Context: an optimization exercise on an open-source flow, tuned for small area. The choices shown serve that exercise and are no tape-out recipe. Only simulation tests tie the RTL to the original design; equivalence was not proved. Not every run is shown, and edits may drop behaviour that the tests do not exercise.

===== design/flow/design.v =====
module LFSR    (
out             ,   
enable          ,   
clk             ,   
reset               
);
output [7:0] out;
input enable, clk, reset;
reg [7:0] out;
wire        linear_feedback;
assign linear_feedback = !(out[7] ^ out[3]);
always @(posedge clk, posedge reset)
if (reset) begin  
  out <= 8'b0 ;
end else if (enable) begin
  out <= {out[6],out[5],
          out[4],out[3],
          out[2],out[1],
          out[0], linear_feedback};
end 
endmodule  
`timescale 1ns / 1ps
module VGA_generator(RGB_in, vga_r, vga_g, vga_b);
    input wire [7: 0] RGB_in;
    output wire [2: 0] vga_r, vga_g;
    output wire [1: 0] vga_b;
    assign vga_r = RGB_in[7: 5];
    assign vga_g = RGB_in[4: 2];
    assign vga_b = RGB_in[1: 0];
endmodule
module hvsync_generator(clk, reset,vga_h_sync, vga_v_sync, inDisplayArea, CounterX, CounterY);
input clk;
input reset;
output vga_h_sync, vga_v_sync;
output inDisplayArea;
output [9:0] CounterX;
output [9:0] CounterY;
reg [9:0] CounterX;
reg [9:0] CounterY;
reg vga_HS, vga_VS;
reg inDisplayArea;
always @(posedge clk, posedge reset)
begin
   if(reset)
      CounterX <= 0;
   else if(CounterX==10'h320)
	   CounterX <= 0;
   else
	   CounterX <= CounterX +1;
end
always @(posedge clk, posedge reset)
begin
   if(reset)
      CounterY<=0; 
   else if(CounterY==10'h209)     
      CounterY<=0;
   else if(CounterX==10'h320)     
      CounterY <= CounterY + 1;
end
always @(posedge clk, posedge reset)
begin
   if(reset)
   begin
	vga_HS <= 0;
	vga_VS <= 0;
   end
   else
   begin
	vga_HS <= (CounterX>655 && CounterX<752); 	 
	vga_VS <= (CounterY==490 ||CounterY==491); 	 
   end
end 
always @(posedge clk, posedge reset)
   if(reset)
      inDisplayArea<=0;
   else
	   inDisplayArea <= (CounterX<640) && (CounterY<480);
assign vga_h_sync = ~vga_HS;
assign vga_v_sync = ~vga_VS;
endmodule
`timescale 1ns / 1ps
module X_RAM_NOREAD(clk,ce,reset,Start, Stop, Ack, out_pipe, out_coin,
	X_Edge_OO_L,
	X_Edge_O1_L,
	X_Edge_O2_L,
	X_Edge_O3_L,
	X_Edge_O4_L,
	X_Edge_OO_R,
	X_Edge_O1_R,
	X_Edge_O2_R,
	X_Edge_O3_R,
	X_Edge_O4_R,
	X_Coin_OO_L,
	X_Coin_O1_L,
	X_Coin_O2_L,
	X_Coin_O3_L,
	X_Coin_O4_L,
	X_Coin_OO_R,
	X_Coin_O1_R,
	X_Coin_O2_R,
	X_Coin_O3_R,
	X_Coin_O4_R,
	shift_Coin,
	Q_Initial,
	Q_Count,
	Q_Stop);
 input clk,ce,reset;
 input Start, Stop, Ack;
 output [9:0] X_Edge_OO_L;
 output [9:0] X_Edge_O1_L;
 output [9:0] X_Edge_O2_L;
 output [9:0] X_Edge_O3_L;
 output [9:0] X_Edge_O4_L;
 output [9:0] X_Edge_OO_R;
 output [9:0] X_Edge_O1_R;
 output [9:0] X_Edge_O2_R;
 output [9:0] X_Edge_O3_R;
 output [9:0] X_Edge_O4_R;
 output [9:0] X_Coin_OO_L;
 output [9:0] X_Coin_O1_L;
 output [9:0] X_Coin_O2_L;
 output [9:0] X_Coin_O3_L;
 output [9:0] X_Coin_O4_L;
 output [9:0] X_Coin_OO_R;
 output [9:0] X_Coin_O1_R;
 output [9:0] X_Coin_O2_R;
 output [9:0] X_Coin_O3_R;
 output [9:0] X_Coin_O4_R;
 output shift_Coin;
 output	[2:0] out_pipe;
 output  [2:0] out_coin;
 output 	Q_Initial, Q_Count, Q_Stop;
 reg [9:0] array_X_Left [4:0];  
 reg [9:0] array_X_Right [4:0];  
 reg [9:0] array_X_Coin_Left [4:0];  
 reg [9:0] array_X_Coin_Right [4:0];  
 reg [2:0] out_pipe;
 reg [2:0] out_coin;
 reg shift_Coin;
 reg[2:0] state;
 parameter PIPE_WIDTH = 61;
 parameter COIN_WIDTH = 20;
 parameter INTERVAL = 142;
 localparam
			QInitial = 3'b001,
			QCount	= 3'b010,
			QStop = 3'b100;
	assign {Q_Stop, Q_Count,
			Q_Initial } = state;
	parameter X0_init = 0;
	parameter X1_init = INTERVAL;
	parameter X2_init = 2*INTERVAL;
	parameter X3_init = 3*INTERVAL;
	parameter X4_init = 4*INTERVAL;
	parameter X0_init_2 = PIPE_WIDTH;
	parameter X1_init_2 = PIPE_WIDTH + INTERVAL;
	parameter X2_init_2 = PIPE_WIDTH + 2*INTERVAL;
	parameter X3_init_2 = PIPE_WIDTH + 3*INTERVAL;
	parameter X4_init_2 = PIPE_WIDTH + 4*INTERVAL;
	parameter X0_init_coin = 0;
	parameter X1_init_coin = INTERVAL;
	parameter X2_init_coin = 2*INTERVAL;
	parameter X3_init_coin = 3*INTERVAL;
	parameter X4_init_coin = 4*INTERVAL;
	parameter X0_init_coin_2 = COIN_WIDTH;
	parameter X1_init_coin_2 = COIN_WIDTH + INTERVAL;
	parameter X2_init_coin_2 = COIN_WIDTH + 2*INTERVAL;
	parameter X3_init_coin_2 = COIN_WIDTH + 3*INTERVAL;
	parameter X4_init_coin_2 = COIN_WIDTH + 4*INTERVAL;
	reg [2:0] out_temp_1;
	reg [2:0] out_temp_2;
	reg [2:0] out_temp_3;
	reg [2:0] out_temp_4;
	reg [2:0] out_coin_1;
	reg [2:0] out_coin_2;
	reg [2:0] out_coin_3;
	reg [2:0] out_coin_4;
integer i;
 always @ (posedge clk, posedge reset)
	begin  : X_RAM_logic
		if(reset)
		begin
			state <= QInitial;
			shift_Coin <= 0;
						array_X_Left[0] <= X0_init;
						array_X_Left[1] <= X1_init;
						array_X_Left[2] <= X2_init;
						array_X_Left[3] <= X3_init;
						array_X_Left[4] <= X4_init;
						array_X_Right[0] <= X0_init_2;
						array_X_Right[1] <= X1_init_2;
						array_X_Right[2] <= X2_init_2;
						array_X_Right[3] <= X3_init_2;
						array_X_Right[4] <= X4_init_2;
						array_X_Coin_Left[0] <= X0_init_coin;
						array_X_Coin_Left[1] <= X1_init_coin;
						array_X_Coin_Left[2] <= X2_init_coin;
						array_X_Coin_Left[3] <= X3_init_coin;
						array_X_Coin_Left[4] <= X4_init_coin;
						array_X_Coin_Right[0] <= X0_init_coin_2;
						array_X_Coin_Right[1] <= X1_init_coin_2;
						array_X_Coin_Right[2] <= X2_init_coin_2;
						array_X_Coin_Right[3] <= X3_init_coin_2;
						array_X_Coin_Right[4] <= X4_init_coin_2;
						out_pipe <= 2;  
						out_temp_1 <= 3;
						out_temp_2 <= 4;
						out_temp_3 <= 0;
						out_temp_4 <= 1;
						out_coin <= 2;  
						out_coin_1 <= 3;
						out_coin_2 <= 4;
						out_coin_3 <= 0;
						out_coin_4 <= 1;
		end
		else if (ce)
		begin
			case(state)	 
				QInitial:
				begin
						array_X_Left[0] <= X0_init;
						array_X_Left[1] <= X1_init;
						array_X_Left[2] <= X2_init;
						array_X_Left[3] <= X3_init;
						array_X_Left[4] <= X4_init;
						array_X_Right[0] <= X0_init_2;
						array_X_Right[1] <= X1_init_2;
						array_X_Right[2] <= X2_init_2;
						array_X_Right[3] <= X3_init_2;
						array_X_Right[4] <= X4_init_2;
						array_X_Coin_Left[0] <= X0_init_coin;
						array_X_Coin_Left[1] <= X1_init_coin;
						array_X_Coin_Left[2] <= X2_init_coin;
						array_X_Coin_Left[3] <= X3_init_coin;
						array_X_Coin_Left[4] <= X4_init_coin;
						array_X_Coin_Right[0] <= X0_init_coin_2;
						array_X_Coin_Right[1] <= X1_init_coin_2;
						array_X_Coin_Right[2] <= X2_init_coin_2;
						array_X_Coin_Right[3] <= X3_init_coin_2;
						array_X_Coin_Right[4] <= X4_init_coin_2;
						out_pipe <= 2;  
						out_temp_1 <= 3;
						out_temp_2 <= 4;
						out_temp_3 <= 0;
						out_temp_4 <= 1;
						out_coin <= 2;  
						out_coin_1 <= 3;
						out_coin_2 <= 4;
						out_coin_3 <= 0;
						out_coin_4 <= 1;
					if(Start)  
						state <= QCount;
				end	
				QCount:
				begin
					if(Stop)
					begin
						state <= QStop;
					end
						for(i = 0; i < 5; i = i + 1)  
						begin
							array_X_Left[i] <= array_X_Left[i]-10'd1;
							array_X_Right[i] <= array_X_Right[i]-10'd1;
							array_X_Coin_Left[i] <= array_X_Coin_Left[i]-10'd1;
							array_X_Coin_Right[i] <= array_X_Coin_Right[i]-10'd1;
							if(array_X_Left[i] == 0)
							begin
								array_X_Left[i] <= 0;
							end
							if(array_X_Right[i] == 0)
							begin
								array_X_Left[i] <= 10'd640;
								array_X_Right[i] <= 10'd640 + PIPE_WIDTH;
							end
							if(array_X_Coin_Left[i] == 0)
							begin
								array_X_Coin_Left[i] <= 0;
							end
							if(array_X_Coin_Right[i] == 0)
							begin
								array_X_Coin_Left[i] <= 10'd640 + PIPE_WIDTH - COIN_WIDTH;
								array_X_Coin_Right[i] <= 10'd640 + PIPE_WIDTH;
							end
						end
						if(array_X_Right[out_pipe] < 230)  
						begin  
							out_pipe <= out_pipe + 1;
							if(out_pipe == 4)
								out_pipe <= 0;
							out_temp_1 <= out_temp_1 + 1;
							if(out_temp_1 == 4)
								out_temp_1 <= 0;
							out_temp_2 <= out_temp_2 + 1;
							if(out_temp_2 == 4)
								out_temp_2 <= 0;
							out_temp_3 <= out_temp_3 + 1;
							if(out_temp_3 == 4)
								out_temp_3 <= 0;
							out_temp_4 <= out_temp_4 + 1;
							if(out_temp_4 == 4)
								out_temp_4 <= 0;	
						end
						if(array_X_Coin_Right[out_coin] < 230)  
						begin  
							out_coin <= out_coin + 1;
							if(out_coin == 4)
								out_coin <= 0;
							out_coin_1 <= out_coin_1 + 1;
							if(out_coin_1 == 4)
								out_coin_1 <= 0;
							out_coin_2 <= out_coin_2 + 1;
							if(out_coin_2 == 4)
								out_coin_2 <= 0;
							out_coin_3 <= out_coin_3 + 1;
							if(out_coin_3 == 4)
								out_coin_3 <= 0;
							out_coin_4 <= out_coin_4 + 1;
							if(out_coin_4 == 4)
								out_coin_4 <= 0;
						end
						if(array_X_Coin_Right[out_coin] == 230)
							shift_Coin <= 1;
						else shift_Coin <= 0;
				end  
				QStop:
				begin
					if(Ack)
						state <= QInitial;
				end
				default:
					state <= 3'b000;
			endcase
		end
	end
 assign X_Edge_OO_L = array_X_Left[out_pipe];
 assign X_Edge_O1_L = array_X_Left[out_temp_1];
 assign X_Edge_O2_L = array_X_Left[out_temp_2];
 assign X_Edge_O3_L = array_X_Left[out_temp_3];
 assign X_Edge_O4_L = array_X_Left[out_temp_4];
 assign X_Edge_OO_R = array_X_Right[out_pipe];
 assign X_Edge_O1_R = array_X_Right[out_temp_1];
 assign X_Edge_O2_R = array_X_Right[out_temp_2];
 assign X_Edge_O3_R = array_X_Right[out_temp_3];
 assign X_Edge_O4_R = array_X_Right[out_temp_4];
 assign X_Coin_OO_L = array_X_Coin_Left[out_coin];
 assign X_Coin_O1_L = array_X_Coin_Left[out_coin_1];
 assign X_Coin_O2_L = array_X_Coin_Left[out_coin_2];
 assign X_Coin_O3_L = array_X_Coin_Left[out_coin_3];
 assign X_Coin_O4_L = array_X_Coin_Left[out_coin_4];
 assign X_Coin_OO_R = array_X_Coin_Right[out_coin];
 assign X_Coin_O1_R = array_X_Coin_Right[out_coin_1];
 assign X_Coin_O2_R = array_X_Coin_Right[out_coin_2];
 assign X_Coin_O3_R = array_X_Coin_Right[out_coin_3];
 assign X_Coin_O4_R = array_X_Coin_Right[out_coin_4];
endmodule
`timescale 1ns / 1ps
module Y_ROM(clk, reset, I, IC,
	YEdge0T, YEdge0B,
	YEdge1T, YEdge1B,
	YEdge2T, YEdge2B,
	YEdge3T, YEdge3B,
	YEdge4T, YEdge4B,
	YCoin0, YCoin1, YCoin2, YCoin3, YCoin4
	);
	parameter ET0 = 50;
	parameter ET1 = 100;
	parameter ET2 = 150;
	parameter ET3 = 110;
	parameter ET4 = 80;
	parameter EB0 = 400 - 50;
	parameter EB1 = 400 - 80;
	parameter EB2 = 400 - 30;
	parameter EB3 = 400 - 50;
	parameter EB4 = 400 - 10;
	reg [9:0] C0;
	reg [9:0] C1;
	reg [9:0] C2;
	reg [9:0] C3;
	reg [9:0] C4;
	reg [2:0] IC_prev;
	input [2:0] I;
	input [2:0] IC;
	input clk;
	input reset;
	output [9:0] YEdge0T;
	output [9:0] YEdge0B;
	output [9:0] YEdge1T;
	output [9:0] YEdge1B;
	output [9:0] YEdge2T;
	output [9:0] YEdge2B;
	output [9:0] YEdge3T;
	output [9:0] YEdge3B;
	output [9:0] YEdge4T;
	output [9:0] YEdge4B;
	output [9:0] YCoin0;
	output [9:0] YCoin1;
	output [9:0] YCoin2;
	output [9:0] YCoin3;
	output [9:0] YCoin4;
	reg [9:0] YEdge0T;
	reg [9:0] YEdge0B;
	reg [9:0] YEdge1T;
	reg [9:0] YEdge1B;
	reg [9:0] YEdge2T;
	reg [9:0] YEdge2B;
	reg [9:0] YEdge3T;
	reg [9:0] YEdge3B;
	reg [9:0] YEdge4T;
	reg [9:0] YEdge4B;
	reg [9:0] YCoin0;
	reg [9:0] YCoin1;
	reg [9:0] YCoin2;
	reg [9:0] YCoin3;
	reg [9:0] YCoin4;	
	wire [12:0] random;
	wire [7:0] lfsr_out;
	assign random = {5'b00000, lfsr_out};
	wire enable = IC[0] & ~IC_prev[0];
	LFSR lfsr(.clk(clk), .reset(reset), .out(lfsr_out), .enable(enable));
   always @(*)
         case (I)
            3'b000: 
				begin 
					YEdge0T = ET0;
					YEdge0B = EB0;
					YEdge1T = ET1;
					YEdge1B = EB1;
					YEdge2T = ET2;
					YEdge2B = EB2;
					YEdge3T = ET3;
					YEdge3B = EB3;
					YEdge4T = ET4;
					YEdge4B = EB4;
				end
            3'b001:
				begin 
					YEdge0T = ET1;
					YEdge0B = EB1;
					YEdge1T = ET2;
					YEdge1B = EB2;
					YEdge2T = ET3;
					YEdge2B = EB3;
					YEdge3T = ET4;
					YEdge3B = EB4;
					YEdge4T = ET0;
					YEdge4B = EB0;
				end
            3'b010:
				begin 
					YEdge0T = ET2;
					YEdge0B = EB2;
					YEdge1T = ET3;
					YEdge1B = EB3;
					YEdge2T = ET4;
					YEdge2B = EB4;
					YEdge3T = ET0;
					YEdge3B = EB0;
					YEdge4T = ET1;
					YEdge4B = EB1;
				end
            3'b011:
				begin 
					YEdge0T = ET3;
					YEdge0B = EB3;
					YEdge1T = ET4;
					YEdge1B = EB4;
					YEdge2T = ET0;
					YEdge2B = EB0;
					YEdge3T = ET1;
					YEdge3B = EB1;
					YEdge4T = ET2;
					YEdge4B = EB2;
				end
			3'b100:
				begin 
					YEdge0T = ET4;
					YEdge0B = EB4;
					YEdge1T = ET0;
					YEdge1B = EB0;
					YEdge2T = ET1;
					YEdge2B = EB1;
					YEdge3T = ET2;
					YEdge3B = EB2;
					YEdge4T = ET3;
					YEdge4B = EB3;
				end
            default:
				begin 
					YEdge0T = 10'd0;
					YEdge0B = 10'd0;
					YEdge1T = 10'd0;
					YEdge1B = 10'd0;
					YEdge2T = 10'd0;
					YEdge2B = 10'd0;
					YEdge3T = 10'd0;
					YEdge3B = 10'd0;
					YEdge4T = 10'd0;
					YEdge4B = 10'd0;
				end
         endcase	 
	always @(*)  
         case (IC)
            3'b000: 
				begin 
					YCoin0 = C0;
					YCoin1 = C1;
					YCoin2 = (ET2+10)+random%((EB2-30)-(ET2+10));
					YCoin3 = C3;
					YCoin4 = C4;	
				end
            3'b001:
				begin 
					YCoin0 = C1;
					YCoin1 = C2;
					YCoin2 = (ET3+10)+random%((EB3-30)-(ET3+10));
					YCoin3 = C4;
					YCoin4 = C0;	
				end
            3'b010:
				begin 
					YCoin0 = C2;
					YCoin1 = C3;
					YCoin2 = (ET4+10)+random%((EB4-30)-(ET4+10));
					YCoin3 = C0;
					YCoin4 = C1;	
				end
            3'b011:
				begin 
					YCoin0 = C3;
					YCoin1 = C4;
					YCoin2 = (ET0+10)+random%((EB0-30)-(ET0+10));
					YCoin3 = C1;
					YCoin4 = C2;	
				end
			3'b100:
				begin 
					YCoin0 = C4;
					YCoin1 = C0;
					YCoin2 = (ET1+10)+random%((EB1-30)-(ET1+10));
					YCoin3 = C2;
					YCoin4 = C3;
				end
            default:
				begin 
					YCoin0 = 10'd0;
					YCoin1 = 10'd0;
					YCoin2 = 10'd0;
					YCoin3 = 10'd0;
					YCoin4 = 10'd0;
				end
         endcase
	always @(posedge clk, posedge reset)
	if (reset)
	begin
		IC_prev <= 3'd2;
		C0 <= (ET0+10);
		C1 <= (ET1+10);
		C2 <= (ET2+10);
		C3 <= (ET3+10);
		C4 <= (ET4+10);
	end
	else if (IC != IC_prev)
	begin
		IC_prev <= IC;
         case (IC)
            3'b000: 
				begin 
					C2 <= (ET2+10)+random%((EB2-30)-(ET2+10));
				end
            3'b001:
				begin 
					C3 <= (ET3+10)+random%((EB3-30)-(ET3+10));
				end
            3'b010:
				begin 
					C4 <= (ET4+10)+random%((EB4-30)-(ET4+10));
				end
            3'b011:
				begin 
					C0 <= (ET0+10)+random%((EB0-30)-(ET0+10));	
				end
			3'b100:
				begin 
					C1 <= (ET1+10)+random%((EB1-30)-(ET1+10));
				end
			default: ;
         endcase
	end
endmodule
`timescale 1ns / 1ps
module obstacle_logic(
	Clk,reset,
	Q_Initial,
	Q_Check,
	Q_Lose, 
	Start, Ack, 
	X_Edge_Left,
	X_Edge_Right,
	Y_Edge_Top,
	Y_Edge_Bottom,
	Bird_X_L, Bird_X_R, Bird_Y_T, Bird_Y_B
	);
input 	Clk, reset, Start, Ack;
input [9:0] Bird_X_L;  
input [9:0] Bird_Y_T;  
input [9:0] Bird_X_R;  
input [9:0] Bird_Y_B;  
input	[9:0] X_Edge_Left;  
input	[9:0] X_Edge_Right;  
input	[9:0] Y_Edge_Top;  
input	[9:0] Y_Edge_Bottom;  
output 	Q_Initial,
			Q_Check, Q_Lose;
reg [2:0] state;
integer loseCounter;
assign {Q_Lose, Q_Check,
			Q_Initial } = state;
localparam
			QInitial = 3'b001,
			QCheck	= 3'b010,
			QLose 	= 3'b100;
always @ (posedge Clk, posedge reset)
begin
	if(reset)
	begin
		state <= QInitial;
		loseCounter <= 0;
	end
	else
	begin
		case(state)
			QInitial:
			begin
				if(Start)  
					state <= QCheck;
			end	
			QCheck:
			begin
				if( (Bird_Y_B >= Y_Edge_Bottom || Bird_Y_T <= Y_Edge_Top)
					&& (Bird_X_R > X_Edge_Left && Bird_X_L < X_Edge_Right) )
					begin
						state <= QLose;
					end
			end	
			QLose:
			begin
				loseCounter <= loseCounter+1;
				if(Ack && loseCounter>=1600)
					begin						
						state <= QInitial;
						loseCounter <= 0;
					end
			end
			default:
				state <= 3'b000;
		endcase
	end
end
endmodule
`timescale 1ns / 1ps
module coin_logic(
	Clk,reset,
	get_Zero,
	Start, Ack, 
	X_Coin_OO_L,
	X_Coin_OO_R,
	Y_Coin_00,
	Bird_X_L, Bird_X_R, Bird_Y_T, Bird_Y_B,
	Score
	);
	input 	Clk, reset, Start, Ack;
	input [9:0] Bird_X_L;  
	input [9:0] Bird_Y_T;  
	input [9:0] Bird_X_R;  
	input [9:0] Bird_Y_B;  
	input [9:0] X_Coin_OO_L;  
	input [9:0] X_Coin_OO_R;  
	input [9:0] Y_Coin_00;
	output [1:0] get_Zero;
	output [9:0] Score;
	reg [1:0] get_Zero;
	reg [1:0] pre_Get_Zero;
	reg [9:0] Score;
	parameter COIN_HEIGHT = 20;
	always @ (posedge Clk, posedge reset)
	begin
		if(reset)
		begin
			Score = 0;
			get_Zero = 0;
			pre_Get_Zero = 0;
		end
		else begin
			if(((Bird_Y_B >= Y_Coin_00 && Bird_Y_B <= Y_Coin_00+COIN_HEIGHT) || (Bird_Y_T <= Y_Coin_00+COIN_HEIGHT && Bird_Y_T >= Y_Coin_00))
				&& (Bird_X_R > X_Coin_OO_L && Bird_X_L < X_Coin_OO_R))
				begin
					pre_Get_Zero = get_Zero;
					get_Zero = 1;
				end
			else 
			begin	
				pre_Get_Zero = get_Zero;
				get_Zero = 0;
			end
			if (!pre_Get_Zero && get_Zero)
				Score = Score + 4'd1;
		end
	end
endmodule
`timescale 1ns / 1ps
module flight_control(Clk, ce, reset, Start, Ack, Stop, BtnU, BtnD, Bird_X_L, Bird_X_R, Bird_Y_T, Bird_Y_B,
   q_Initial, q_Flight, q_Stop);
input 	Clk, ce, reset, Start, Ack, Stop;
input 	BtnU, BtnD;
output [9:0] Bird_X_L;
output [9:0] Bird_X_R;
output [9:0] Bird_Y_T;
output [9:0] Bird_Y_B;
output q_Initial, q_Flight, q_Stop;
reg [2:0] state;
assign {q_Stop, q_Flight, q_Initial} = state;
reg [9:0] Bird_X_L;
reg [9:0] Bird_X_R;
reg [9:0] Bird_Y_T;
reg [9:0] Bird_Y_B;
localparam
			QInitial = 3'b001,
			QFlight	= 3'b010,
			QStop 	= 3'b100;
parameter step = 4;
parameter MIN_BIRD_Y = step;
parameter MAX_BIRD_Y = 767 - 128;
always @ (posedge Clk, posedge reset)
begin	
	if(reset)
	begin
		state <= QInitial;
		Bird_X_L <= 10'd230;
		Bird_X_R <= 10'd249;
		Bird_Y_T <= 10'd220;
		Bird_Y_B <= 10'd239;
	end
	else if (ce)
	begin
		case(state)
			QInitial:
			begin
				if(Start)  
					state <= QFlight;
				Bird_X_L <= 10'd230;  
				Bird_X_R <= 10'd249;  
				Bird_Y_T <= 10'd220; 
				Bird_Y_B <= 10'd239;  
			end	
			QFlight:
			begin
				if(Stop)
					state <= QStop;
				else 
				begin
					if (BtnU & Bird_Y_T > MIN_BIRD_Y)
						begin
						Bird_Y_T <= Bird_Y_T - step;
						Bird_Y_B <= Bird_Y_B - step;
						end
					else if (BtnD & Bird_Y_B < MAX_BIRD_Y)
						begin
						Bird_Y_T <= Bird_Y_T + step;
						Bird_Y_B <= Bird_Y_B + step;
						end
				end
			end	
			QStop:
			begin
				if(Ack)
					state <= QInitial;
			end
			default:
				state <= 3'b000;
		endcase
	end
end
endmodule
`timescale 1ns / 1ps
module vga_top(ClkPort, BtnR, BtnC, BtnU, BtnD,
	vga_h_sync, vga_v_sync, vga_r, vga_g, vga_b,
	An0, An1, An2, An3,
	Ca, Cb, Cc, Cd, Ce, Cf, Cg, Dp);
	input 	ClkPort;
	input 	BtnR, BtnC, BtnU, BtnD;
	output 	vga_h_sync, vga_v_sync;
	output [2:0] vga_r;
	output [2:0] vga_g;
	output [1:0] vga_b;
	output 	An0, An1, An2, An3;
	output	Ca, Cb, Cc, Cd, Ce, Cf, Cg, Dp;
	wire	Reset, sys_clk;
	wire [2:0] X_Index;  
	wire [2:0] X_Index_Coin;  
	wire [9:0] X_Edge_OO_L;
	wire [9:0] X_Edge_OO_R;
	wire [9:0] X_Edge_O1_L;
	wire [9:0] X_Edge_O1_R;
	wire [9:0] X_Edge_O2_L;
	wire [9:0] X_Edge_O2_R;
	wire [9:0] X_Edge_O3_L;
	wire [9:0] X_Edge_O3_R;
	wire [9:0] X_Edge_O4_L;
	wire [9:0] X_Edge_O4_R;
	wire [9:0] X_Coin_OO_L;
	wire [9:0] X_Coin_O1_L;
	wire [9:0] X_Coin_O2_L;
	wire [9:0] X_Coin_O3_L;
	wire [9:0] X_Coin_O4_L;
	wire [9:0] X_Coin_OO_R;
	wire [9:0] X_Coin_O1_R;
	wire [9:0] X_Coin_O2_R;
	wire [9:0] X_Coin_O3_R;
	wire [9:0] X_Coin_O4_R;
	wire [9:0] Y_Edge_00_Top;
	wire [9:0] Y_Edge_00_Bottom;
	wire [9:0] Y_Edge_01_Top;
	wire [9:0] Y_Edge_01_Bottom;
	wire [9:0] Y_Edge_02_Top;
	wire [9:0] Y_Edge_02_Bottom;
	wire [9:0] Y_Edge_03_Top;
	wire [9:0] Y_Edge_03_Bottom;
	wire [9:0] Y_Edge_04_Top;
	wire [9:0] Y_Edge_04_Bottom;
	wire [9:0] Y_Coin_00;
	wire [9:0] Y_Coin_01;
	wire [9:0] Y_Coin_02;
	wire [9:0] Y_Coin_03;
	wire [9:0] Y_Coin_04;
	reg [4:0] Show_Coin;
	wire [1:0] get_Zero;
	wire shift_Coin;
	wire q_Initial, q_Check, q_Lose;
	wire q_InitialX, q_Count, q_Stop;
	wire q_InitialF, q_Flight, q_StopF;
	wire [9:0]	Score;
	wire [9:0] Bird_X_L;
	wire [9:0] Bird_Y_T;
	wire [9:0] Bird_X_R;
	wire [9:0] Bird_Y_B;
	wire [1:0] 	ssdscan_clk;
	assign sys_clk = ClkPort;
	assign Reset = BtnR;
	reg [11:0]	DIV_CLK;
	always @ (posedge sys_clk, posedge Reset)  
	begin : CLOCK_DIVIDER
      if (Reset)
			begin
				DIV_CLK <= 0;
			end
      else
			DIV_CLK <= DIV_CLK + 1'b1;
	end	
	wire tick_x     = (DIV_CLK[8:0] == 9'h0ff);  
	wire tick_fly   = (DIV_CLK[9:0] == 10'h1ff);  
	wire tick_flash = (DIV_CLK[11:0] == 12'h7ff);  
	wire inDisplayArea;
	wire [9:0] CounterX;
	wire [9:0] CounterY;
	hvsync_generator syncgen(.clk(sys_clk), .reset(Reset),.vga_h_sync(vga_h_sync), .vga_v_sync(vga_v_sync), .inDisplayArea(inDisplayArea), .CounterX(CounterX), .CounterY(CounterY));
	always @ (posedge sys_clk, posedge Reset)
	begin
	if (Reset)
		Show_Coin <= 5'b00000;
	else if (tick_x)
	begin
	if (q_Initial)
		Show_Coin <= 5'b00000;
	if (get_Zero != 2'b00)
	begin
		Show_Coin[0] <= 0;
	end
	if (shift_Coin)
	begin
		if (Show_Coin[4] == 1) Show_Coin[3] <= 1;
		else Show_Coin[3] <= 0;
		if (Show_Coin[0] == 1) Show_Coin[4] <= 1;
		else Show_Coin[4] <= 0;
		if (Show_Coin[1] == 1) Show_Coin[0] <= 1;
		else Show_Coin[0] <= 0;
		if (Show_Coin[2] == 1) Show_Coin[1] <= 1;
		else Show_Coin[1] <= 0;
		Show_Coin[2] <= 1;
	end
	end
	end
	reg [7:0] RGB_in;
	VGA_generator generator(RGB_in, vga_r, vga_g, vga_b);
	reg Flash_Blue;
	always @(posedge sys_clk, posedge Reset)
		if (Reset)
			Flash_Blue <= 0;
		else if (tick_flash)
		begin
			Flash_Blue <= 0;
			if (q_Lose)
				Flash_Blue <= ~Flash_Blue;				
		end
	wire Bird = (CounterY>=(Bird_Y_T) && CounterY<=(Bird_Y_B) && 
		CounterX>=(Bird_X_L) && CounterX<=(Bird_X_R));
	wire Pipe = ((CounterX>=X_Edge_OO_L && CounterX<=X_Edge_OO_R && (CounterY<=Y_Edge_00_Top || CounterY>=Y_Edge_00_Bottom)) ||
		(CounterX>=X_Edge_O1_L && CounterX<=X_Edge_O1_R && (CounterY<=Y_Edge_01_Top || CounterY>=Y_Edge_01_Bottom)) ||
		(CounterX>=X_Edge_O2_L && CounterX<=X_Edge_O2_R && (CounterY<=Y_Edge_02_Top || CounterY>=Y_Edge_02_Bottom)) ||
		(CounterX>=X_Edge_O3_L && CounterX<=X_Edge_O3_R && (CounterY<=Y_Edge_03_Top || CounterY>=Y_Edge_03_Bottom)) ||
		(CounterX>=X_Edge_O4_L && CounterX<=X_Edge_O4_R && (CounterY<=Y_Edge_04_Top || CounterY>=Y_Edge_04_Bottom)));
	wire Coin_0 = Show_Coin[0] && CounterX>=X_Coin_OO_L && CounterX<=X_Coin_OO_R && CounterY>=Y_Coin_00 && CounterY<=Y_Coin_00+20;
	wire Coin_1 = Show_Coin[1] && CounterX>=X_Coin_O1_L && CounterX<=X_Coin_O1_R && CounterY>=Y_Coin_01 && CounterY<=Y_Coin_01+20;
	wire Coin_2 = Show_Coin[2] && CounterX>=X_Coin_O2_L && CounterX<=X_Coin_O2_R && CounterY>=Y_Coin_02 && CounterY<=Y_Coin_02+20;
	wire Coin_3 = Show_Coin[3] && CounterX>=X_Coin_O3_L && CounterX<=X_Coin_O3_R && CounterY>=Y_Coin_03 && CounterY<=Y_Coin_03+20;
	wire Coin_4 = Show_Coin[4] && CounterX>=X_Coin_O4_L && CounterX<=X_Coin_O4_R && CounterY>=Y_Coin_04 && CounterY<=Y_Coin_04+20;
	wire R = Bird;
	wire G = Pipe;
	wire B = Flash_Blue || Coin_0 || Coin_1 || Coin_2 || Coin_3 || Coin_4;
	always @(posedge sys_clk, posedge Reset)
	begin
		if (Reset)
			RGB_in <= 8'd0;
		else
		begin
			RGB_in[7:5] <= {R & inDisplayArea, R & inDisplayArea, R & inDisplayArea};
			RGB_in[4:2] <= {G & inDisplayArea, G & inDisplayArea, G & inDisplayArea};
			RGB_in[1:0] <= {B & inDisplayArea, B & inDisplayArea};
		end
	end
	reg 	[3:0]	SSD;
	wire 	[3:0]	SSD0, SSD1, SSD2, SSD3;
	assign SSD0 = Score[9:0]%10; 
	assign SSD1 = (Score[9:0]/10)%10;
	assign SSD2 = (Score[9:0]/100)%10;
	assign SSD3 = 0;
	assign ssdscan_clk = DIV_CLK[8:7];	
	assign An0	= !(~(ssdscan_clk[1]) && ~(ssdscan_clk[0]));   
	assign An1	= !(~(ssdscan_clk[1]) &&  (ssdscan_clk[0]));   
	assign An2	= !( (ssdscan_clk[1]) && ~(ssdscan_clk[0]));   
	assign An3	= !( (ssdscan_clk[1]) &&  (ssdscan_clk[0]));   
	always @ (*)
	begin : SSD_SCAN_OUT
		case (ssdscan_clk) 
				  2'b00: SSD =     SSD0 ;
				  2'b01: SSD =     SSD1;
				  2'b10: SSD =     SSD2;
				  2'b11: SSD =     SSD3;
		endcase 
	end
	reg [6:0]  SSD_CATHODES;
	assign {Ca, Cb, Cc, Cd, Ce, Cf, Cg, Dp} = {SSD_CATHODES, 1'b1};
	always @ (*) 
	begin : HEX_TO_SSD
		case (SSD)		
			4'b1111: SSD_CATHODES = 7'b1111111 ;  
			4'b0000: SSD_CATHODES = 7'b0000001 ;  
			4'b0001: SSD_CATHODES = 7'b1001111 ;  
			4'b0010: SSD_CATHODES = 7'b0010010 ;  
			4'b0011: SSD_CATHODES = 7'b0000110 ;  
			4'b0100: SSD_CATHODES = 7'b1001100 ;  
			4'b0101: SSD_CATHODES = 7'b0100100 ;  
			4'b0110: SSD_CATHODES = 7'b0100000 ;  
			4'b0111: SSD_CATHODES = 7'b0001111 ;  
			4'b1000: SSD_CATHODES = 7'b0000000 ;  
			4'b1001: SSD_CATHODES = 7'b0000100 ;  
			4'b1010: SSD_CATHODES = 7'b0001000 ;  
			default: SSD_CATHODES = 7'b1111111 ;
		endcase
	end
	X_RAM_NOREAD x_ram(.clk(sys_clk),.ce(tick_x),.reset(BtnR),.Start(BtnC), .Stop(q_Lose), .Ack(BtnD), .out_pipe(X_Index), .out_coin(X_Index_Coin),
		.X_Edge_OO_L(X_Edge_OO_L), .X_Edge_O1_L(X_Edge_O1_L), .X_Edge_O2_L(X_Edge_O2_L), .X_Edge_O3_L(X_Edge_O3_L),.X_Edge_O4_L(X_Edge_O4_L), 
		.X_Edge_OO_R(X_Edge_OO_R), .X_Edge_O1_R(X_Edge_O1_R), .X_Edge_O2_R(X_Edge_O2_R), .X_Edge_O3_R(X_Edge_O3_R), .X_Edge_O4_R(X_Edge_O4_R), 
		.X_Coin_OO_L(X_Coin_OO_L), .X_Coin_O1_L(X_Coin_O1_L), .X_Coin_O2_L(X_Coin_O2_L), .X_Coin_O3_L(X_Coin_O3_L), .X_Coin_O4_L(X_Coin_O4_L),
		.X_Coin_OO_R(X_Coin_OO_R), .X_Coin_O1_R(X_Coin_O1_R), .X_Coin_O2_R(X_Coin_O2_R), .X_Coin_O3_R(X_Coin_O3_R), .X_Coin_O4_R(X_Coin_O4_R),
		.shift_Coin(shift_Coin),
		.Q_Initial(q_InitialX), .Q_Count(q_Count), .Q_Stop(q_Stop));	
	Y_ROM y_rom(.clk(sys_clk), .reset(BtnR), .I(X_Index), .IC(X_Index_Coin),
		.YEdge0T(Y_Edge_00_Top), 
		.YEdge0B(Y_Edge_00_Bottom),
		.YEdge1T(Y_Edge_01_Top), 
		.YEdge1B(Y_Edge_01_Bottom),
		.YEdge2T(Y_Edge_02_Top),
		.YEdge2B(Y_Edge_02_Bottom),
		.YEdge3T(Y_Edge_03_Top),
		.YEdge3B(Y_Edge_03_Bottom),
		.YEdge4T(Y_Edge_04_Top),
		.YEdge4B(Y_Edge_04_Bottom),
		.YCoin0(Y_Coin_00), 
		.YCoin1(Y_Coin_01),
		.YCoin2(Y_Coin_02),
		.YCoin3(Y_Coin_03),
		.YCoin4(Y_Coin_04)
		);
	obstacle_logic obs_log(.Clk(sys_clk),.reset(BtnR),.Q_Initial(q_Initial),.Q_Check(q_Check),.Q_Lose(q_Lose),
		.Start(BtnC), .Ack(BtnC), 
		.X_Edge_Left(X_Edge_OO_L),
		.X_Edge_Right(X_Edge_OO_R),
		.Y_Edge_Top(Y_Edge_00_Top),
		.Y_Edge_Bottom(Y_Edge_00_Bottom),
		.Bird_X_L(Bird_X_L), .Bird_X_R(Bird_X_R), .Bird_Y_T(Bird_Y_T), .Bird_Y_B(Bird_Y_B));
	coin_logic coin_log(.Clk(sys_clk),.reset(BtnR), .Score(Score),
		.Start(BtnC), .Ack(BtnC), 
		.X_Coin_OO_L(X_Coin_OO_L),
		.X_Coin_OO_R(X_Coin_OO_R),
		.Y_Coin_00(Y_Coin_00),
		.get_Zero(get_Zero),
		.Bird_X_L(Bird_X_L), .Bird_X_R(Bird_X_R), .Bird_Y_T(Bird_Y_T), .Bird_Y_B(Bird_Y_B));
	flight_control flight_control(.Clk(sys_clk), .ce(tick_fly), .reset(BtnR), .Start(BtnC), .Ack(BtnC), .Stop(q_Lose),
		.BtnU(BtnU), .BtnD(BtnD), .Bird_X_L(Bird_X_L),  .Bird_X_R(Bird_X_R), .Bird_Y_T(Bird_Y_T),  .Bird_Y_B(Bird_Y_B),
		.q_Initial(q_InitialF), .q_Flight(q_Flight), .q_Stop(q_StopF));
endmodule

===== design/flow/run.sh =====
#!/bin/bash
# synth_recipe.tcl (not shown) runs the flow's synth.tcl, then flattens the netlist and writes it again
# the make line also repeats each setting of config.mk as NAME=value (left out here)
make -C /OpenROAD-flow-scripts/flow DESIGN_CONFIG=/design/flow/config.mk WORK_HOME=/design/flow/orfs CLKGATE_MAP_FILE= SYNTH_SCRIPT=/design/flow/synth_recipe.tcl finish

===== design/flow/config.mk =====
export PLATFORM = sky130hd
export DESIGN_NAME = vga_top
export DESIGN_NICKNAME = vga_top
export VERILOG_FILES = /design/flow/design.v
export SDC_FILE = /design/flow/constraint.sdc
export NUM_CORES = 4
export LEC_CHECK = 0
export CAP_MARGIN = 20
export CORE_MARGIN = 2
export CORE_UTILIZATION = 40
export PLACE_DENSITY = 0.6
export SLEW_MARGIN = 20

===== design/flow/constraint.sdc =====
create_clock -name core_clock -period 20.0 [get_ports {ClkPort}]
set_input_delay 4.0000 -clock core_clock [delete_from_list [all_inputs] [get_ports {ClkPort}]]
set_output_delay 4.0000 -clock core_clock [all_outputs]
set_load 0.01 [all_outputs]

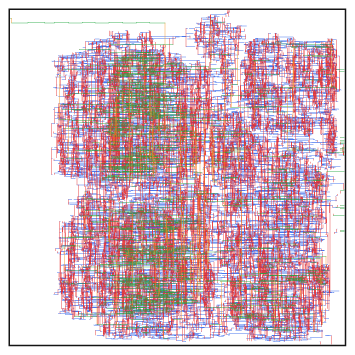
(run_1/layers.png)
(1 px per µm)
| layer | colour | wire length |
|---|---|---|
| M2 | red | 65.4 mm |
| M1 | blue | 66.4 mm |
| M4 | orange | 4340 µm |
| M5 | purple | 13.8 µm |
| M3 | green | 14600 µm |

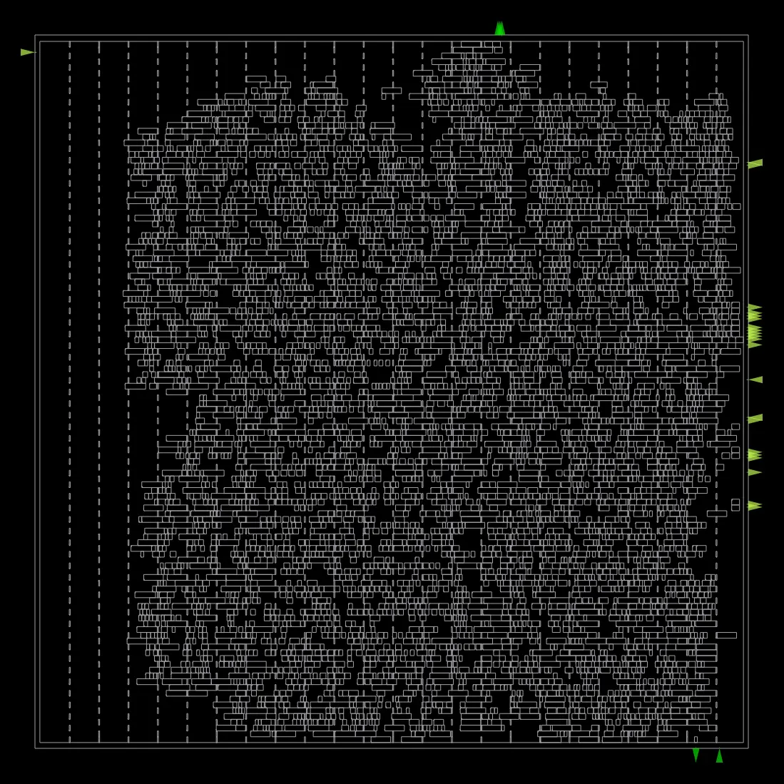
(run_1/placed.png)
fraction of area in registers: 0.218
fin cells: 6838
tapcell count: 1414

==> impl_metrics.env, run 1 <==
export IMPL_outcome="timing/DRC/antenna clean"
export IMPL_cp_startpoint="DIV_CLK[7]"
export IMPL_drv_slew=0
export IMPL_grt_ovfl_total=0
export IMPL_synth_top_area_frac=0.163
export IMPL_grt_max_degree=75
export IMPL_cts_repair_resized=8
export IMPL_fin_tns_setup_ns=0
export IMPL_synth_distinct_cells=117
export IMPL_fill_cells=10783
export IMPL_wl_per_cell_um=22.1
export IMPL_seq_cell_count=403
export IMPL_hold_start="x_ram.out_coin[1]"
export IMPL_clock_sinks=403
export IMPL_antenna_cells=0
export IMPL_timing_final_crit_share=0.942
export IMPL_n_all_buffers=155
export IMPL_drive_gt1_frac=0.0907
export IMPL_dieArea_mm2=0.112
export IMPL_hold_end="y_rom.IC_prev[1]"
export IMPL_gr_usage_met1=0.365
export IMPL_fmax_mhz=53.1
export IMPL_drt_iter0_markers=5291
export IMPL_nMultiInputCombCells=4525
export IMPL_busiest_layer="met2"
export IMPL_yosysWarnings=12
export IMPL_syn_area_mm2=0.0438
export IMPL_regArea_mm2=0.0102
export IMPL_avgViaCountPerCell=6.34
export IMPL_top_area_cell_class="multi-input gates"
export IMPL_cp_slowest_cell="clkdlybuf4s50_1"
export IMPL_use_met3=0.0504
export IMPL_portBuffers=25
export IMPL_drt_pass1_iterations=9
export IMPL_multi_input_area_mm2=0.0311
export IMPL_cp_start_kind="flip-flop"
export IMPL_io_pins=27
export IMPL_grt_pass1_vias=40009
export IMPL_r2r_start="x_ram.out_coin[0]"
export IMPL_die_h_um=335
export IMPL_tightest_slew_ns=1.22
export IMPL_num_vias=43368
export IMPL_multi_input_area_share=0.661
export IMPL_grt_pass1_wl_um=235000
export IMPL_path_class="flip-flop to output port"
export IMPL_nets=5958
export IMPL_max_stage_delay_ns=0.49
export IMPL_h_tree_depth=2
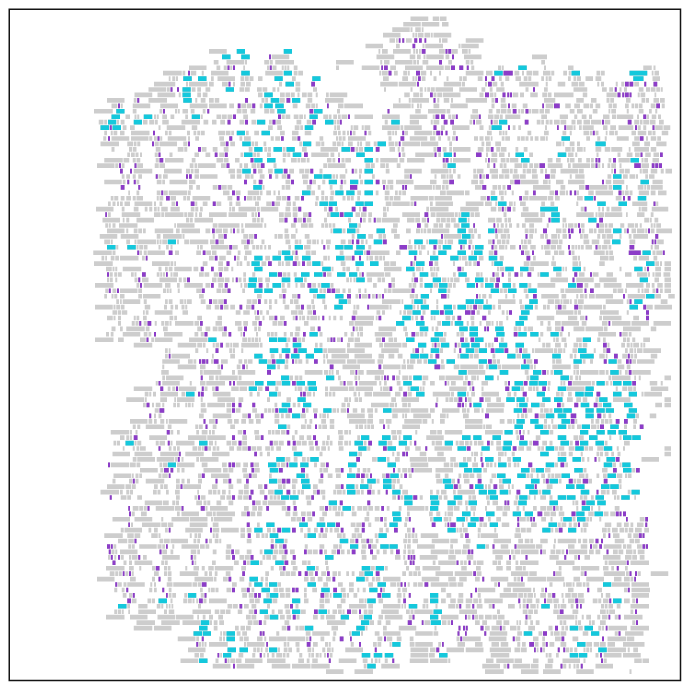
(run_1/gates.png)
(2 px per µm)
| family | colour | cells |
|---|---|---|
| fa/ha/maj cells | cyan | 574 |
| nand cells | purple | 862 |

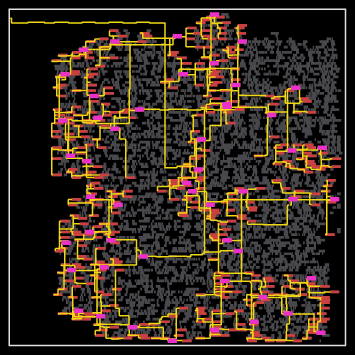
(run_1/clock_wires.png)
(1 px per µm)
[flip-flops] red | count: 403
[clock wires] yellow | length: 7070 µm
[clock-net drivers] magenta | count: 51
flops lie: spread over the die
routed clock nets: 52

run 1: flip-flops by register name, summed over array words and instances, names as in the netlist, 12 cells and up:
name / cells
x_ram.array_X_Right: 50
x_ram.array_X_Left: 50
DIV_CLK: 12
x_ram.array_X_Coin_Left: 50
obs_log.loseCounter: 32
x_ram.array_X_Coin_Right: 50
run 1: kinds of logic after synthesis:
| kind of cell | count (synthesis) | share of synthesized area |
|---|---|---|
| buffers and inverters | 705 | 0.0615 |
| adders and majority gates | 574 | 0.164 |
| other | 1 | 0.0000856 |
| xor gates and xnor gates | 172 | 0.0348 |
| AOI/OAI and AO/OA | 1938 | 0.288 |
| and+or+nand+nor | 1802 | 0.208 |
| muxes | 38 | 0.00977 |
| DFF | 403 | 0.234 |
run 1: per-stage QoR:
step	hold WS, ns	instance area [µm²]	utilization
2_1_floorplan	0.443	43800	-
3_3_place_gp	0.395	44900	0.413
3_5_place_dp	0.400	44900	0.413
4_1_cts	0.410	46800	0.431
5_1_grt	0.414	47100	0.433
6_report	0.406	47100	0.433
run 1: cell usage in the layout (no fill, tap or decap), types with 121 or more instances in the layout:
master,synthesis,routed
nor2b_1,124,121
a22oi_1,406,406
nor2_1,387,381
dfrtp_1,278,278
dfstp_2,125,125
ha_1,571,565
nand2_1,389,387
nor3_1,147,146
inv_1,243,242
a21oi_1,360,358
nand3_1,258,258
o21ai_0,590,587
buf_4,7,129
run 1: how the worst max path moves through the flow:
| stage | endpoint | slack (ns) | cells after the start |
|---|---|---|---|
| 2_1_floorplan | Cd | 1.83 | 74 |
| 3_3_place_gp | Cd | 0.38 | 71 |
| 3_5_place_dp | Cd | 0.07 | 71 |
| 4_1_cts | Cd | 0.02 | 70 |
| 5_1_grt | Cd | -0.006 | 73 |
| 6_report | Cd | 1.16 | 71 |
run 1: critical path: cells and delay by family, from the launching register on:
kind / cells / cell delay, ns
adder cells (fa/ha/maj): 9 / 2.83
flip-flops: 1 / 0.41
multiplexers: 1 / 0.07
XOR/XNOR: 4 / 0.79
buffers and inverters: 8 / 1.58
AND/OR/NAND/NOR: 24 / 3.93
AO/OA/AOI/OAI: 25 / 4.57
run 1: layer usage:
layer | wire length [µm] | up-vias
met5 | 13 | -
met4 | 4340 | 2
met3 | 14600 | 274
met2 | 65400 | 2024
met1 | 66400 | 20653
li1 | - | 20415
==> run 2: a larger rewrite; changed files in full <==
==> design/flow/design.v <==
`timescale 1ns / 1ps
module vga_top(ClkPort, BtnR, BtnC, BtnU, BtnD,
	vga_h_sync, vga_v_sync, vga_r, vga_g, vga_b,
	An0, An1, An2, An3,
	Ca, Cb, Cc, Cd, Ce, Cf, Cg, Dp);
	input 	ClkPort;
	input 	BtnR, BtnC, BtnU, BtnD;
	output 	vga_h_sync, vga_v_sync;
	output [2:0] vga_r;
	output [2:0] vga_g;
	output [1:0] vga_b;
	output 	An0, An1, An2, An3;
	output	Ca, Cb, Cc, Cd, Ce, Cf, Cg, Dp;
	wire clk = ClkPort;
	wire rst = BtnR;
	function [9:0] coin_y;
		input [2:0] j;
		input [3:0] l;
		begin
			case ({j, l})
				{3'd0, 4'd0}: coin_y = 60;  {3'd0, 4'd1}: coin_y = 61;
				{3'd0, 4'd2}: coin_y = 63;  {3'd0, 4'd3}: coin_y = 67;
				{3'd0, 4'd4}: coin_y = 75;  {3'd0, 4'd5}: coin_y = 90;
				{3'd0, 4'd6}: coin_y = 120; {3'd0, 4'd7}: coin_y = 180;
				{3'd0, 4'd8}: coin_y = 300; {3'd0, 4'd9}: coin_y = 284;
				{3'd0, 4'd10}: coin_y = 252; {3'd0, 4'd11}: coin_y = 188;
				{3'd1, 4'd0}: coin_y = 110; {3'd1, 4'd1}: coin_y = 111;
				{3'd1, 4'd2}: coin_y = 113; {3'd1, 4'd3}: coin_y = 117;
				{3'd1, 4'd4}: coin_y = 125; {3'd1, 4'd5}: coin_y = 140;
				{3'd1, 4'd6}: coin_y = 170; {3'd1, 4'd7}: coin_y = 230;
				{3'd1, 4'd8}: coin_y = 170; {3'd1, 4'd9}: coin_y = 154;
				{3'd1, 4'd10}: coin_y = 122; {3'd1, 4'd11}: coin_y = 238;
				{3'd2, 4'd0}: coin_y = 160; {3'd2, 4'd1}: coin_y = 161;
				{3'd2, 4'd2}: coin_y = 163; {3'd2, 4'd3}: coin_y = 167;
				{3'd2, 4'd4}: coin_y = 175; {3'd2, 4'd5}: coin_y = 190;
				{3'd2, 4'd6}: coin_y = 220; {3'd2, 4'd7}: coin_y = 280;
				{3'd2, 4'd8}: coin_y = 220; {3'd2, 4'd9}: coin_y = 204;
				{3'd2, 4'd10}: coin_y = 172; {3'd2, 4'd11}: coin_y = 288;
				{3'd3, 4'd0}: coin_y = 120; {3'd3, 4'd1}: coin_y = 121;
				{3'd3, 4'd2}: coin_y = 123; {3'd3, 4'd3}: coin_y = 127;
				{3'd3, 4'd4}: coin_y = 135; {3'd3, 4'd5}: coin_y = 150;
				{3'd3, 4'd6}: coin_y = 180; {3'd3, 4'd7}: coin_y = 240;
				{3'd3, 4'd8}: coin_y = 160; {3'd3, 4'd9}: coin_y = 144;
				{3'd3, 4'd10}: coin_y = 312; {3'd3, 4'd11}: coin_y = 248;
				{3'd4, 4'd0}: coin_y = 90;  {3'd4, 4'd1}: coin_y = 91;
				{3'd4, 4'd2}: coin_y = 93;  {3'd4, 4'd3}: coin_y = 97;
				{3'd4, 4'd4}: coin_y = 105; {3'd4, 4'd5}: coin_y = 120;
				{3'd4, 4'd6}: coin_y = 150; {3'd4, 4'd7}: coin_y = 210;
				{3'd4, 4'd8}: coin_y = 330; {3'd4, 4'd9}: coin_y = 314;
				{3'd4, 4'd10}: coin_y = 282; {3'd4, 4'd11}: coin_y = 218;
				default: coin_y = 0;
			endcase
		end
	endfunction
	reg [11:0] div;
	always @(posedge clk, posedge rst)
		if (rst) div <= 0;
		else div <= div + 1'b1;
	wire tick_x     = (div[8:0] == 9'h0ff);
	wire tick_fly   = (div[9:0] == 10'h1ff);
	wire tick_flash = (div[11:0] == 12'h7ff);
	reg [9:0] cx, cy;
	reg hs, vs, de;
	always @(posedge clk, posedge rst)
		if (rst) begin
			cx <= 0; cy <= 0; hs <= 0; vs <= 0; de <= 0;
		end else begin
			cx <= (cx == 10'd800) ? 10'd0 : cx + 1'b1;
			if (cy == 10'd521) cy <= 0;
			else if (cx == 10'd800) cy <= cy + 1'b1;
			hs <= (cx > 655) && (cx < 752);
			vs <= (cy == 490) || (cy == 491);
			de <= (cx < 640) && (cy < 480);
		end
	assign vga_h_sync = ~hs;
	assign vga_v_sync = ~vs;
	reg [1:0] xs;       
	reg [9:0] p;        
	reg [2:0] ic;       
	reg shc;            
	reg [1:0] os;       
	reg [31:0] lc;      
	reg [1:0] fs;       
	reg [7:0] a;        
	reg [4:0] show;
	reg flash;
	reg gz;
	reg [3:0] d0, d1, d2;
	reg th;
	reg [3:0] sc0, sc1, sc2, sc3, sc4;
	reg [3:0] lf;
	reg pend;
	wire q_Lose = (os == 2'd2);
	wire q_Initial = (os == 2'd0);
	wire adv = (p == 10'd270) || (p == 10'd128) || (p == 10'd688) || (p == 10'd546) || (p == 10'd404);
	wire at230 = (p == 10'd271) || (p == 10'd129) || (p == 10'd689) || (p == 10'd547) || (p == 10'd405);
	reg [2:0] ic_n;
	always @(*) begin
		ic_n = ic;
		if (tick_x) begin
			if (xs == 2'd0) ic_n = 3'd2;
			else if (xs == 2'd1 && adv) ic_n = (ic == 3'd4) ? 3'd0 : ic + 1'b1;
		end
	end
	wire chg = (ic_n != ic);
	wire [2:0] icw = (ic_n >= 3'd3) ? ic_n - 3'd3 : ic_n + 3'd2;
	always @(posedge clk, posedge rst)
		if (rst) begin
			xs <= 0; p <= 10'd61; ic <= 3'd2; shc <= 0;
		end else begin
			ic <= ic_n;
			if (tick_x) case (xs)
				2'd0: begin
					p <= 10'd61;
					if (BtnC) xs <= 2'd1;
				end
				2'd1: begin
					if (q_Lose) xs <= 2'd2;
					p <= (p == 0) ? 10'd701 : p - 1'b1;
					shc <= at230;
				end
				default: if (BtnD) xs <= 2'd0;
			endcase
		end
	always @(posedge clk, posedge rst)
		if (rst) begin
			sc0 <= 0; sc1 <= 0; sc2 <= 0; sc3 <= 0; sc4 <= 0; lf <= 0; pend <= 0;
		end else begin
			pend <= chg & ic_n[0] & ~ic[0];
			if (pend) lf <= (lf == 4'd11) ? 4'd0 : lf + 1'b1;
			if (chg) case (icw)
				3'd0: sc0 <= lf;
				3'd1: sc1 <= lf;
				3'd2: sc2 <= lf;
				3'd3: sc3 <= lf;
				default: sc4 <= lf;
			endcase
		end
	always @(posedge clk, posedge rst)
		if (rst) begin
			fs <= 0; a <= 8'd55;
		end else if (tick_fly) case (fs)
			2'd0: begin
				a <= 8'd55;
				if (BtnC) fs <= 2'd1;
			end
			2'd1: begin
				if (q_Lose) fs <= 2'd2;
				else if (BtnU && a > 8'd1) a <= a - 1'b1;
				else if (BtnD && a < 8'd155) a <= a + 1'b1;
			end
			default: if (BtnC) fs <= 2'd0;
		endcase
	wire hx0 = (p >= 231) && (p <= 309);
	wire hx1 = (p >= 89) && (p <= 167);
	wire hx2 = (p >= 649) || (p <= 25);
	wire hx3 = (p >= 507) && (p <= 585);
	wire hx4 = (p >= 365) && (p <= 443);
	wire hit = (hx0 && (a >= 83 || a <= 12)) || (hx1 && (a >= 76 || a <= 25)) ||
		(hx2 && (a >= 88 || a <= 37)) || (hx3 && (a >= 83 || a <= 27)) ||
		(hx4 && (a >= 93 || a <= 20));
	always @(posedge clk, posedge rst)
		if (rst) begin
			os <= 0; lc <= 0;
		end else case (os)
			2'd0: if (BtnC) os <= 2'd1;
			2'd1: if (hit) os <= 2'd2;
			default: begin
				lc <= lc + 1;
				if (BtnC && !lc[31] && lc[30:0] >= 1600) begin
					os <= 2'd0;
					lc <= 0;
				end
			end
		endcase
	wire cx0 = (p >= 272) && (p <= 309);
	wire cx1 = (p >= 130) && (p <= 167);
	wire cx2 = (p >= 690) || (p <= 25);
	wire cx3 = (p >= 548) && (p <= 585);
	wire cx4 = (p >= 406) && (p <= 443);
	reg [2:0] cj;
	reg [3:0] cl;
	always @(*) begin
		cj = 3'd0; cl = sc0;
		if (cx1) begin cj = 3'd1; cl = sc1; end
		if (cx2) begin cj = 3'd2; cl = sc2; end
		if (cx3) begin cj = 3'd3; cl = sc3; end
		if (cx4) begin cj = 3'd4; cl = sc4; end
	end
	wire [9:0] cyc = coin_y(cj, cl);
	wire [10:0] cdiff = {1'b0, a, 2'b00} + 11'd19 - {1'b0, cyc};
	wire ccond = (cx0 || cx1 || cx2 || cx3 || cx4) && (cdiff <= 11'd39);
	always @(posedge clk, posedge rst)
		if (rst) begin
			gz <= 0; d0 <= 0; d1 <= 0; d2 <= 0; th <= 0;
		end else begin
			gz <= ccond;
			if (ccond && !gz) begin
				if (th && d2 == 0 && d1 == 2 && d0 == 3) begin
					th <= 0; d1 <= 0; d0 <= 0;
				end else if (d0 != 9) d0 <= d0 + 1'b1;
				else begin
					d0 <= 0;
					if (d1 != 9) d1 <= d1 + 1'b1;
					else begin
						d1 <= 0;
						if (d2 != 9) d2 <= d2 + 1'b1;
						else begin
							d2 <= 0; th <= 1;
						end
					end
				end
			end
		end
	always @(posedge clk, posedge rst)
		if (rst) show <= 0;
		else if (tick_x) begin
			if (shc) show <= {show[0], show[4], 1'b1, show[2], show[1]};
			else begin
				show <= q_Initial ? 5'b0 : show;
				if (gz) show[0] <= 1'b0;
			end
		end
	always @(posedge clk, posedge rst)
		if (rst) flash <= 0;
		else if (tick_flash) flash <= q_Lose ? ~flash : 1'b0;
	wire [10:0] s = {1'b0, p} + 11'd800 - {1'b0, cx};
	function inr;
		input [10:0] v;
		input integer lo, hi;
		inr = (v >= lo + 800) && (v <= hi + 800);
	endfunction
	wire px0 = inr(s, 0, 61);
	wire px1 = inr(s, -142, -81) || inr(s, 560, 621);
	wire px2 = inr(s, -284, -223) || inr(s, 418, 479);
	wire px3 = inr(s, -426, -365) || inr(s, 276, 337);
	wire px4 = inr(s, -568, -507) || inr(s, 134, 195);
	wire Pipe = (px0 && (cy <= 50 || cy >= 350)) || (px1 && (cy <= 100 || cy >= 320)) ||
		(px2 && (cy <= 150 || cy >= 370)) || (px3 && (cy <= 110 || cy >= 350)) ||
		(px4 && (cy <= 80 || cy >= 390));
	wire kx0 = inr(s, 41, 61);
	wire kx1 = inr(s, -101, -81) || inr(s, 601, 621);
	wire kx2 = inr(s, -243, -223) || inr(s, 459, 479);
	wire kx3 = inr(s, -385, -365) || inr(s, 317, 337);
	wire kx4 = inr(s, -527, -507) || inr(s, 175, 195);
	reg [2:0] kj;
	always @(*) begin
		kj = 3'd0;
		if (kx1) kj = 3'd1;
		if (kx2) kj = 3'd2;
		if (kx3) kj = 3'd3;
		if (kx4) kj = 3'd4;
	end
	wire [2:0] krel = (kj >= ic) ? kj - ic : kj + 3'd5 - ic;
	wire [2:0] ic2 = (ic >= 3'd3) ? ic - 3'd3 : ic + 3'd2;
	reg [3:0] kl;
	always @(*)
		if (kj == ic2) kl = lf;
		else case (kj)
			3'd0: kl = sc0;
			3'd1: kl = sc1;
			3'd2: kl = sc2;
			3'd3: kl = sc3;
			default: kl = sc4;
		endcase
	wire [9:0] kyc = coin_y(kj, kl);
	wire [10:0] kdiff = {1'b0, cy} - {1'b0, kyc};
	wire Coin = (kx0 || kx1 || kx2 || kx3 || kx4) && show[krel] && (kdiff <= 11'd20);
	wire [7:0] bdy = cy[9:2] - a;
	wire Bird = (cx >= 230) && (cx <= 249) && (bdy <= 8'd4);
	reg rr, gg, bb;
	always @(posedge clk, posedge rst)
		if (rst) begin
			rr <= 0; gg <= 0; bb <= 0;
		end else begin
			rr <= Bird & de;
			gg <= Pipe & de;
			bb <= (flash | Coin) & de;
		end
	assign vga_r = {rr, rr, rr};
	assign vga_g = {gg, gg, gg};
	assign vga_b = {bb, bb};
	wire [1:0] scan = div[8:7];
	assign An0 = !(scan == 2'd0);
	assign An1 = !(scan == 2'd1);
	assign An2 = !(scan == 2'd2);
	assign An3 = !(scan == 2'd3);
	reg [3:0] digit;
	always @(*)
		case (scan)
			2'd0: digit = d0;
			2'd1: digit = d1;
			2'd2: digit = d2;
			default: digit = 4'd0;
		endcase
	reg [6:0] seg;
	always @(*)
		case (digit)
			4'd0: seg = 7'b0000001;
			4'd1: seg = 7'b1001111;
			4'd2: seg = 7'b0010010;
			4'd3: seg = 7'b0000110;
			4'd4: seg = 7'b1001100;
			4'd5: seg = 7'b0100100;
			4'd6: seg = 7'b0100000;
			4'd7: seg = 7'b0001111;
			4'd8: seg = 7'b0000000;
			default: seg = 7'b0000100;
		endcase
	assign {Ca, Cb, Cc, Cd, Ce, Cf, Cg, Dp} = {seg, 1'b1};
endmodule
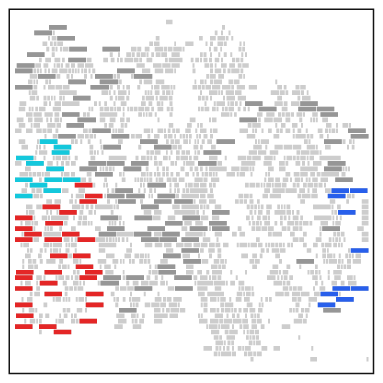
(run_2/ff_map.png)
(2 px per µm)
| name in the netlist | colour | placed flops |
|---|---|---|
| cy | blue | 10 |
| lc | red | 32 |
| div | cyan | 12 |
not coloured: 89

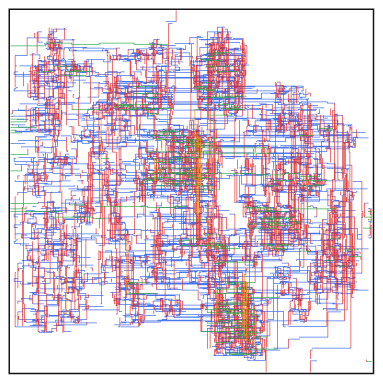
(run_2/layers.png)
(2 px per µm)
| layer | colour | wire length |
|---|---|---|
| M2 | red | 14900 µm |
| M4 | orange | 669 µm |
| M3 | green | 1980 µm |
| M1 | blue | 15800 µm |
GR Util All Layers: 0.203
total wire length: 33300 µm
via count: 11.4k

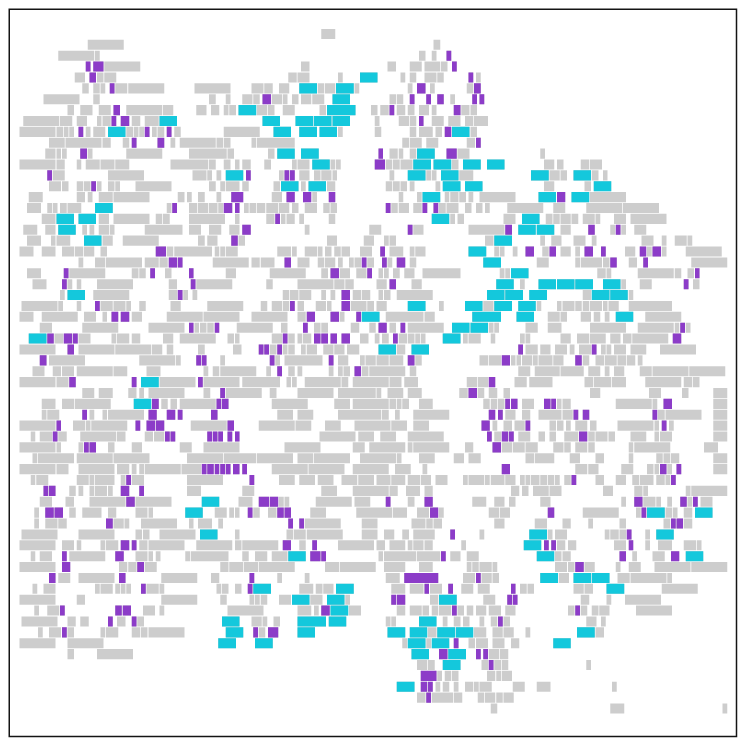
(run_2/gates.png)
(4 px per µm)
| family | colour | cells |
|---|---|---|
| fa/ha/maj cells | cyan | 118 |
| nand cells | purple | 263 |

==> impl_metrics.env, run 2 <==
export IMPL_outcome="timing/DRC/antenna clean"
export IMPL_synth_top_family_by_area="compound AO/OA/AOI/OAI gates"
export IMPL_final_cells=1933
export IMPL_drv_slew=0
export IMPL_cp_start_kind="flip-flop"
export IMPL_timing_final_crit_share=0.402
export IMPL_fmax_mhz=124
export IMPL_synthAdderAreaFrac=0.119
export IMPL_io_pins=27
export IMPL_grt_max_degree=89
export IMPL_dieArea_mm2=0.0329
export IMPL_final_cell_mix="175 x nor2_1, 146 x nand2_1, 132 x dfrtp_1"
export IMPL_synth_area_mux_share=0.0532
export IMPL_reg_top3="lc: 32 flops, div: 12 flops"
export IMPL_die_h_um=181
export IMPL_synth_distinct_cells=100
export IMPL_clock_sinks=143
export IMPL_finish_utilization=0.443
export IMPL_stdcell_area_mm2=0.0137
export IMPL_path_class="flip-flop to flip-flop"
export IMPL_largest_register="lc"
export IMPL_synthXorXnorAreaFrac=0.0534
export IMPL_grt_ovfl_total=0
export IMPL_grt_pass1_wl_um=55100
export IMPL_synth_simple_area_share=0.213
export IMPL_nets=1647
export IMPL_synth_top_area_frac=0.262
export IMPL_synth_compound_area_share=0.217
export IMPL_cp_slowest_cell="mux2i_1"
export IMPL_yosysWarnings=1
export IMPL_portBuffers=25
export IMPL_required_ns=20.35
export IMPL_avgViaCountPerCell=5.91
export IMPL_yosys_most_used_dff="dfrtp_1"
export IMPL_max_stage_delay_ns=0.70
export IMPL_syn_area_mm2=0.0126
export IMPL_drt_iter0_markers=1074
export IMPL_largest_reg_flops=32
export IMPL_placed_cell_area_mm2=0.0130
export IMPL_final_common_cell="nor2_1"
export IMPL_grt_pass1_vias=10544
[run 2: path summary, 6_finish.rpt]
kind	depth (start not counted)	slack, ns	from	endpoint
setup / recovery	31	11.95	p[0]	bb
hold / removal	1	0.46	div[11]	div[11]
setup reg to reg	31	11.95	p[0]	bb
hold reg to reg	1	0.46	div[11]	div[11]
max in group asynchronous	3	14.68	BtnR	lc[9]
min in group asynchronous	2	4.10	BtnR	lc[1]
[run 2: cell families after synthesis]
logic type	Yosys count
XOR/XNOR	75
AO/OA/AOI/OAI	415
multiplexers	60
other	1
AND/OR/NAND/NOR	561
flip-flops	143
adder cells (fa/ha/maj)	118
buffers and inverters	177
[run 2: layout make-up]
type,count,area (µm²)
inverters,100,380
multi-input cells,1230,8280
flip-flops and latches,143,3590
repair buffers,32,303
well taps,396,495
fillers,3009,17200
clock inverters,12,148
clock buffers,20,467
[run 2: metal layers]
| layer | track usage | vias to the layer above | wire length, µm |
|---|---|---|---|
| li1 | - | 5530 | - |
| met1 | 0.289 | 5394 | 15800 |
| met2 | 0.320 | 429 | 14900 |
| met3 | 0.0299 | 63 | 1980 |
| met4 | 0.0602 | 0 | 668 |
| met5 | 0 | - | 0 |
[run 2: critical path: cells and delay by family (launching register included)]
| kind | cells | cell delay [ns] |
|---|---|---|
| AND/OR/NAND/NOR | 7 | 1.41 |
| multiplexers | 1 | 0.70 |
| buffers and inverters | 4 | 0.52 |
| adder cells (fa/ha/maj) | 5 | 1.43 |
| flip-flops | 1 | 0.59 |
| AO/OA/AOI/OAI | 14 | 3.31 |
[run 2: through the flow]
stage / hold WS [ns]
floorplan: 0.433
global placement: 0.450
detailed placement: 0.453
CTS: 0.465
global route: 0.493
finish: 0.459
## Run 3: files that changed since run 2, shown whole
==> design/flow/design.v <==
`timescale 1ns / 1ps
module vga_top(ClkPort, BtnR, BtnC, BtnU, BtnD,
	vga_h_sync, vga_v_sync, vga_r, vga_g, vga_b,
	An0, An1, An2, An3,
	Ca, Cb, Cc, Cd, Ce, Cf, Cg, Dp);
	input 	ClkPort;
	input 	BtnR, BtnC, BtnU, BtnD;
	output 	vga_h_sync, vga_v_sync;
	output [2:0] vga_r;
	output [2:0] vga_g;
	output [1:0] vga_b;
	output 	An0, An1, An2, An3;
	output	Ca, Cb, Cc, Cd, Ce, Cf, Cg, Dp;
	wire clk = ClkPort;
	wire rst = BtnR;
	function [9:0] coin_y;
		input [2:0] j;
		input [3:0] l;
		begin
			case ({j, l})
				{3'd0, 4'd0}: coin_y = 60;  {3'd0, 4'd1}: coin_y = 61;
				{3'd0, 4'd2}: coin_y = 63;  {3'd0, 4'd3}: coin_y = 67;
				{3'd0, 4'd4}: coin_y = 75;  {3'd0, 4'd5}: coin_y = 90;
				{3'd0, 4'd6}: coin_y = 120; {3'd0, 4'd7}: coin_y = 180;
				{3'd0, 4'd8}: coin_y = 300; {3'd0, 4'd9}: coin_y = 284;
				{3'd0, 4'd10}: coin_y = 252; {3'd0, 4'd11}: coin_y = 188;
				{3'd1, 4'd0}: coin_y = 110; {3'd1, 4'd1}: coin_y = 111;
				{3'd1, 4'd2}: coin_y = 113; {3'd1, 4'd3}: coin_y = 117;
				{3'd1, 4'd4}: coin_y = 125; {3'd1, 4'd5}: coin_y = 140;
				{3'd1, 4'd6}: coin_y = 170; {3'd1, 4'd7}: coin_y = 230;
				{3'd1, 4'd8}: coin_y = 170; {3'd1, 4'd9}: coin_y = 154;
				{3'd1, 4'd10}: coin_y = 122; {3'd1, 4'd11}: coin_y = 238;
				{3'd2, 4'd0}: coin_y = 160; {3'd2, 4'd1}: coin_y = 161;
				{3'd2, 4'd2}: coin_y = 163; {3'd2, 4'd3}: coin_y = 167;
				{3'd2, 4'd4}: coin_y = 175; {3'd2, 4'd5}: coin_y = 190;
				{3'd2, 4'd6}: coin_y = 220; {3'd2, 4'd7}: coin_y = 280;
				{3'd2, 4'd8}: coin_y = 220; {3'd2, 4'd9}: coin_y = 204;
				{3'd2, 4'd10}: coin_y = 172; {3'd2, 4'd11}: coin_y = 288;
				{3'd3, 4'd0}: coin_y = 120; {3'd3, 4'd1}: coin_y = 121;
				{3'd3, 4'd2}: coin_y = 123; {3'd3, 4'd3}: coin_y = 127;
				{3'd3, 4'd4}: coin_y = 135; {3'd3, 4'd5}: coin_y = 150;
				{3'd3, 4'd6}: coin_y = 180; {3'd3, 4'd7}: coin_y = 240;
				{3'd3, 4'd8}: coin_y = 160; {3'd3, 4'd9}: coin_y = 144;
				{3'd3, 4'd10}: coin_y = 312; {3'd3, 4'd11}: coin_y = 248;
				{3'd4, 4'd0}: coin_y = 90;  {3'd4, 4'd1}: coin_y = 91;
				{3'd4, 4'd2}: coin_y = 93;  {3'd4, 4'd3}: coin_y = 97;
				{3'd4, 4'd4}: coin_y = 105; {3'd4, 4'd5}: coin_y = 120;
				{3'd4, 4'd6}: coin_y = 150; {3'd4, 4'd7}: coin_y = 210;
				{3'd4, 4'd8}: coin_y = 330; {3'd4, 4'd9}: coin_y = 314;
				{3'd4, 4'd10}: coin_y = 282; {3'd4, 4'd11}: coin_y = 218;
				default: coin_y = 0;
			endcase
		end
	endfunction
	reg [11:0] div;
	always @(posedge clk, posedge rst)
		if (rst) div <= 0;
		else div <= div + 1'b1;
	wire tick_x     = (div[8:0] == 9'h0ff);
	wire tick_fly   = (div[9:0] == 10'h1ff);
	wire tick_flash = (div[11:0] == 12'h7ff);
	reg [2:0] cx1;      
	reg [7:0] cx0;
	reg [9:0] cy;
	reg hs, vs, de;
	wire eol = (cx1 == 3'd5) && (cx0 == 8'd90);    
	always @(posedge clk, posedge rst)
		if (rst) begin
			cx1 <= 0; cx0 <= 0; cy <= 0; hs <= 0; vs <= 0; de <= 0;
		end else begin
			if (eol) begin
				cx1 <= 0; cx0 <= 0;
			end else if (cx0 == 8'd141) begin
				cx1 <= cx1 + 1'b1; cx0 <= 0;
			end else
				cx0 <= cx0 + 1'b1;
			if (cy == 10'd521) cy <= 0;
			else if (eol) cy <= cy + 1'b1;
			hs <= (cx1 == 3'd4 && cx0 >= 8'd88) || (cx1 == 3'd5 && cx0 <= 8'd41);
			vs <= (cy == 490) || (cy == 491);
			de <= (cx1 < 3'd4 || (cx1 == 3'd4 && cx0 < 8'd72)) && (cy < 480);
		end
	assign vga_h_sync = ~hs;
	assign vga_v_sync = ~vs;
	reg [1:0] xs;       
	reg [2:0] w1;       
	reg [7:0] w0;
	reg shc;            
	reg [1:0] os;       
	reg [31:0] lc;      
	reg [1:0] fs;       
	reg [7:0] a;        
	reg [4:0] show;
	reg flash;
	reg gz;
	reg [3:0] d0, d1, d2;
	reg th;
	reg [3:0] sc0, sc1, sc2, sc3, sc4;
	reg [3:0] lf;
	reg pend;
	wire q_Lose = (os == 2'd2);
	wire q_Initial = (os == 2'd0);
	wire lo2 = (w1 <= 3'd1);
	wire [7:0] thr = lo2 ? 8'd136 : 8'd128;
	wire h = (w0 >= thr);
	wire [2:0] icx = 3'd7 - w1 - h;           
	wire [2:0] ic = (icx >= 3'd5) ? icx - 3'd5 : icx;
	wire adv = (w0 == thr);                   
	wire at230 = (w0 == thr + 8'd1);
	always @(posedge clk, posedge rst)
		if (rst) begin
			xs <= 0; w1 <= 3'd0; w0 <= 8'd69; shc <= 0;
		end else if (tick_x) case (xs)
			2'd0: begin
				w1 <= 3'd0; w0 <= 8'd69;
				if (BtnC) xs <= 2'd1;
			end
			2'd1: begin
				if (q_Lose) xs <= 2'd2;
				if (w1 == 3'd0 && w0 == 8'd8) begin
					w1 <= 3'd4; w0 <= 8'd141;
				end else if (w0 == 8'd0) begin
					w1 <= w1 - 1'b1; w0 <= 8'd141;
				end else
					w0 <= w0 - 1'b1;
				shc <= at230;
			end
			default: if (BtnD) xs <= 2'd0;
		endcase
	wire restart = tick_x && (xs == 2'd0) && (ic != 3'd2);
	wire step = tick_x && (xs == 2'd1) && adv;
	wire chg = restart || step;
	wire [2:0] icw = restart ? 3'd4 : (ic >= 3'd2) ? ic - 3'd2 : ic + 3'd3;
	wire rise = restart ? 1'b0 : ((ic == 3'd0) || (ic == 3'd2));
	always @(posedge clk, posedge rst)
		if (rst) begin
			sc0 <= 0; sc1 <= 0; sc2 <= 0; sc3 <= 0; sc4 <= 0; lf <= 0; pend <= 0;
		end else begin
			pend <= chg & rise;
			if (pend) lf <= (lf == 4'd11) ? 4'd0 : lf + 1'b1;
			if (chg) case (icw)
				3'd0: sc0 <= lf;
				3'd1: sc1 <= lf;
				3'd2: sc2 <= lf;
				3'd3: sc3 <= lf;
				default: sc4 <= lf;
			endcase
		end
	always @(posedge clk, posedge rst)
		if (rst) begin
			fs <= 0; a <= 8'd55;
		end else if (tick_fly) case (fs)
			2'd0: begin
				a <= 8'd55;
				if (BtnC) fs <= 2'd1;
			end
			2'd1: begin
				if (q_Lose) fs <= 2'd2;
				else if (BtnU && a > 8'd1) a <= a - 1'b1;
				else if (BtnD && a < 8'd155) a <= a + 1'b1;
			end
			default: if (BtnC) fs <= 2'd0;
		endcase
	function ycond;
		input [2:0] j;
		input [7:0] a;
		case (j)
			3'd0: ycond = (a >= 83 || a <= 12);
			3'd1: ycond = (a >= 76 || a <= 25);
			3'd2: ycond = (a >= 88 || a <= 37);
			3'd3: ycond = (a >= 83 || a <= 27);
			default: ycond = (a >= 93 || a <= 20);
		endcase
	endfunction
	wire hup = lo2 ? (w0 >= 8'd97) : (w0 >= 8'd89);
	wire hlo = (w1 <= 3'd2) ? (w0 <= 8'd33) : (w0 <= 8'd25);
	wire [2:0] jup = (w1 == 3'd0) ? 3'd1 : (w1 == 3'd1) ? 3'd0 : 3'd6 - w1;
	wire [2:0] jlo = (w1 <= 3'd2) ? 3'd2 - w1 : 3'd7 - w1;
	wire hit = (hup && ycond(jup, a)) || (hlo && ycond(jlo, a));
	wire lose_exit = BtnC && !lc[31] && lc[30:0] >= 1600;
	always @(posedge clk, posedge rst)
		if (rst) begin
			os <= 0; lc <= 0;
		end else begin
			lc <= (q_Lose && !lose_exit) ? lc + 1'b1 : 32'd0;
			case (os)
				2'd0: if (BtnC) os <= 2'd1;
				2'd1: if (hit) os <= 2'd2;
				default: if (lose_exit) os <= 2'd0;
			endcase
		end
	wire cnear = lo2 ? (w0 >= 8'd138) : (w0 >= 8'd130);
	wire cfar = (w1 <= 3'd2) ? (w0 <= 8'd33) : (w0 <= 8'd25);
	reg [6:0] yc;
	wire [7:0] cdiff = a - {1'b0, yc} + 8'd4;
	wire ccond = (cnear || cfar) && (cdiff <= 8'd9);
	always @(posedge clk, posedge rst)
		if (rst) begin
			gz <= 0; d0 <= 0; d1 <= 0; d2 <= 0; th <= 0;
		end else begin
			gz <= ccond;
			if (ccond && !gz) begin
				if (th && d2 == 0 && d1 == 2 && d0 == 3) begin
					th <= 0; d1 <= 0; d0 <= 0;
				end else if (d0 != 9) d0 <= d0 + 1'b1;
				else begin
					d0 <= 0;
					if (d1 != 9) d1 <= d1 + 1'b1;
					else begin
						d1 <= 0;
						if (d2 != 9) d2 <= d2 + 1'b1;
						else begin
							d2 <= 0; th <= 1;
						end
					end
				end
			end
		end
	always @(posedge clk, posedge rst)
		if (rst) show <= 0;
		else if (tick_x) begin
			if (shc) show <= {show[0], show[4], 1'b1, show[2], show[1]};
			else begin
				show <= q_Initial ? 5'b0 : show;
				if (gz) show[0] <= 1'b0;
			end
		end
	always @(posedge clk, posedge rst)
		if (rst) flash <= 0;
		else if (tick_flash) flash <= q_Lose ? ~flash : 1'b0;
	wire [8:0] dx = {1'b0, w0} - {1'b0, cx0};
	wire bx = dx[8];
	wire [7:0] rx = bx ? dx[7:0] + 8'd142 : dx[7:0];
	wire [3:0] cxb = {1'b0, cx1} + bx;
	wire mpos = ({1'b0, w1} > cxb);
	wire pipe_x = mpos ? (rx <= 8'd61) : (rx >= 8'd8) && (rx <= 8'd69);
	wire coin_x = mpos ? (rx >= 8'd41) && (rx <= 8'd61) : (rx >= 8'd49) && (rx <= 8'd69);
	wire [3:0] jt = {1'b0, cx1} + bx + 4'd5 - w1;
	wire [2:0] pj = (jt >= 4'd5) ? jt - 4'd5 : jt;
	wire [3:0] kt = {1'b0, cx1} + bx + h + 4'd3;
	wire [2:0] kk = (kt >= 4'd10) ? kt - 4'd10 : (kt >= 4'd5) ? kt - 4'd5 : kt;
	reg pyc;
	always @(*)
		case (pj)
			3'd0: pyc = (cy <= 50 || cy >= 350);
			3'd1: pyc = (cy <= 100 || cy >= 320);
			3'd2: pyc = (cy <= 150 || cy >= 370);
			3'd3: pyc = (cy <= 110 || cy >= 350);
			default: pyc = (cy <= 80 || cy >= 390);
		endcase
	wire Pipe = pipe_x && pyc;
	wire [2:0] tj = coin_x ? pj : ic;
	reg [3:0] kl;
	always @(*)
		if (coin_x && kk == 3'd2) kl = lf;
		else case (tj)
			3'd0: kl = sc0;
			3'd1: kl = sc1;
			3'd2: kl = sc2;
			3'd3: kl = sc3;
			default: kl = sc4;
		endcase
	wire [9:0] kyc = coin_y(tj, kl);
	wire [10:0] kdiff = {1'b0, cy} - {1'b0, kyc};
	always @(posedge clk, posedge rst)
		if (rst) yc <= 7'd40;
		else if (!coin_x) yc <= kyc[8:2];
	wire Coin = coin_x && show[kk] && (kdiff <= 11'd20);
	wire [7:0] bdy = cy[9:2] - a;
	wire Bird = (cx1 == 3'd1) && (cx0 >= 8'd88) && (cx0 <= 8'd107) && (bdy <= 8'd4);
	reg rr, gg, bb;
	always @(posedge clk, posedge rst)
		if (rst) begin
			rr <= 0; gg <= 0; bb <= 0;
		end else begin
			rr <= Bird & de;
			gg <= Pipe & de;
			bb <= (flash | Coin) & de;
		end
	assign vga_r = {rr, rr, rr};
	assign vga_g = {gg, gg, gg};
	assign vga_b = {bb, bb};
	wire [1:0] scan = div[8:7];
	assign An0 = !(scan == 2'd0);
	assign An1 = !(scan == 2'd1);
	assign An2 = !(scan == 2'd2);
	assign An3 = !(scan == 2'd3);
	reg [3:0] digit;
	always @(*)
		case (scan)
			2'd0: digit = d0;
			2'd1: digit = d1;
			2'd2: digit = d2;
			default: digit = 4'd0;
		endcase
	reg [6:0] seg;
	always @(*)
		case (digit)
			4'd0: seg = 7'b0000001;
			4'd1: seg = 7'b1001111;
			4'd2: seg = 7'b0010010;
			4'd3: seg = 7'b0000110;
			4'd4: seg = 7'b1001100;
			4'd5: seg = 7'b0100100;
			4'd6: seg = 7'b0100000;
			4'd7: seg = 7'b0001111;
			4'd8: seg = 7'b0000000;
			default: seg = 7'b0000100;
		endcase
	assign {Ca, Cb, Cc, Cd, Ce, Cf, Cg, Dp} = {seg, 1'b1};
endmodule
==> design/flow/config.mk <==
export PLATFORM = sky130hd
export DESIGN_NAME = vga_top
export DESIGN_NICKNAME = vga_top
export VERILOG_FILES = /design/flow/design.v
export SDC_FILE = /design/flow/constraint.sdc
export NUM_CORES = 4
export LEC_CHECK = 0
export ABC_AREA = 1
export CAP_MARGIN = 20
export CORE_MARGIN = 2
export CORE_UTILIZATION = 40
export PLACE_DENSITY = 0.6
export SLEW_MARGIN = 20
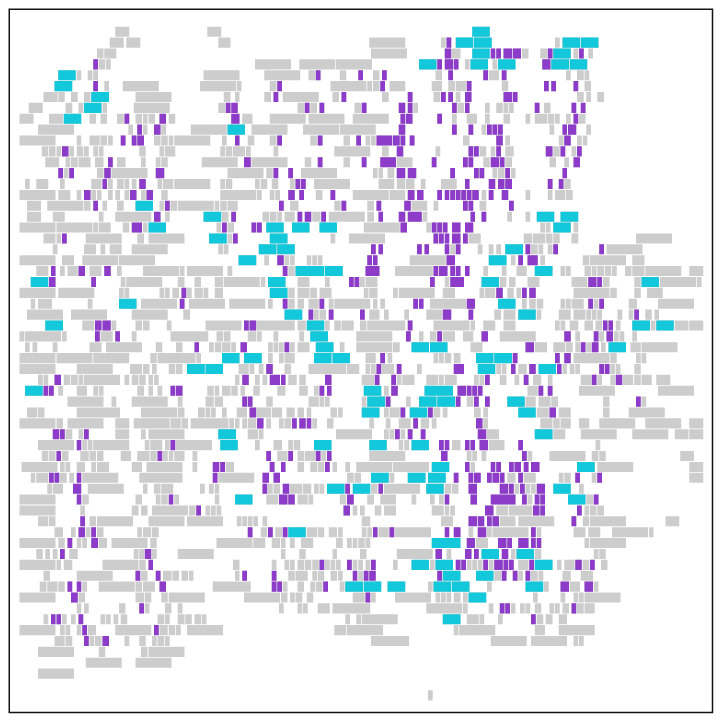
(run_3/gates.png)
(4 px per µm)
| family | colour | cells |
|---|---|---|
| nand cells | purple | 452 |
| fa/ha/maj cells | cyan | 109 |
fraction of area in multi-input gates: 0.524
commonest non-fill, non-tap cell in the layout: nand2_1

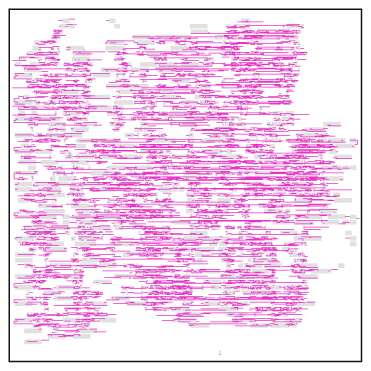
(run_3/m1.png)
(2 px per µm) Cells faint in the background.
share of all routed wire: 51%
wire length on this layer: 14800 µm
longest straight run: 55.2 µm
main direction: horizontal

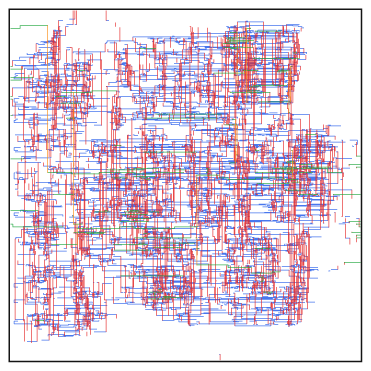
(run_3/layers.png)
(2 px per µm)
| layer | colour | wire length |
|---|---|---|
| M1 | blue | 14800 µm |
| M3 | green | 1260 µm |
| M4 | orange | 343 µm |
| M2 | red | 12900 µm |

==> impl_metrics.env, run 3 <==
export IMPL_tightest_slew_ns=0.904
export IMPL_grt_ovfl_total=0
export IMPL_cp_slowest_cell="o21ai_2"
export IMPL_stdcell_area_mm2=0.0129
export IMPL_yosys_most_used_dff="dfrtp_1"
export IMPL_met2_usage=0.309
export IMPL_grt_total_usage=0.196
export IMPL_largest_reg_flops=32
export IMPL_cts_repair_resized=0
export IMPL_timing_final_crit_share=0.444
export IMPL_largest_register="lc"
export IMPL_nets=1777
export IMPL_synth_top_area_frac=0.296
export IMPL_fill_cells=2932
export IMPL_portBuffers=25
export IMPL_max_stage_delay_ns=0.79
export IMPL_drt_pass1_iterations=5
export IMPL_fmax_mhz=113
export IMPL_outcome="timing/DRC/antenna clean"
export IMPL_use_met3=0.0340
export IMPL_die_h_um=175
export IMPL_multi_input_area_mm2=0.00678
export IMPL_grt_pass1_vias=9995
export IMPL_avgViaCountPerCell=5.15
export IMPL_routed_wl_um=29200
export IMPL_cts_buffer_depth=2
export IMPL_h_tree_depth=4
export IMPL_fin_tns_setup_ns=0
export IMPL_gr_usage_met1=0.281
export IMPL_cp_start_kind="flip-flop"
export IMPL_path_class="flip-flop to flip-flop"
export IMPL_regArea_mm2=0.00374
export IMPL_final_cell_mix="313 x nand2_1, 275 x inv_1, 174 x nor2_1"
export IMPL_busiest_layer="met2"
export IMPL_drv_slew=0
export IMPL_reg_top3="lc: 32 flops, div: 12 flops, cy: 10 flops"
export IMPL_clock_sinks=149
export IMPL_required_ns=20.36
export IMPL_grt_pass1_wl_um=49300
export IMPL_drt_iter0_markers=766
export IMPL_critPathTopFamily="compound AO/OA/AOI/OAI gates"
export IMPL_placed_cell_area_mm2=0.0123
export IMPL_num_vias=10618
export IMPL_drive_gt1_frac=0.0585
export IMPL_path_buf_inv=7
export IMPL_dieArea_mm2=0.0308
export IMPL_wl_per_cell_um=14.2
export IMPL_synth_distinct_cells=59
## run 3: cell count changes in the layout (fill, tap and decap cells not counted), sizes merged, moves of 12 or more
cell	before	now
a21o	20	3
a21oi	106	93
a31oi	23	11
inv	103	289
mux2	29	0
mux2i	30	0
nand2	147	329
nand2b	22	0
nand3	55	94
nor2b	16	0
nor3	32	54
o21ai	89	128
o22ai	23	9
xnor2	41	13
## run 3: cells by family after synthesis
family	count (synthesis)	synth area share
and+or+nand+nor	722	0.271
AOI/OAI and AO/OA	311	0.155
buffers and inverters	310	0.105
DFF	149	0.318
adders and majority gates	109	0.118
xor gates and xnor gates	43	0.0320
other	1	0.000319
## run 3: per-stage QoR
step | instances | hold slack [ns] | setup slack [ns] | utilization
final | 2060 | 0.452 | 11.11 | 0.448
after global routing | 2060 | 0.474 | 10.23 | 0.448
after CTS | 2060 | 0.461 | 11.12 | 0.448
after detailed placement | 2028 | 0.451 | 11.18 | 0.427
after global placement | 2028 | 0.448 | 11.49 | 0.427
after floorplan | 1645 | 0.421 | 12.01 | -
## run 3: per-layer routing
layer,vias to the layer above,share of wire
met5,-,0
met4,0,0.012
met3,31,0.043
met2,222,0.44
met1,4909,0.51
li1,5456,-
## run 3: path summary, 6_finish.rpt
path	from	end	slack, ns	cells after the start
worst max-delay path	w0[0]	bb	11.11	48
worst min register to register	div[0]	div[0]	0.45	1
min in group asynchronous	BtnR	lf[1]	4.10	2
max in group asynchronous	BtnR	lc[12]	14.59	3
worst min-delay path	div[0]	div[0]	0.45	1
worst max register to register	w0[0]	bb	11.11	48
## run 3: cell type report
| cell class | instances | share of cell area |
|---|---|---|
| inverters | 282 | 0.0822 |
| clock buffers | 17 | 0.0329 |
| repair buffers | 27 | 0.0205 |
| flip-flops and latches | 149 | 0.289 |
| multi-input cells | 1186 | 0.524 |
| clock inverters | 15 | 0.0146 |
| well taps | 384 | 0.0371 |
--- run 4 (changed files replaced; the others as in run 3) ---
removed: design/flow/run.sh
==> design/flow/design.v <==
`timescale 1ns / 1ps
module vga_top(ClkPort, BtnR, BtnC, BtnU, BtnD,
	vga_h_sync, vga_v_sync, vga_r, vga_g, vga_b,
	An0, An1, An2, An3,
	Ca, Cb, Cc, Cd, Ce, Cf, Cg, Dp);
	input 	ClkPort;
	input 	BtnR, BtnC, BtnU, BtnD;
	output 	vga_h_sync, vga_v_sync;
	output [2:0] vga_r;
	output [2:0] vga_g;
	output [1:0] vga_b;
	output 	An0, An1, An2, An3;
	output	Ca, Cb, Cc, Cd, Ce, Cf, Cg, Dp;
	wire clk = ClkPort;
	wire rst = BtnR;
	function [7:0] coin_v;
		input [1:0] c;
		input [3:0] l;
		begin
			case ({c, l})
				{2'd0, 4'd0}: coin_v = 0;
				{2'd0, 4'd1}: coin_v = 1;
				{2'd0, 4'd2}: coin_v = 3;
				{2'd0, 4'd3}: coin_v = 7;
				{2'd0, 4'd4}: coin_v = 15;
				{2'd0, 4'd5}: coin_v = 30;
				{2'd0, 4'd6}: coin_v = 60;
				{2'd0, 4'd7}: coin_v = 120;
				{2'd0, 4'd8}: coin_v = 240;
				{2'd0, 4'd9}: coin_v = 224;
				{2'd0, 4'd10}: coin_v = 192;
				{2'd0, 4'd11}: coin_v = 128;
				{2'd1, 4'd0}: coin_v = 0;
				{2'd1, 4'd1}: coin_v = 1;
				{2'd1, 4'd2}: coin_v = 3;
				{2'd1, 4'd3}: coin_v = 7;
				{2'd1, 4'd4}: coin_v = 15;
				{2'd1, 4'd5}: coin_v = 30;
				{2'd1, 4'd6}: coin_v = 60;
				{2'd1, 4'd7}: coin_v = 120;
				{2'd1, 4'd8}: coin_v = 60;
				{2'd1, 4'd9}: coin_v = 44;
				{2'd1, 4'd10}: coin_v = 12;
				{2'd1, 4'd11}: coin_v = 128;
				{2'd2, 4'd0}: coin_v = 0;
				{2'd2, 4'd1}: coin_v = 1;
				{2'd2, 4'd2}: coin_v = 3;
				{2'd2, 4'd3}: coin_v = 7;
				{2'd2, 4'd4}: coin_v = 15;
				{2'd2, 4'd5}: coin_v = 30;
				{2'd2, 4'd6}: coin_v = 60;
				{2'd2, 4'd7}: coin_v = 120;
				{2'd2, 4'd8}: coin_v = 40;
				{2'd2, 4'd9}: coin_v = 24;
				{2'd2, 4'd10}: coin_v = 192;
				{2'd2, 4'd11}: coin_v = 128;
				default: coin_v = 0;
			endcase
		end
	endfunction
	reg [11:0] div;
	always @(posedge clk, posedge rst)
		if (rst) div <= 0;
		else div <= div + 1'b1;
	wire tick_x     = (div[8:0] == 9'h0ff);
	wire tick_fly   = (div[9:0] == 10'h1ff);
	wire tick_flash = (div[11:0] == 12'h7ff);
	reg [2:0] cx1;      
	reg [7:0] cx0;
	reg [9:0] cy;
	reg vs, de;
	wire eol = (cx1 == 3'd5) && (cx0 == 8'd90);    
	always @(posedge clk, posedge rst)
		if (rst) begin
			cx1 <= 0; cx0 <= 0; cy <= 0; de <= 0;
		end else begin
			if (eol) begin
				cx1 <= 0; cx0 <= 0;
			end else if (cx0 == 8'd141) begin
				cx1 <= cx1 + 1'b1; cx0 <= 0;
			end else
				cx0 <= cx0 + 1'b1;
			if (cy == 10'd521) cy <= 0;
			else if (eol) cy <= cy + 1'b1;
			de <= (cx1 < 3'd4 || (cx1 == 3'd4 && cx0 < 8'd72)) && (cy < 480);
		end
	wire hs = (cx1 == 3'd4 && cx0 >= 8'd89) || (cx1 == 3'd5 && cx0 <= 8'd42);
	always @(posedge clk)
		vs <= (cy == 490) || (cy == 491);
	assign vga_h_sync = ~hs;
	assign vga_v_sync = ~vs;
	reg [1:0] xs;       
	reg [2:0] w1;       
	reg [7:0] w0;
	reg shc;            
	reg [1:0] os;       
	reg [31:0] lc;      
	reg [1:0] fs;       
	reg [7:0] a;        
	reg [4:0] show;
	reg flash;
	reg gz;
	reg [3:0] d0, d1, d2;
	reg th;
	reg [3:0] sc0, sc1, sc2, sc3, sc4;
	reg [3:0] lf;
	reg pend;
	wire q_Lose = (os == 2'd2);
	wire q_Initial = (os == 2'd0);
	wire lo2 = (w1 <= 3'd1);
	wire [7:0] thr = lo2 ? 8'd136 : 8'd128;
	wire h = (w0 >= thr);
	wire [2:0] icx = 3'd7 - w1 - h;           
	wire [2:0] ic = (icx >= 3'd5) ? icx - 3'd5 : icx;
	wire adv = (w0 == thr);                   
	wire at230 = (w0 == thr + 8'd1);
	always @(posedge clk, posedge rst)
		if (rst) begin
			xs <= 0; w1 <= 3'd0; w0 <= 8'd69; shc <= 0;
		end else if (tick_x) case (xs)
			2'd0: begin
				w1 <= 3'd0; w0 <= 8'd69;
				if (BtnC) xs <= 2'd1;
			end
			2'd1: begin
				if (q_Lose) xs <= 2'd2;
				if (w1 == 3'd0 && w0 == 8'd8) begin
					w1 <= 3'd4; w0 <= 8'd141;
				end else if (w0 == 8'd0) begin
					w1 <= w1 - 1'b1; w0 <= 8'd141;
				end else
					w0 <= w0 - 1'b1;
				shc <= at230;
			end
			default: if (BtnD) xs <= 2'd0;
		endcase
	wire restart = tick_x && (xs == 2'd0) && (ic != 3'd2);
	wire step = tick_x && (xs == 2'd1) && adv;
	wire chg = restart || step;
	wire [2:0] icw = restart ? 3'd4 : (ic >= 3'd2) ? ic - 3'd2 : ic + 3'd3;
	wire rise = restart ? 1'b0 : ((ic == 3'd0) || (ic == 3'd2));
	always @(posedge clk, posedge rst)
		if (rst) begin
			sc0 <= 0; sc1 <= 0; sc2 <= 0; sc3 <= 0; sc4 <= 0; lf <= 0; pend <= 0;
		end else begin
			pend <= chg & rise;
			if (pend) lf <= (lf == 4'd11) ? 4'd0 : lf + 1'b1;
			if (chg) case (icw)
				3'd0: sc0 <= lf;
				3'd1: sc1 <= lf;
				3'd2: sc2 <= lf;
				3'd3: sc3 <= lf;
				default: sc4 <= lf;
			endcase
		end
	always @(posedge clk, posedge rst)
		if (rst) begin
			fs <= 0; a <= 8'd55;
		end else if (tick_fly) case (fs)
			2'd0: begin
				a <= 8'd55;
				if (BtnC) fs <= 2'd1;
			end
			2'd1: begin
				if (q_Lose) fs <= 2'd2;
				else if (BtnU && a > 8'd1) a <= a - 1'b1;
				else if (BtnD && a < 8'd155) a <= a + 1'b1;
			end
			default: if (BtnC) fs <= 2'd0;
		endcase
	function ycond;
		input [2:0] j;
		input [7:0] a;
		case (j)
			3'd0: ycond = (a >= 83 || a <= 12);
			3'd1: ycond = (a >= 76 || a <= 25);
			3'd2: ycond = (a >= 88 || a <= 37);
			3'd3: ycond = (a >= 83 || a <= 27);
			default: ycond = (a >= 93 || a <= 20);
		endcase
	endfunction
	wire hup = lo2 ? (w0 >= 8'd97) : (w0 >= 8'd89);
	wire hlo = (w1 <= 3'd2) ? (w0 <= 8'd33) : (w0 <= 8'd25);
	wire [2:0] jx = 3'd7 - w1 - hup;          
	wire hit = (hup || hlo) && ycond((jx >= 3'd5) ? jx - 3'd5 : jx, a);
	wire lose_exit = BtnC && !lc[31] && lc[30:0] >= 1600;
	wire [31:0] lcc;       
	assign lcc[0] = 1'b1;
	genvar gi;
	generate for (gi = 1; gi < 32; gi = gi + 1) begin : lcinc
		assign lcc[gi] = lcc[gi-1] & lc[gi-1];
	end endgenerate
	always @(posedge clk)
		lc <= (lc ^ lcc) & {32{q_Lose && !lose_exit}};
	always @(posedge clk, posedge rst)
		if (rst) os <= 0;
		else case (os)
			2'd0: if (BtnC) os <= 2'd1;
			2'd1: if (hit) os <= 2'd2;
			default: if (lose_exit) os <= 2'd0;
		endcase
	wire cnear = lo2 ? (w0 >= 8'd138) : (w0 >= 8'd130);
	wire cfar = (w1 <= 3'd2) ? (w0 <= 8'd33) : (w0 <= 8'd25);
	reg [6:0] yc;
	wire [7:0] cdiff = a - {1'b0, yc} + 8'd4;
	wire ccond = (cnear || cfar) && (cdiff <= 8'd9);
	always @(posedge clk)
		gz <= ccond;
	always @(posedge clk, posedge rst)
		if (rst) begin
			d0 <= 0; d1 <= 0; d2 <= 0; th <= 0;
		end else begin
			if (ccond && !gz) begin
				if (th && d2 == 0 && d1 == 2 && d0 == 3) begin
					th <= 0; d1 <= 0; d0 <= 0;
				end else if (d0 != 9) d0 <= d0 + 1'b1;
				else begin
					d0 <= 0;
					if (d1 != 9) d1 <= d1 + 1'b1;
					else begin
						d1 <= 0;
						if (d2 != 9) d2 <= d2 + 1'b1;
						else begin
							d2 <= 0; th <= 1;
						end
					end
				end
			end
		end
	always @(posedge clk, posedge rst)
		if (rst) show <= 0;
		else if (tick_x) begin
			if (shc) show <= {show[0], show[4], 1'b1, show[2], show[1]};
			else begin
				show <= q_Initial ? 5'b0 : show;
				if (gz) show[0] <= 1'b0;
			end
		end
	always @(posedge clk, posedge rst)
		if (rst) flash <= 0;
		else if (tick_flash) flash <= q_Lose ? ~flash : 1'b0;
	wire [8:0] dx = {1'b0, w0} - {1'b0, cx0};
	wire bx = dx[8];
	wire [7:0] rx = bx ? dx[7:0] + 8'd142 : dx[7:0];
	wire [3:0] cxb = {1'b0, cx1} + bx;
	wire mpos = ({1'b0, w1} > cxb);
	wire pipe_x = mpos ? (rx <= 8'd61) : (rx >= 8'd8) && (rx <= 8'd69);
	wire coin_x = mpos ? (rx >= 8'd41) && (rx <= 8'd61) : (rx >= 8'd49) && (rx <= 8'd69);
	wire [3:0] jt = {1'b0, cx1} + bx + 4'd5 - w1;
	wire [2:0] pj = (jt >= 4'd5) ? jt - 4'd5 : jt;
	wire [3:0] kt = {1'b0, cx1} + bx + h + 4'd3;
	wire [2:0] kk = (kt >= 4'd10) ? kt - 4'd10 : (kt >= 4'd5) ? kt - 4'd5 : kt;
	reg pyc;
	always @(*)
		case (pj)
			3'd0: pyc = (cy <= 50 || cy >= 350);
			3'd1: pyc = (cy <= 100 || cy >= 320);
			3'd2: pyc = (cy <= 150 || cy >= 370);
			3'd3: pyc = (cy <= 110 || cy >= 350);
			default: pyc = (cy <= 80 || cy >= 390);
		endcase
	wire Pipe = pipe_x && pyc;
	wire [2:0] tj = coin_x ? pj : ic;
	reg [3:0] kl;
	always @(*)
		if (coin_x && kk == 3'd2) kl = lf;
		else case (tj)
			3'd0: kl = sc0;
			3'd1: kl = sc1;
			3'd2: kl = sc2;
			3'd3: kl = sc3;
			default: kl = sc4;
		endcase
	reg [9:0] kb;
	reg [1:0] kc;
	always @(*)
		case (tj)
			3'd0: begin kb = 10'd60; kc = 2'd0; end
			3'd1: begin kb = 10'd110; kc = 2'd1; end
			3'd2: begin kb = 10'd160; kc = 2'd1; end
			3'd3: begin kb = 10'd120; kc = 2'd2; end
			default: begin kb = 10'd90; kc = 2'd0; end
		endcase
	wire [9:0] ky = cy | {10{~coin_x}};
	wire [10:0] kdiff = {1'b0, ky} - {1'b0, kb} - {3'b0, coin_v(kc, kl)};
	always @(posedge clk)
		if (!coin_x) yc <= ~kdiff[8:2];
	wire Coin = coin_x && show[kk] && (kdiff <= 11'd20);
	wire [7:0] bdy = cy[9:2] - a;
	wire Bird = (cx1 == 3'd1) && (cx0 >= 8'd88) && (cx0 <= 8'd107) && (bdy <= 8'd4);
	reg rr, gg, bb;
	always @(posedge clk) begin
		rr <= Bird & de;
		gg <= Pipe & de;
		bb <= (flash | Coin) & de;
	end
	assign vga_r = {rr, rr, rr};
	assign vga_g = {gg, gg, gg};
	assign vga_b = {bb, bb};
	wire [1:0] scan = div[8:7];
	assign An0 = !(scan == 2'd0);
	assign An1 = !(scan == 2'd1);
	assign An2 = !(scan == 2'd2);
	assign An3 = !(scan == 2'd3);
	reg [3:0] digit;
	always @(*)
		case (scan)
			2'd0: digit = d0;
			2'd1: digit = d1;
			2'd2: digit = d2;
			default: digit = 4'd0;
		endcase
	reg [6:0] seg;
	always @(*)
		case (digit)
			4'd0: seg = 7'b0000001;
			4'd1: seg = 7'b1001111;
			4'd2: seg = 7'b0010010;
			4'd3: seg = 7'b0000110;
			4'd4: seg = 7'b1001100;
			4'd5: seg = 7'b0100100;
			4'd6: seg = 7'b0100000;
			4'd7: seg = 7'b0001111;
			4'd8: seg = 7'b0000000;
			default: seg = 7'b0000100;
		endcase
	assign {Ca, Cb, Cc, Cd, Ce, Cf, Cg, Dp} = {seg, 1'b1};
endmodule
==> design/flow/flow/run.sh <==
#!/bin/bash
# Own layout flow: the standard ORFS flow (standard.sh) with changes that
# only affect how the layout is made:
#  - synthesis maps the logic with an area-oriented ABC script
#    (flow/abc_area.script); yosys's own passes, and so the registers, are
#    those of the standard synthesis;
#  - ports are buffered with the smallest buffer;
#  - clock tree synthesis uses clkbuf_8 buffers and no dummy loads.
# Each tool's output stays in orfs/logs; make's own output goes to flow_make.log.
set -euo pipefail
here=$(pwd)
rm -rf "$here/scripts_local"
cp -r "$FLOW_HOME/scripts" "$here/scripts_local"
cp "$here/flow/abc_area.script" "$here/scripts_local/abc_area.script"
bash "$here/standard.sh" "SCRIPTS_DIR=$here/scripts_local" \
	"BUFFER_PORTS_ARGS=-buffer_cell sky130_fd_sc_hd__buf_1" \
	"CTS_ARGS=-sink_clustering_enable -repair_clock_nets -dont_use_dummy_load -sink_clustering_size 30 -sink_clustering_max_diameter 100 -buf_list sky130_fd_sc_hd__clkbuf_8" \
	finish > "$here/flow_make.log" 2>&1
==> design/flow/flow/abc_area.script <==
strash
&get -n
&deepsyn -T 60
&dch -f
&nf -R 1000
&put
topo
==> design/flow/standard.sh <==
#!/bin/bash
# synth_recipe.tcl (not shown) runs the flow's synth.tcl, then flattens the netlist and writes it again
# the make line also repeats each setting of config.mk as NAME=value (left out here)
make -C /OpenROAD-flow-scripts/flow DESIGN_CONFIG=/design/flow/config.mk WORK_HOME=/design/flow/orfs CLKGATE_MAP_FILE= SYNTH_SCRIPT=/design/flow/synth_recipe.tcl "${@:-finish}"
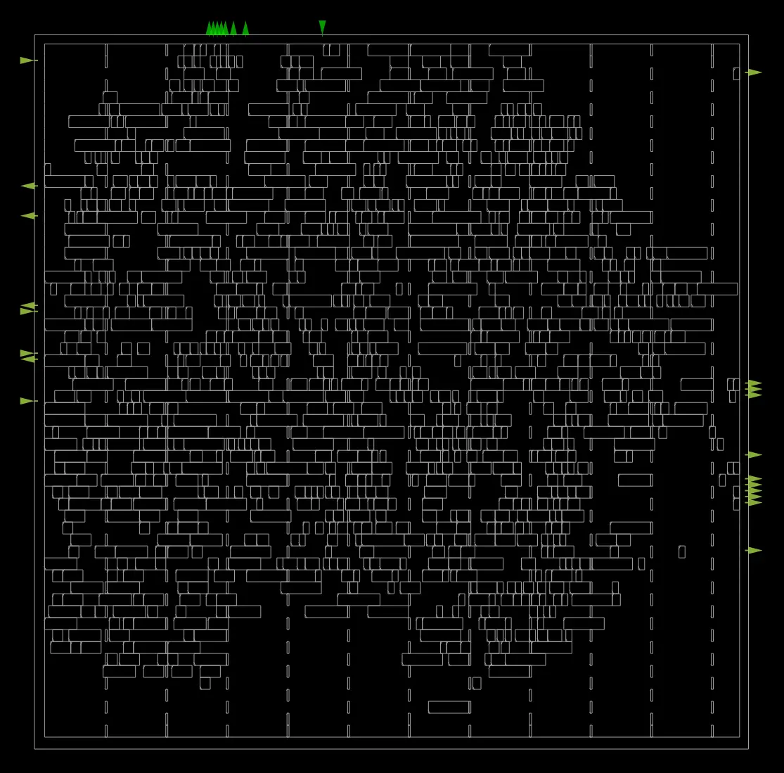
(run_4/placed.png)
Core Area: 0.0250 mm²
site row count: 58
Seq cells: 148
tapcell count: 330
FILL cells: 2473

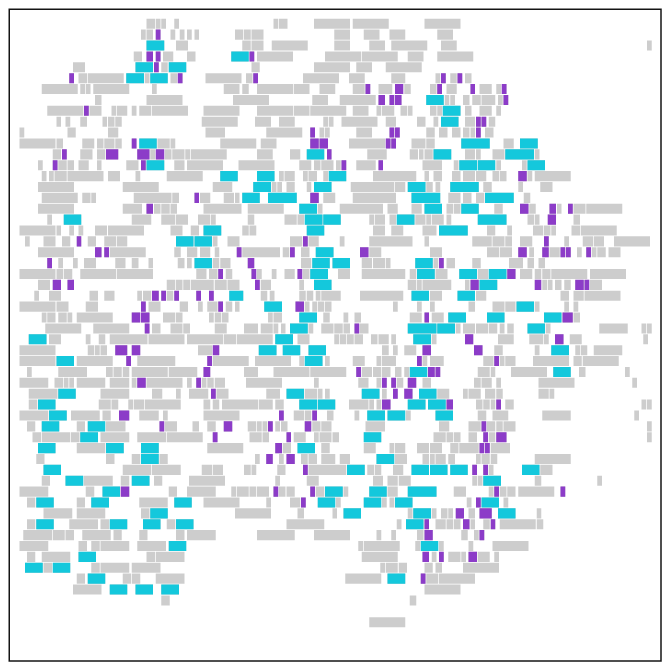
(run_4/gates.png)
(4 px per µm)
| family | colour | cells |
|---|---|---|
| nand cells | purple | 153 |
| fa/ha/maj cells | cyan | 140 |

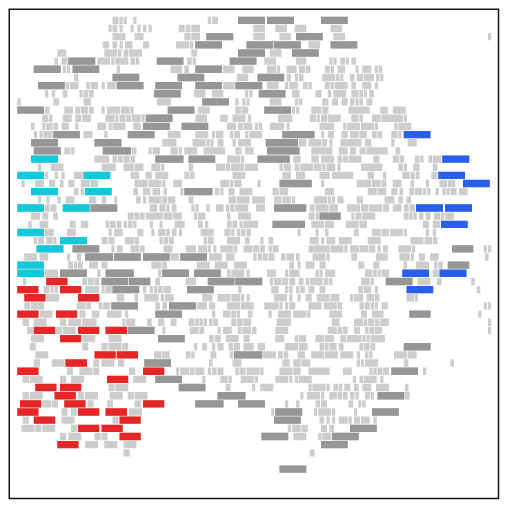
(run_4/ff_map.png)
(3 px per µm)
| name in the netlist | colour | placed flops | where |
|---|---|---|---|
| div | cyan | 12 | middle left |
| cy | blue | 10 | middle right |
| lc | red | 32 | lower left |
fraction of area in registers: 0.331

==> impl_metrics.env, run 4 <==
export IMPL_outcome="timing/DRC/antenna clean"
export IMPL_drt_iter0_markers=523
export IMPL_antenna_cells=0
export IMPL_drv_slew=0
export IMPL_buf_share=0.0108
export IMPL_fmax_mhz=99.1
export IMPL_reg2regPathDepth=43
export IMPL_multi_input_area_share=0.565
export IMPL_required_ns=20.37
export IMPL_regArea_mm2=0.00356
export IMPL_avgViaCountPerCell=5.35
export IMPL_timing_final_crit_share=0.504
export IMPL_yosys_most_used_dff="dfrtp_1"
export IMPL_nMultiInputCombCells=840
export IMPL_die_h_um=163
export IMPL_h_tree_depth=4
export IMPL_wl_met3_um=817
export IMPL_yosysWarnings=1
export IMPL_synth_top_area_frac=0.239
export IMPL_nets=1274
export IMPL_wl_met1_um=10900
export IMPL_max_stage_delay_ns=0.53
export IMPL_top_layer="met5"
export IMPL_drt_pass1_iterations=5
export IMPL_r2r_slack_ns=9.91
export IMPL_largest_reg_flops=32
export IMPL_top_area_cell_class="multi-input gates"
export IMPL_wl_per_cell_um=14.8
==> run 4: cell count changes after synthesis, moves of 28 or more <==
cell / before / now
nor2_1: 174 / 92
nand3_1: 90 / 20
dfrtp_1: 139 / 96
xnor2_1: 13 / 43
and2_0: 0 / 38
nor3_1: 54 / 26
inv_1: 276 / 0
clkinv_1: 1 / 95
nand2_1: 313 / 94
dfxtp_1: 0 / 37
o21ai_0: 115 / 42
==> run 4: logic make-up (layout without fill, tap and decap cells) <==
group | Yosys count | after routing | synth area share
compound gates | 227 | 227 | 0.147
xor+xnor | 62 | 62 | 0.0540
fa+ha+maj | 140 | 140 | 0.181
buf+inv | 104 | 140 | 0.0422
flops | 148 | 148 | 0.354
mux | 28 | 28 | 0.0306
other cells | 1 | 1 | 0.000373
simple gates | 382 | 382 | 0.190
==> run 4: layer usage <==
| layer | vias up | GRT usage |
|---|---|---|
| met3 | 20 | 0.0374 |
| met4 | 2 | 0.0418 |
| met5 | - | 0 |
| li1 | 3927 | - |
| met2 | 103 | 0.273 |
| met1 | 3751 | 0.238 |
==> run 4: through the flow <==
step	hold slack (ns)	util	area, µm²	std cells
3_5_place_dp	0.460	0.422	10500	1441
6_report	0.482	0.431	10800	1458
4_1_cts	0.480	0.431	10800	1458
3_3_place_gp	0.458	0.422	10500	1441
5_1_grt	0.488	0.431	10800	1458
2_1_floorplan	0.435	-	10100	1092
==> run 4: how the worst max path moves through the flow <==
stage | slack [ns] | endpoint | depth (start not counted)
after global routing | 8.75 | bb | 42
final | 9.91 | bb | 43
after CTS | 9.90 | bb | 43
after global placement | 10.24 | bb | 43
after floorplan | 10.59 | bb | 41
after detailed placement | 9.96 | bb | 43
==> run 5, diff against run 4 <==
--- a/design/flow/design.v
+++ b/design/flow/design.v
@@ -71,3 +71,3 @@
 	reg vs, de;
-	wire eol = (cx1 == 3'd5) && (cx0 == 8'd90);    
+	wire eol = cx1[2] && cx1[0] && cx0[6] && cx0[4] && cx0[3] && cx0[1];
 	always @(posedge clk, posedge rst)
@@ -78,3 +78,3 @@
 				cx1 <= 0; cx0 <= 0;
-			end else if (cx0 == 8'd141) begin
+			end else if (cx0[7] && cx0[3] && cx0[2] && cx0[0]) begin    
 				cx1 <= cx1 + 1'b1; cx0 <= 0;
@@ -82,3 +82,3 @@
 				cx0 <= cx0 + 1'b1;
-			if (cy == 10'd521) cy <= 0;
+			if (cy[9] && cy[3] && cy[0]) cy <= 0;    
 			else if (eol) cy <= cy + 1'b1;
@@ -146,3 +146,3 @@
 			pend <= chg & rise;
-			if (pend) lf <= (lf == 4'd11) ? 4'd0 : lf + 1'b1;
+			if (pend) lf <= (lf[3] && lf[1] && lf[0]) ? 4'd0 : lf + 1'b1;    
 			if (chg) case (icw)
@@ -165,4 +165,4 @@
 				if (q_Lose) fs <= 2'd2;
-				else if (BtnU && a > 8'd1) a <= a - 1'b1;
-				else if (BtnD && a < 8'd155) a <= a + 1'b1;
+				else if (BtnU && a != 8'd1) a <= a - 1'b1;      
+				else if (BtnD && a != 8'd155) a <= a + 1'b1;
 			end
@@ -213,11 +213,11 @@
 			if (ccond && !gz) begin
-				if (th && d2 == 0 && d1 == 2 && d0 == 3) begin
+				if (th && d1[1] && d0[1] && d0[0]) begin    
 					th <= 0; d1 <= 0; d0 <= 0;
-				end else if (d0 != 9) d0 <= d0 + 1'b1;
+				end else if (!(d0[3] && d0[0])) d0 <= d0 + 1'b1;    
 				else begin
 					d0 <= 0;
-					if (d1 != 9) d1 <= d1 + 1'b1;
+					if (!(d1[3] && d1[0])) d1 <= d1 + 1'b1;
 					else begin
 						d1 <= 0;
-						if (d2 != 9) d2 <= d2 + 1'b1;
+						if (!(d2[3] && d2[0])) d2 <= d2 + 1'b1;
 						else begin
@@ -312,16 +312,12 @@
 		endcase
-	reg [6:0] seg;
-	always @(*)
-		case (digit)
-			4'd0: seg = 7'b0000001;
-			4'd1: seg = 7'b1001111;
-			4'd2: seg = 7'b0010010;
-			4'd3: seg = 7'b0000110;
-			4'd4: seg = 7'b1001100;
-			4'd5: seg = 7'b0100100;
-			4'd6: seg = 7'b0100000;
-			4'd7: seg = 7'b0001111;
-			4'd8: seg = 7'b0000000;
-			default: seg = 7'b0000100;
-		endcase
+	wire [3:0] x = digit;
+	wire [6:0] seg;
+	assign seg[6] = (!x[3] && !x[2] && !x[1] && x[0]) || (x[2] && !x[1] && !x[0]);    
+	assign seg[5] = (x[2] && !x[1] && x[0]) || (x[2] && x[1] && !x[0]);               
+	assign seg[4] = !x[2] && x[1] && !x[0];                                           
+	assign seg[3] = (x[2] && !x[1] && !x[0]) || (x[2] && x[1] && x[0]) ||
+		(!x[3] && !x[2] && !x[1] && x[0]);                                            
+	assign seg[2] = x[0] || (x[2] && !x[1]);                                          
+	assign seg[1] = (!x[2] && x[1]) || (x[1] && x[0]) || (!x[3] && !x[2] && x[0]);    
+	assign seg[0] = (!x[3] && !x[2] && !x[1]) || (x[2] && x[1] && x[0]);              
 	assign {Ca, Cb, Cc, Cd, Ce, Cf, Cg, Dp} = {seg, 1'b1};
==> design/flow/flow/abc_area.script (replaced) <==
strash
&get -n
&deepsyn -T 180
&dch -f
&nf -R 1000
&put
topo
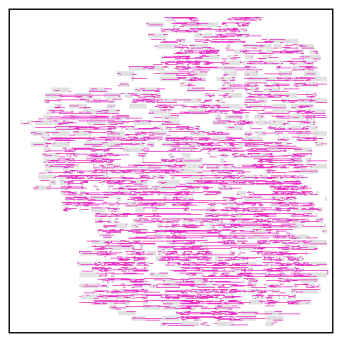
(run_5/m1.png)
(2 px per µm) Cells faint in the background.
main direction: horizontal
longest straight run: 47.8 µm
met1 Resource Use GR: 0.249
total wire length: 21900 µm
via count: 7708

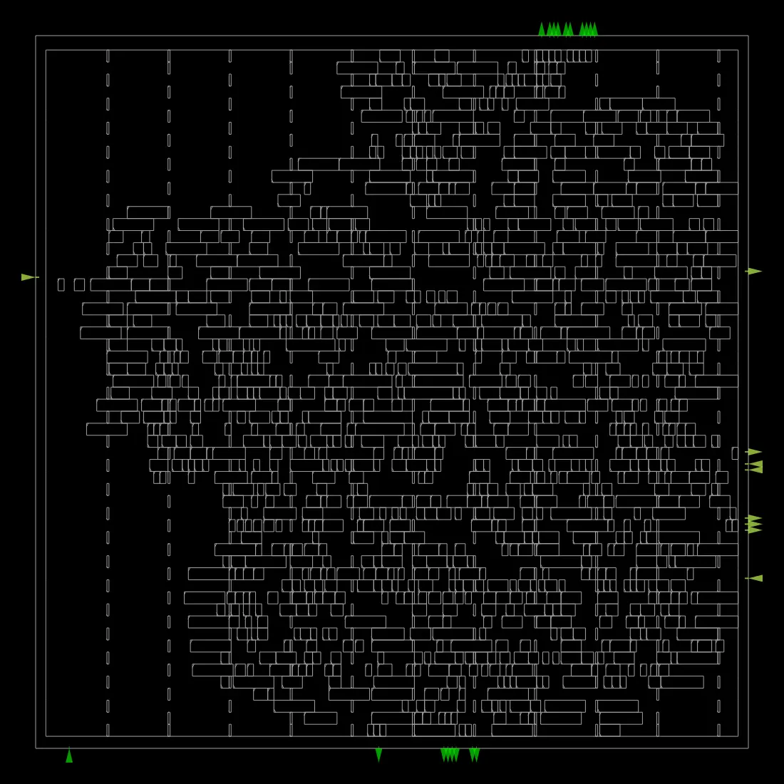
(run_5/placed.png)
site row count: 57
fraction of area in registers: 0.338

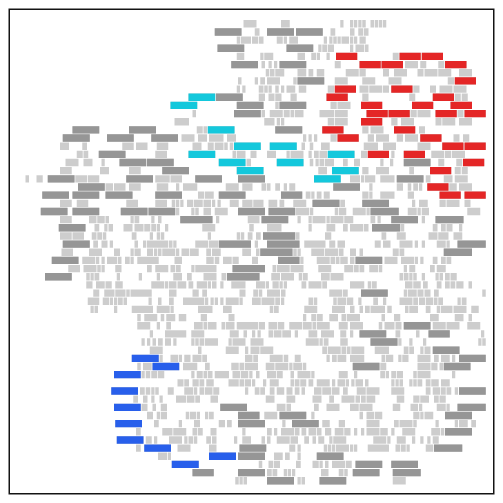
(run_5/ff_map.png)
(3 px per µm)
| name in the netlist | colour | placed flops |
|---|---|---|
| lc | red | 32 |
| div | cyan | 12 |
| cy | blue | 10 |
not coloured: 94
FF/Latch Area: 0.00356 mm²
fin util: 0.435

==> impl_metrics.env, run 5 <==
export IMPL_synthAdderAreaFrac=0.176
export IMPL_timing_final_crit_share=0.482
export IMPL_place_ws_ns=10.38
export IMPL_clock_sinks=148
export IMPL_largest_register="lc"
export IMPL_drv_slew=0
export IMPL_drt_iter0_markers=434
export IMPL_final_cells=1439
export IMPL_fmax_mhz=104
export IMPL_grt_pass1_vias=7524
export IMPL_synth_top_area_frac=0.244
export IMPL_cp_start_kind="flip-flop"
export IMPL_required_ns=20.38
export IMPL_cp_slowest_cell="dfstp_2"
export IMPL_synth_simple_area_share=0.186
export IMPL_path_class="flip-flop to flip-flop"
export IMPL_portBuffers=25
export IMPL_grt_pass1_wl_um=37300
export IMPL_nets=1255
export IMPL_antenna_cells=0
export IMPL_wl_per_cell_um=15.2
export IMPL_yosysWarnings=1
export IMPL_grt_ovfl_total=0
export IMPL_synth_compound_area_share=0.140
export IMPL_outcome="timing/DRC/antenna clean"
export IMPL_fill_cells=2399
export IMPL_dp_cells=1422
export IMPL_syn_area_mm2=0.00986
export IMPL_synth_top_family_by_area="simple AND/OR/NAND/NOR gates"
export IMPL_grt_max_degree=68
export IMPL_max_stage_delay_ns=0.56
export IMPL_core_mm2=0.0242
export IMPL_die_h_um=161
## run 5: cell types whose count changed in the layout (fill, tap and decap cells not counted), sizes merged, moves of 5 or more
cell and delta:
a31oi +5, nor2 +10, a22o -5, nor2b -7, or2 -11, o41ai +5, nand3 +12, and3 +36
ha -6, and2 -32, o22ai -5
## run 5: per-layer routing
metal	wire length (µm)	vias to the layer above	part of all wire	global-route usage
met1	11200	3658	0.51	0.249
li1	-	3898	-	-
met2	9590	131	0.44	0.278
met4	348	0	0.016	0.0540
met3	762	21	0.035	0.0272
met5	0	-	0	0
## run 5: layout make-up
cell class | instances | area share
sequential | 148 | 0.338
tap | 324 | 0.0384
clock buffer | 17 | 0.0222
timing repair buffer | 28 | 0.0110
inverter | 97 | 0.0347
multi-input combinational | 825 | 0.556
## run 5: worst paths after layout
check	cells past startpoint	from	slack (ns)	to
worst max-delay path	47	w0[0]	10.35	bb
worst min-delay path	1	lc[0]	0.48	lc[0]
worst max register to register	47	w0[0]	10.35	bb
worst min register to register	1	lc[0]	0.48	lc[0]
max in group asynchronous	3	BtnR	15.17	w1[0]
min in group asynchronous	2	BtnR	3.56	lf[1]
## run 5: logic make-up after synthesis
| group | count (synthesis) |
|---|---|
| and+or+nand+nor | 379 |
| AOI/OAI and AO/OA | 217 |
| DFF | 148 |
| adders and majority gates | 133 |
| buffers and inverters | 106 |
| xor gates and xnor gates | 62 |
| muxes | 33 |
| other | 1 |
## run 5: critical path, delay by kind of cell (launching register included)
family | cells | cell delay [ns]
compound gates | 18 | 2.77
simple gates | 12 | 2.11
fa+ha+maj | 7 | 2.00
buf+inv | 6 | 0.90
mux | 2 | 0.67
flops | 1 | 0.56
xor+xnor | 2 | 0.56
## run 5: through the flow
stage | instance area (µm²)
global placement | 10300
finish | 10600
floorplan | 9860
detailed placement | 10300
global route | 10600
CTS | 10600

## Gallery

Met1 routing.
shot_01.png
(2 px per µm) Cells faint in the background.
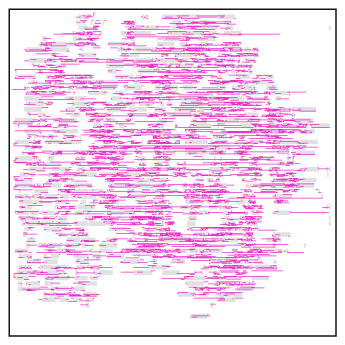
shot_02.png
(1 px per µm) Cells faint in the background.
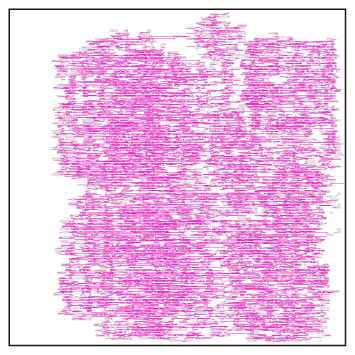
shot_03.png
(2 px per µm) Cells faint in the background.
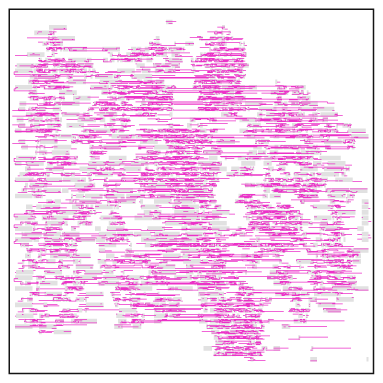
| picture | from |
|---|---|
| shot_03.png | run 2 |
| shot_01.png | run 4 |
| shot_02.png | run 1 |
The one with the smallest die is shot_01.png.
The one with the largest die is shot_02.png.

Key to shot_03.png:
longest straight run: 64.9 µm
wire length on this layer: 15800 µm
nets with wire on the layer: 1519
main direction: horizontal

## afterwards: timing with drivers on the ports
The flow's constraints put no driver on any port. The routed layouts listed below were extracted and timed again, unchanged, in two steps.
Step 1 assumes that a clkbuf_16 drives the clock port and a buf_2 every other input.
Step 2 adds t to the input delays and takes it off the output delays; t is the mean of the earliest and latest rising clock arrival at the registers after step 1. Input paths then give back, and output paths get back, about the clock's delay inside the block.
Slacks: ideal ports / drivers / drivers and shift; pairs: ideal ports / drivers.
run | t, ns | slack for setup (ns) | worst setup path at the end | worst slew at a driven data input, ns
run 1 | 0.704 | 1.160 / 1.087 / 1.791 | register to output | 0.03
run 2 | 0.470 | 11.954 / 11.954 / 11.954 | register to register | 0.05
run 3 | 0.488 | 11.112 / 11.112 / 11.112 | register to register | 0.04
run 4 | 0.487 | 9.911 / 9.911 / 9.911 | register to register | 0.05
run 5 | 0.485 | 10.351 / 10.351 / 10.351 | register to register | 0.03
After both steps every run listed still meets setup and hold.
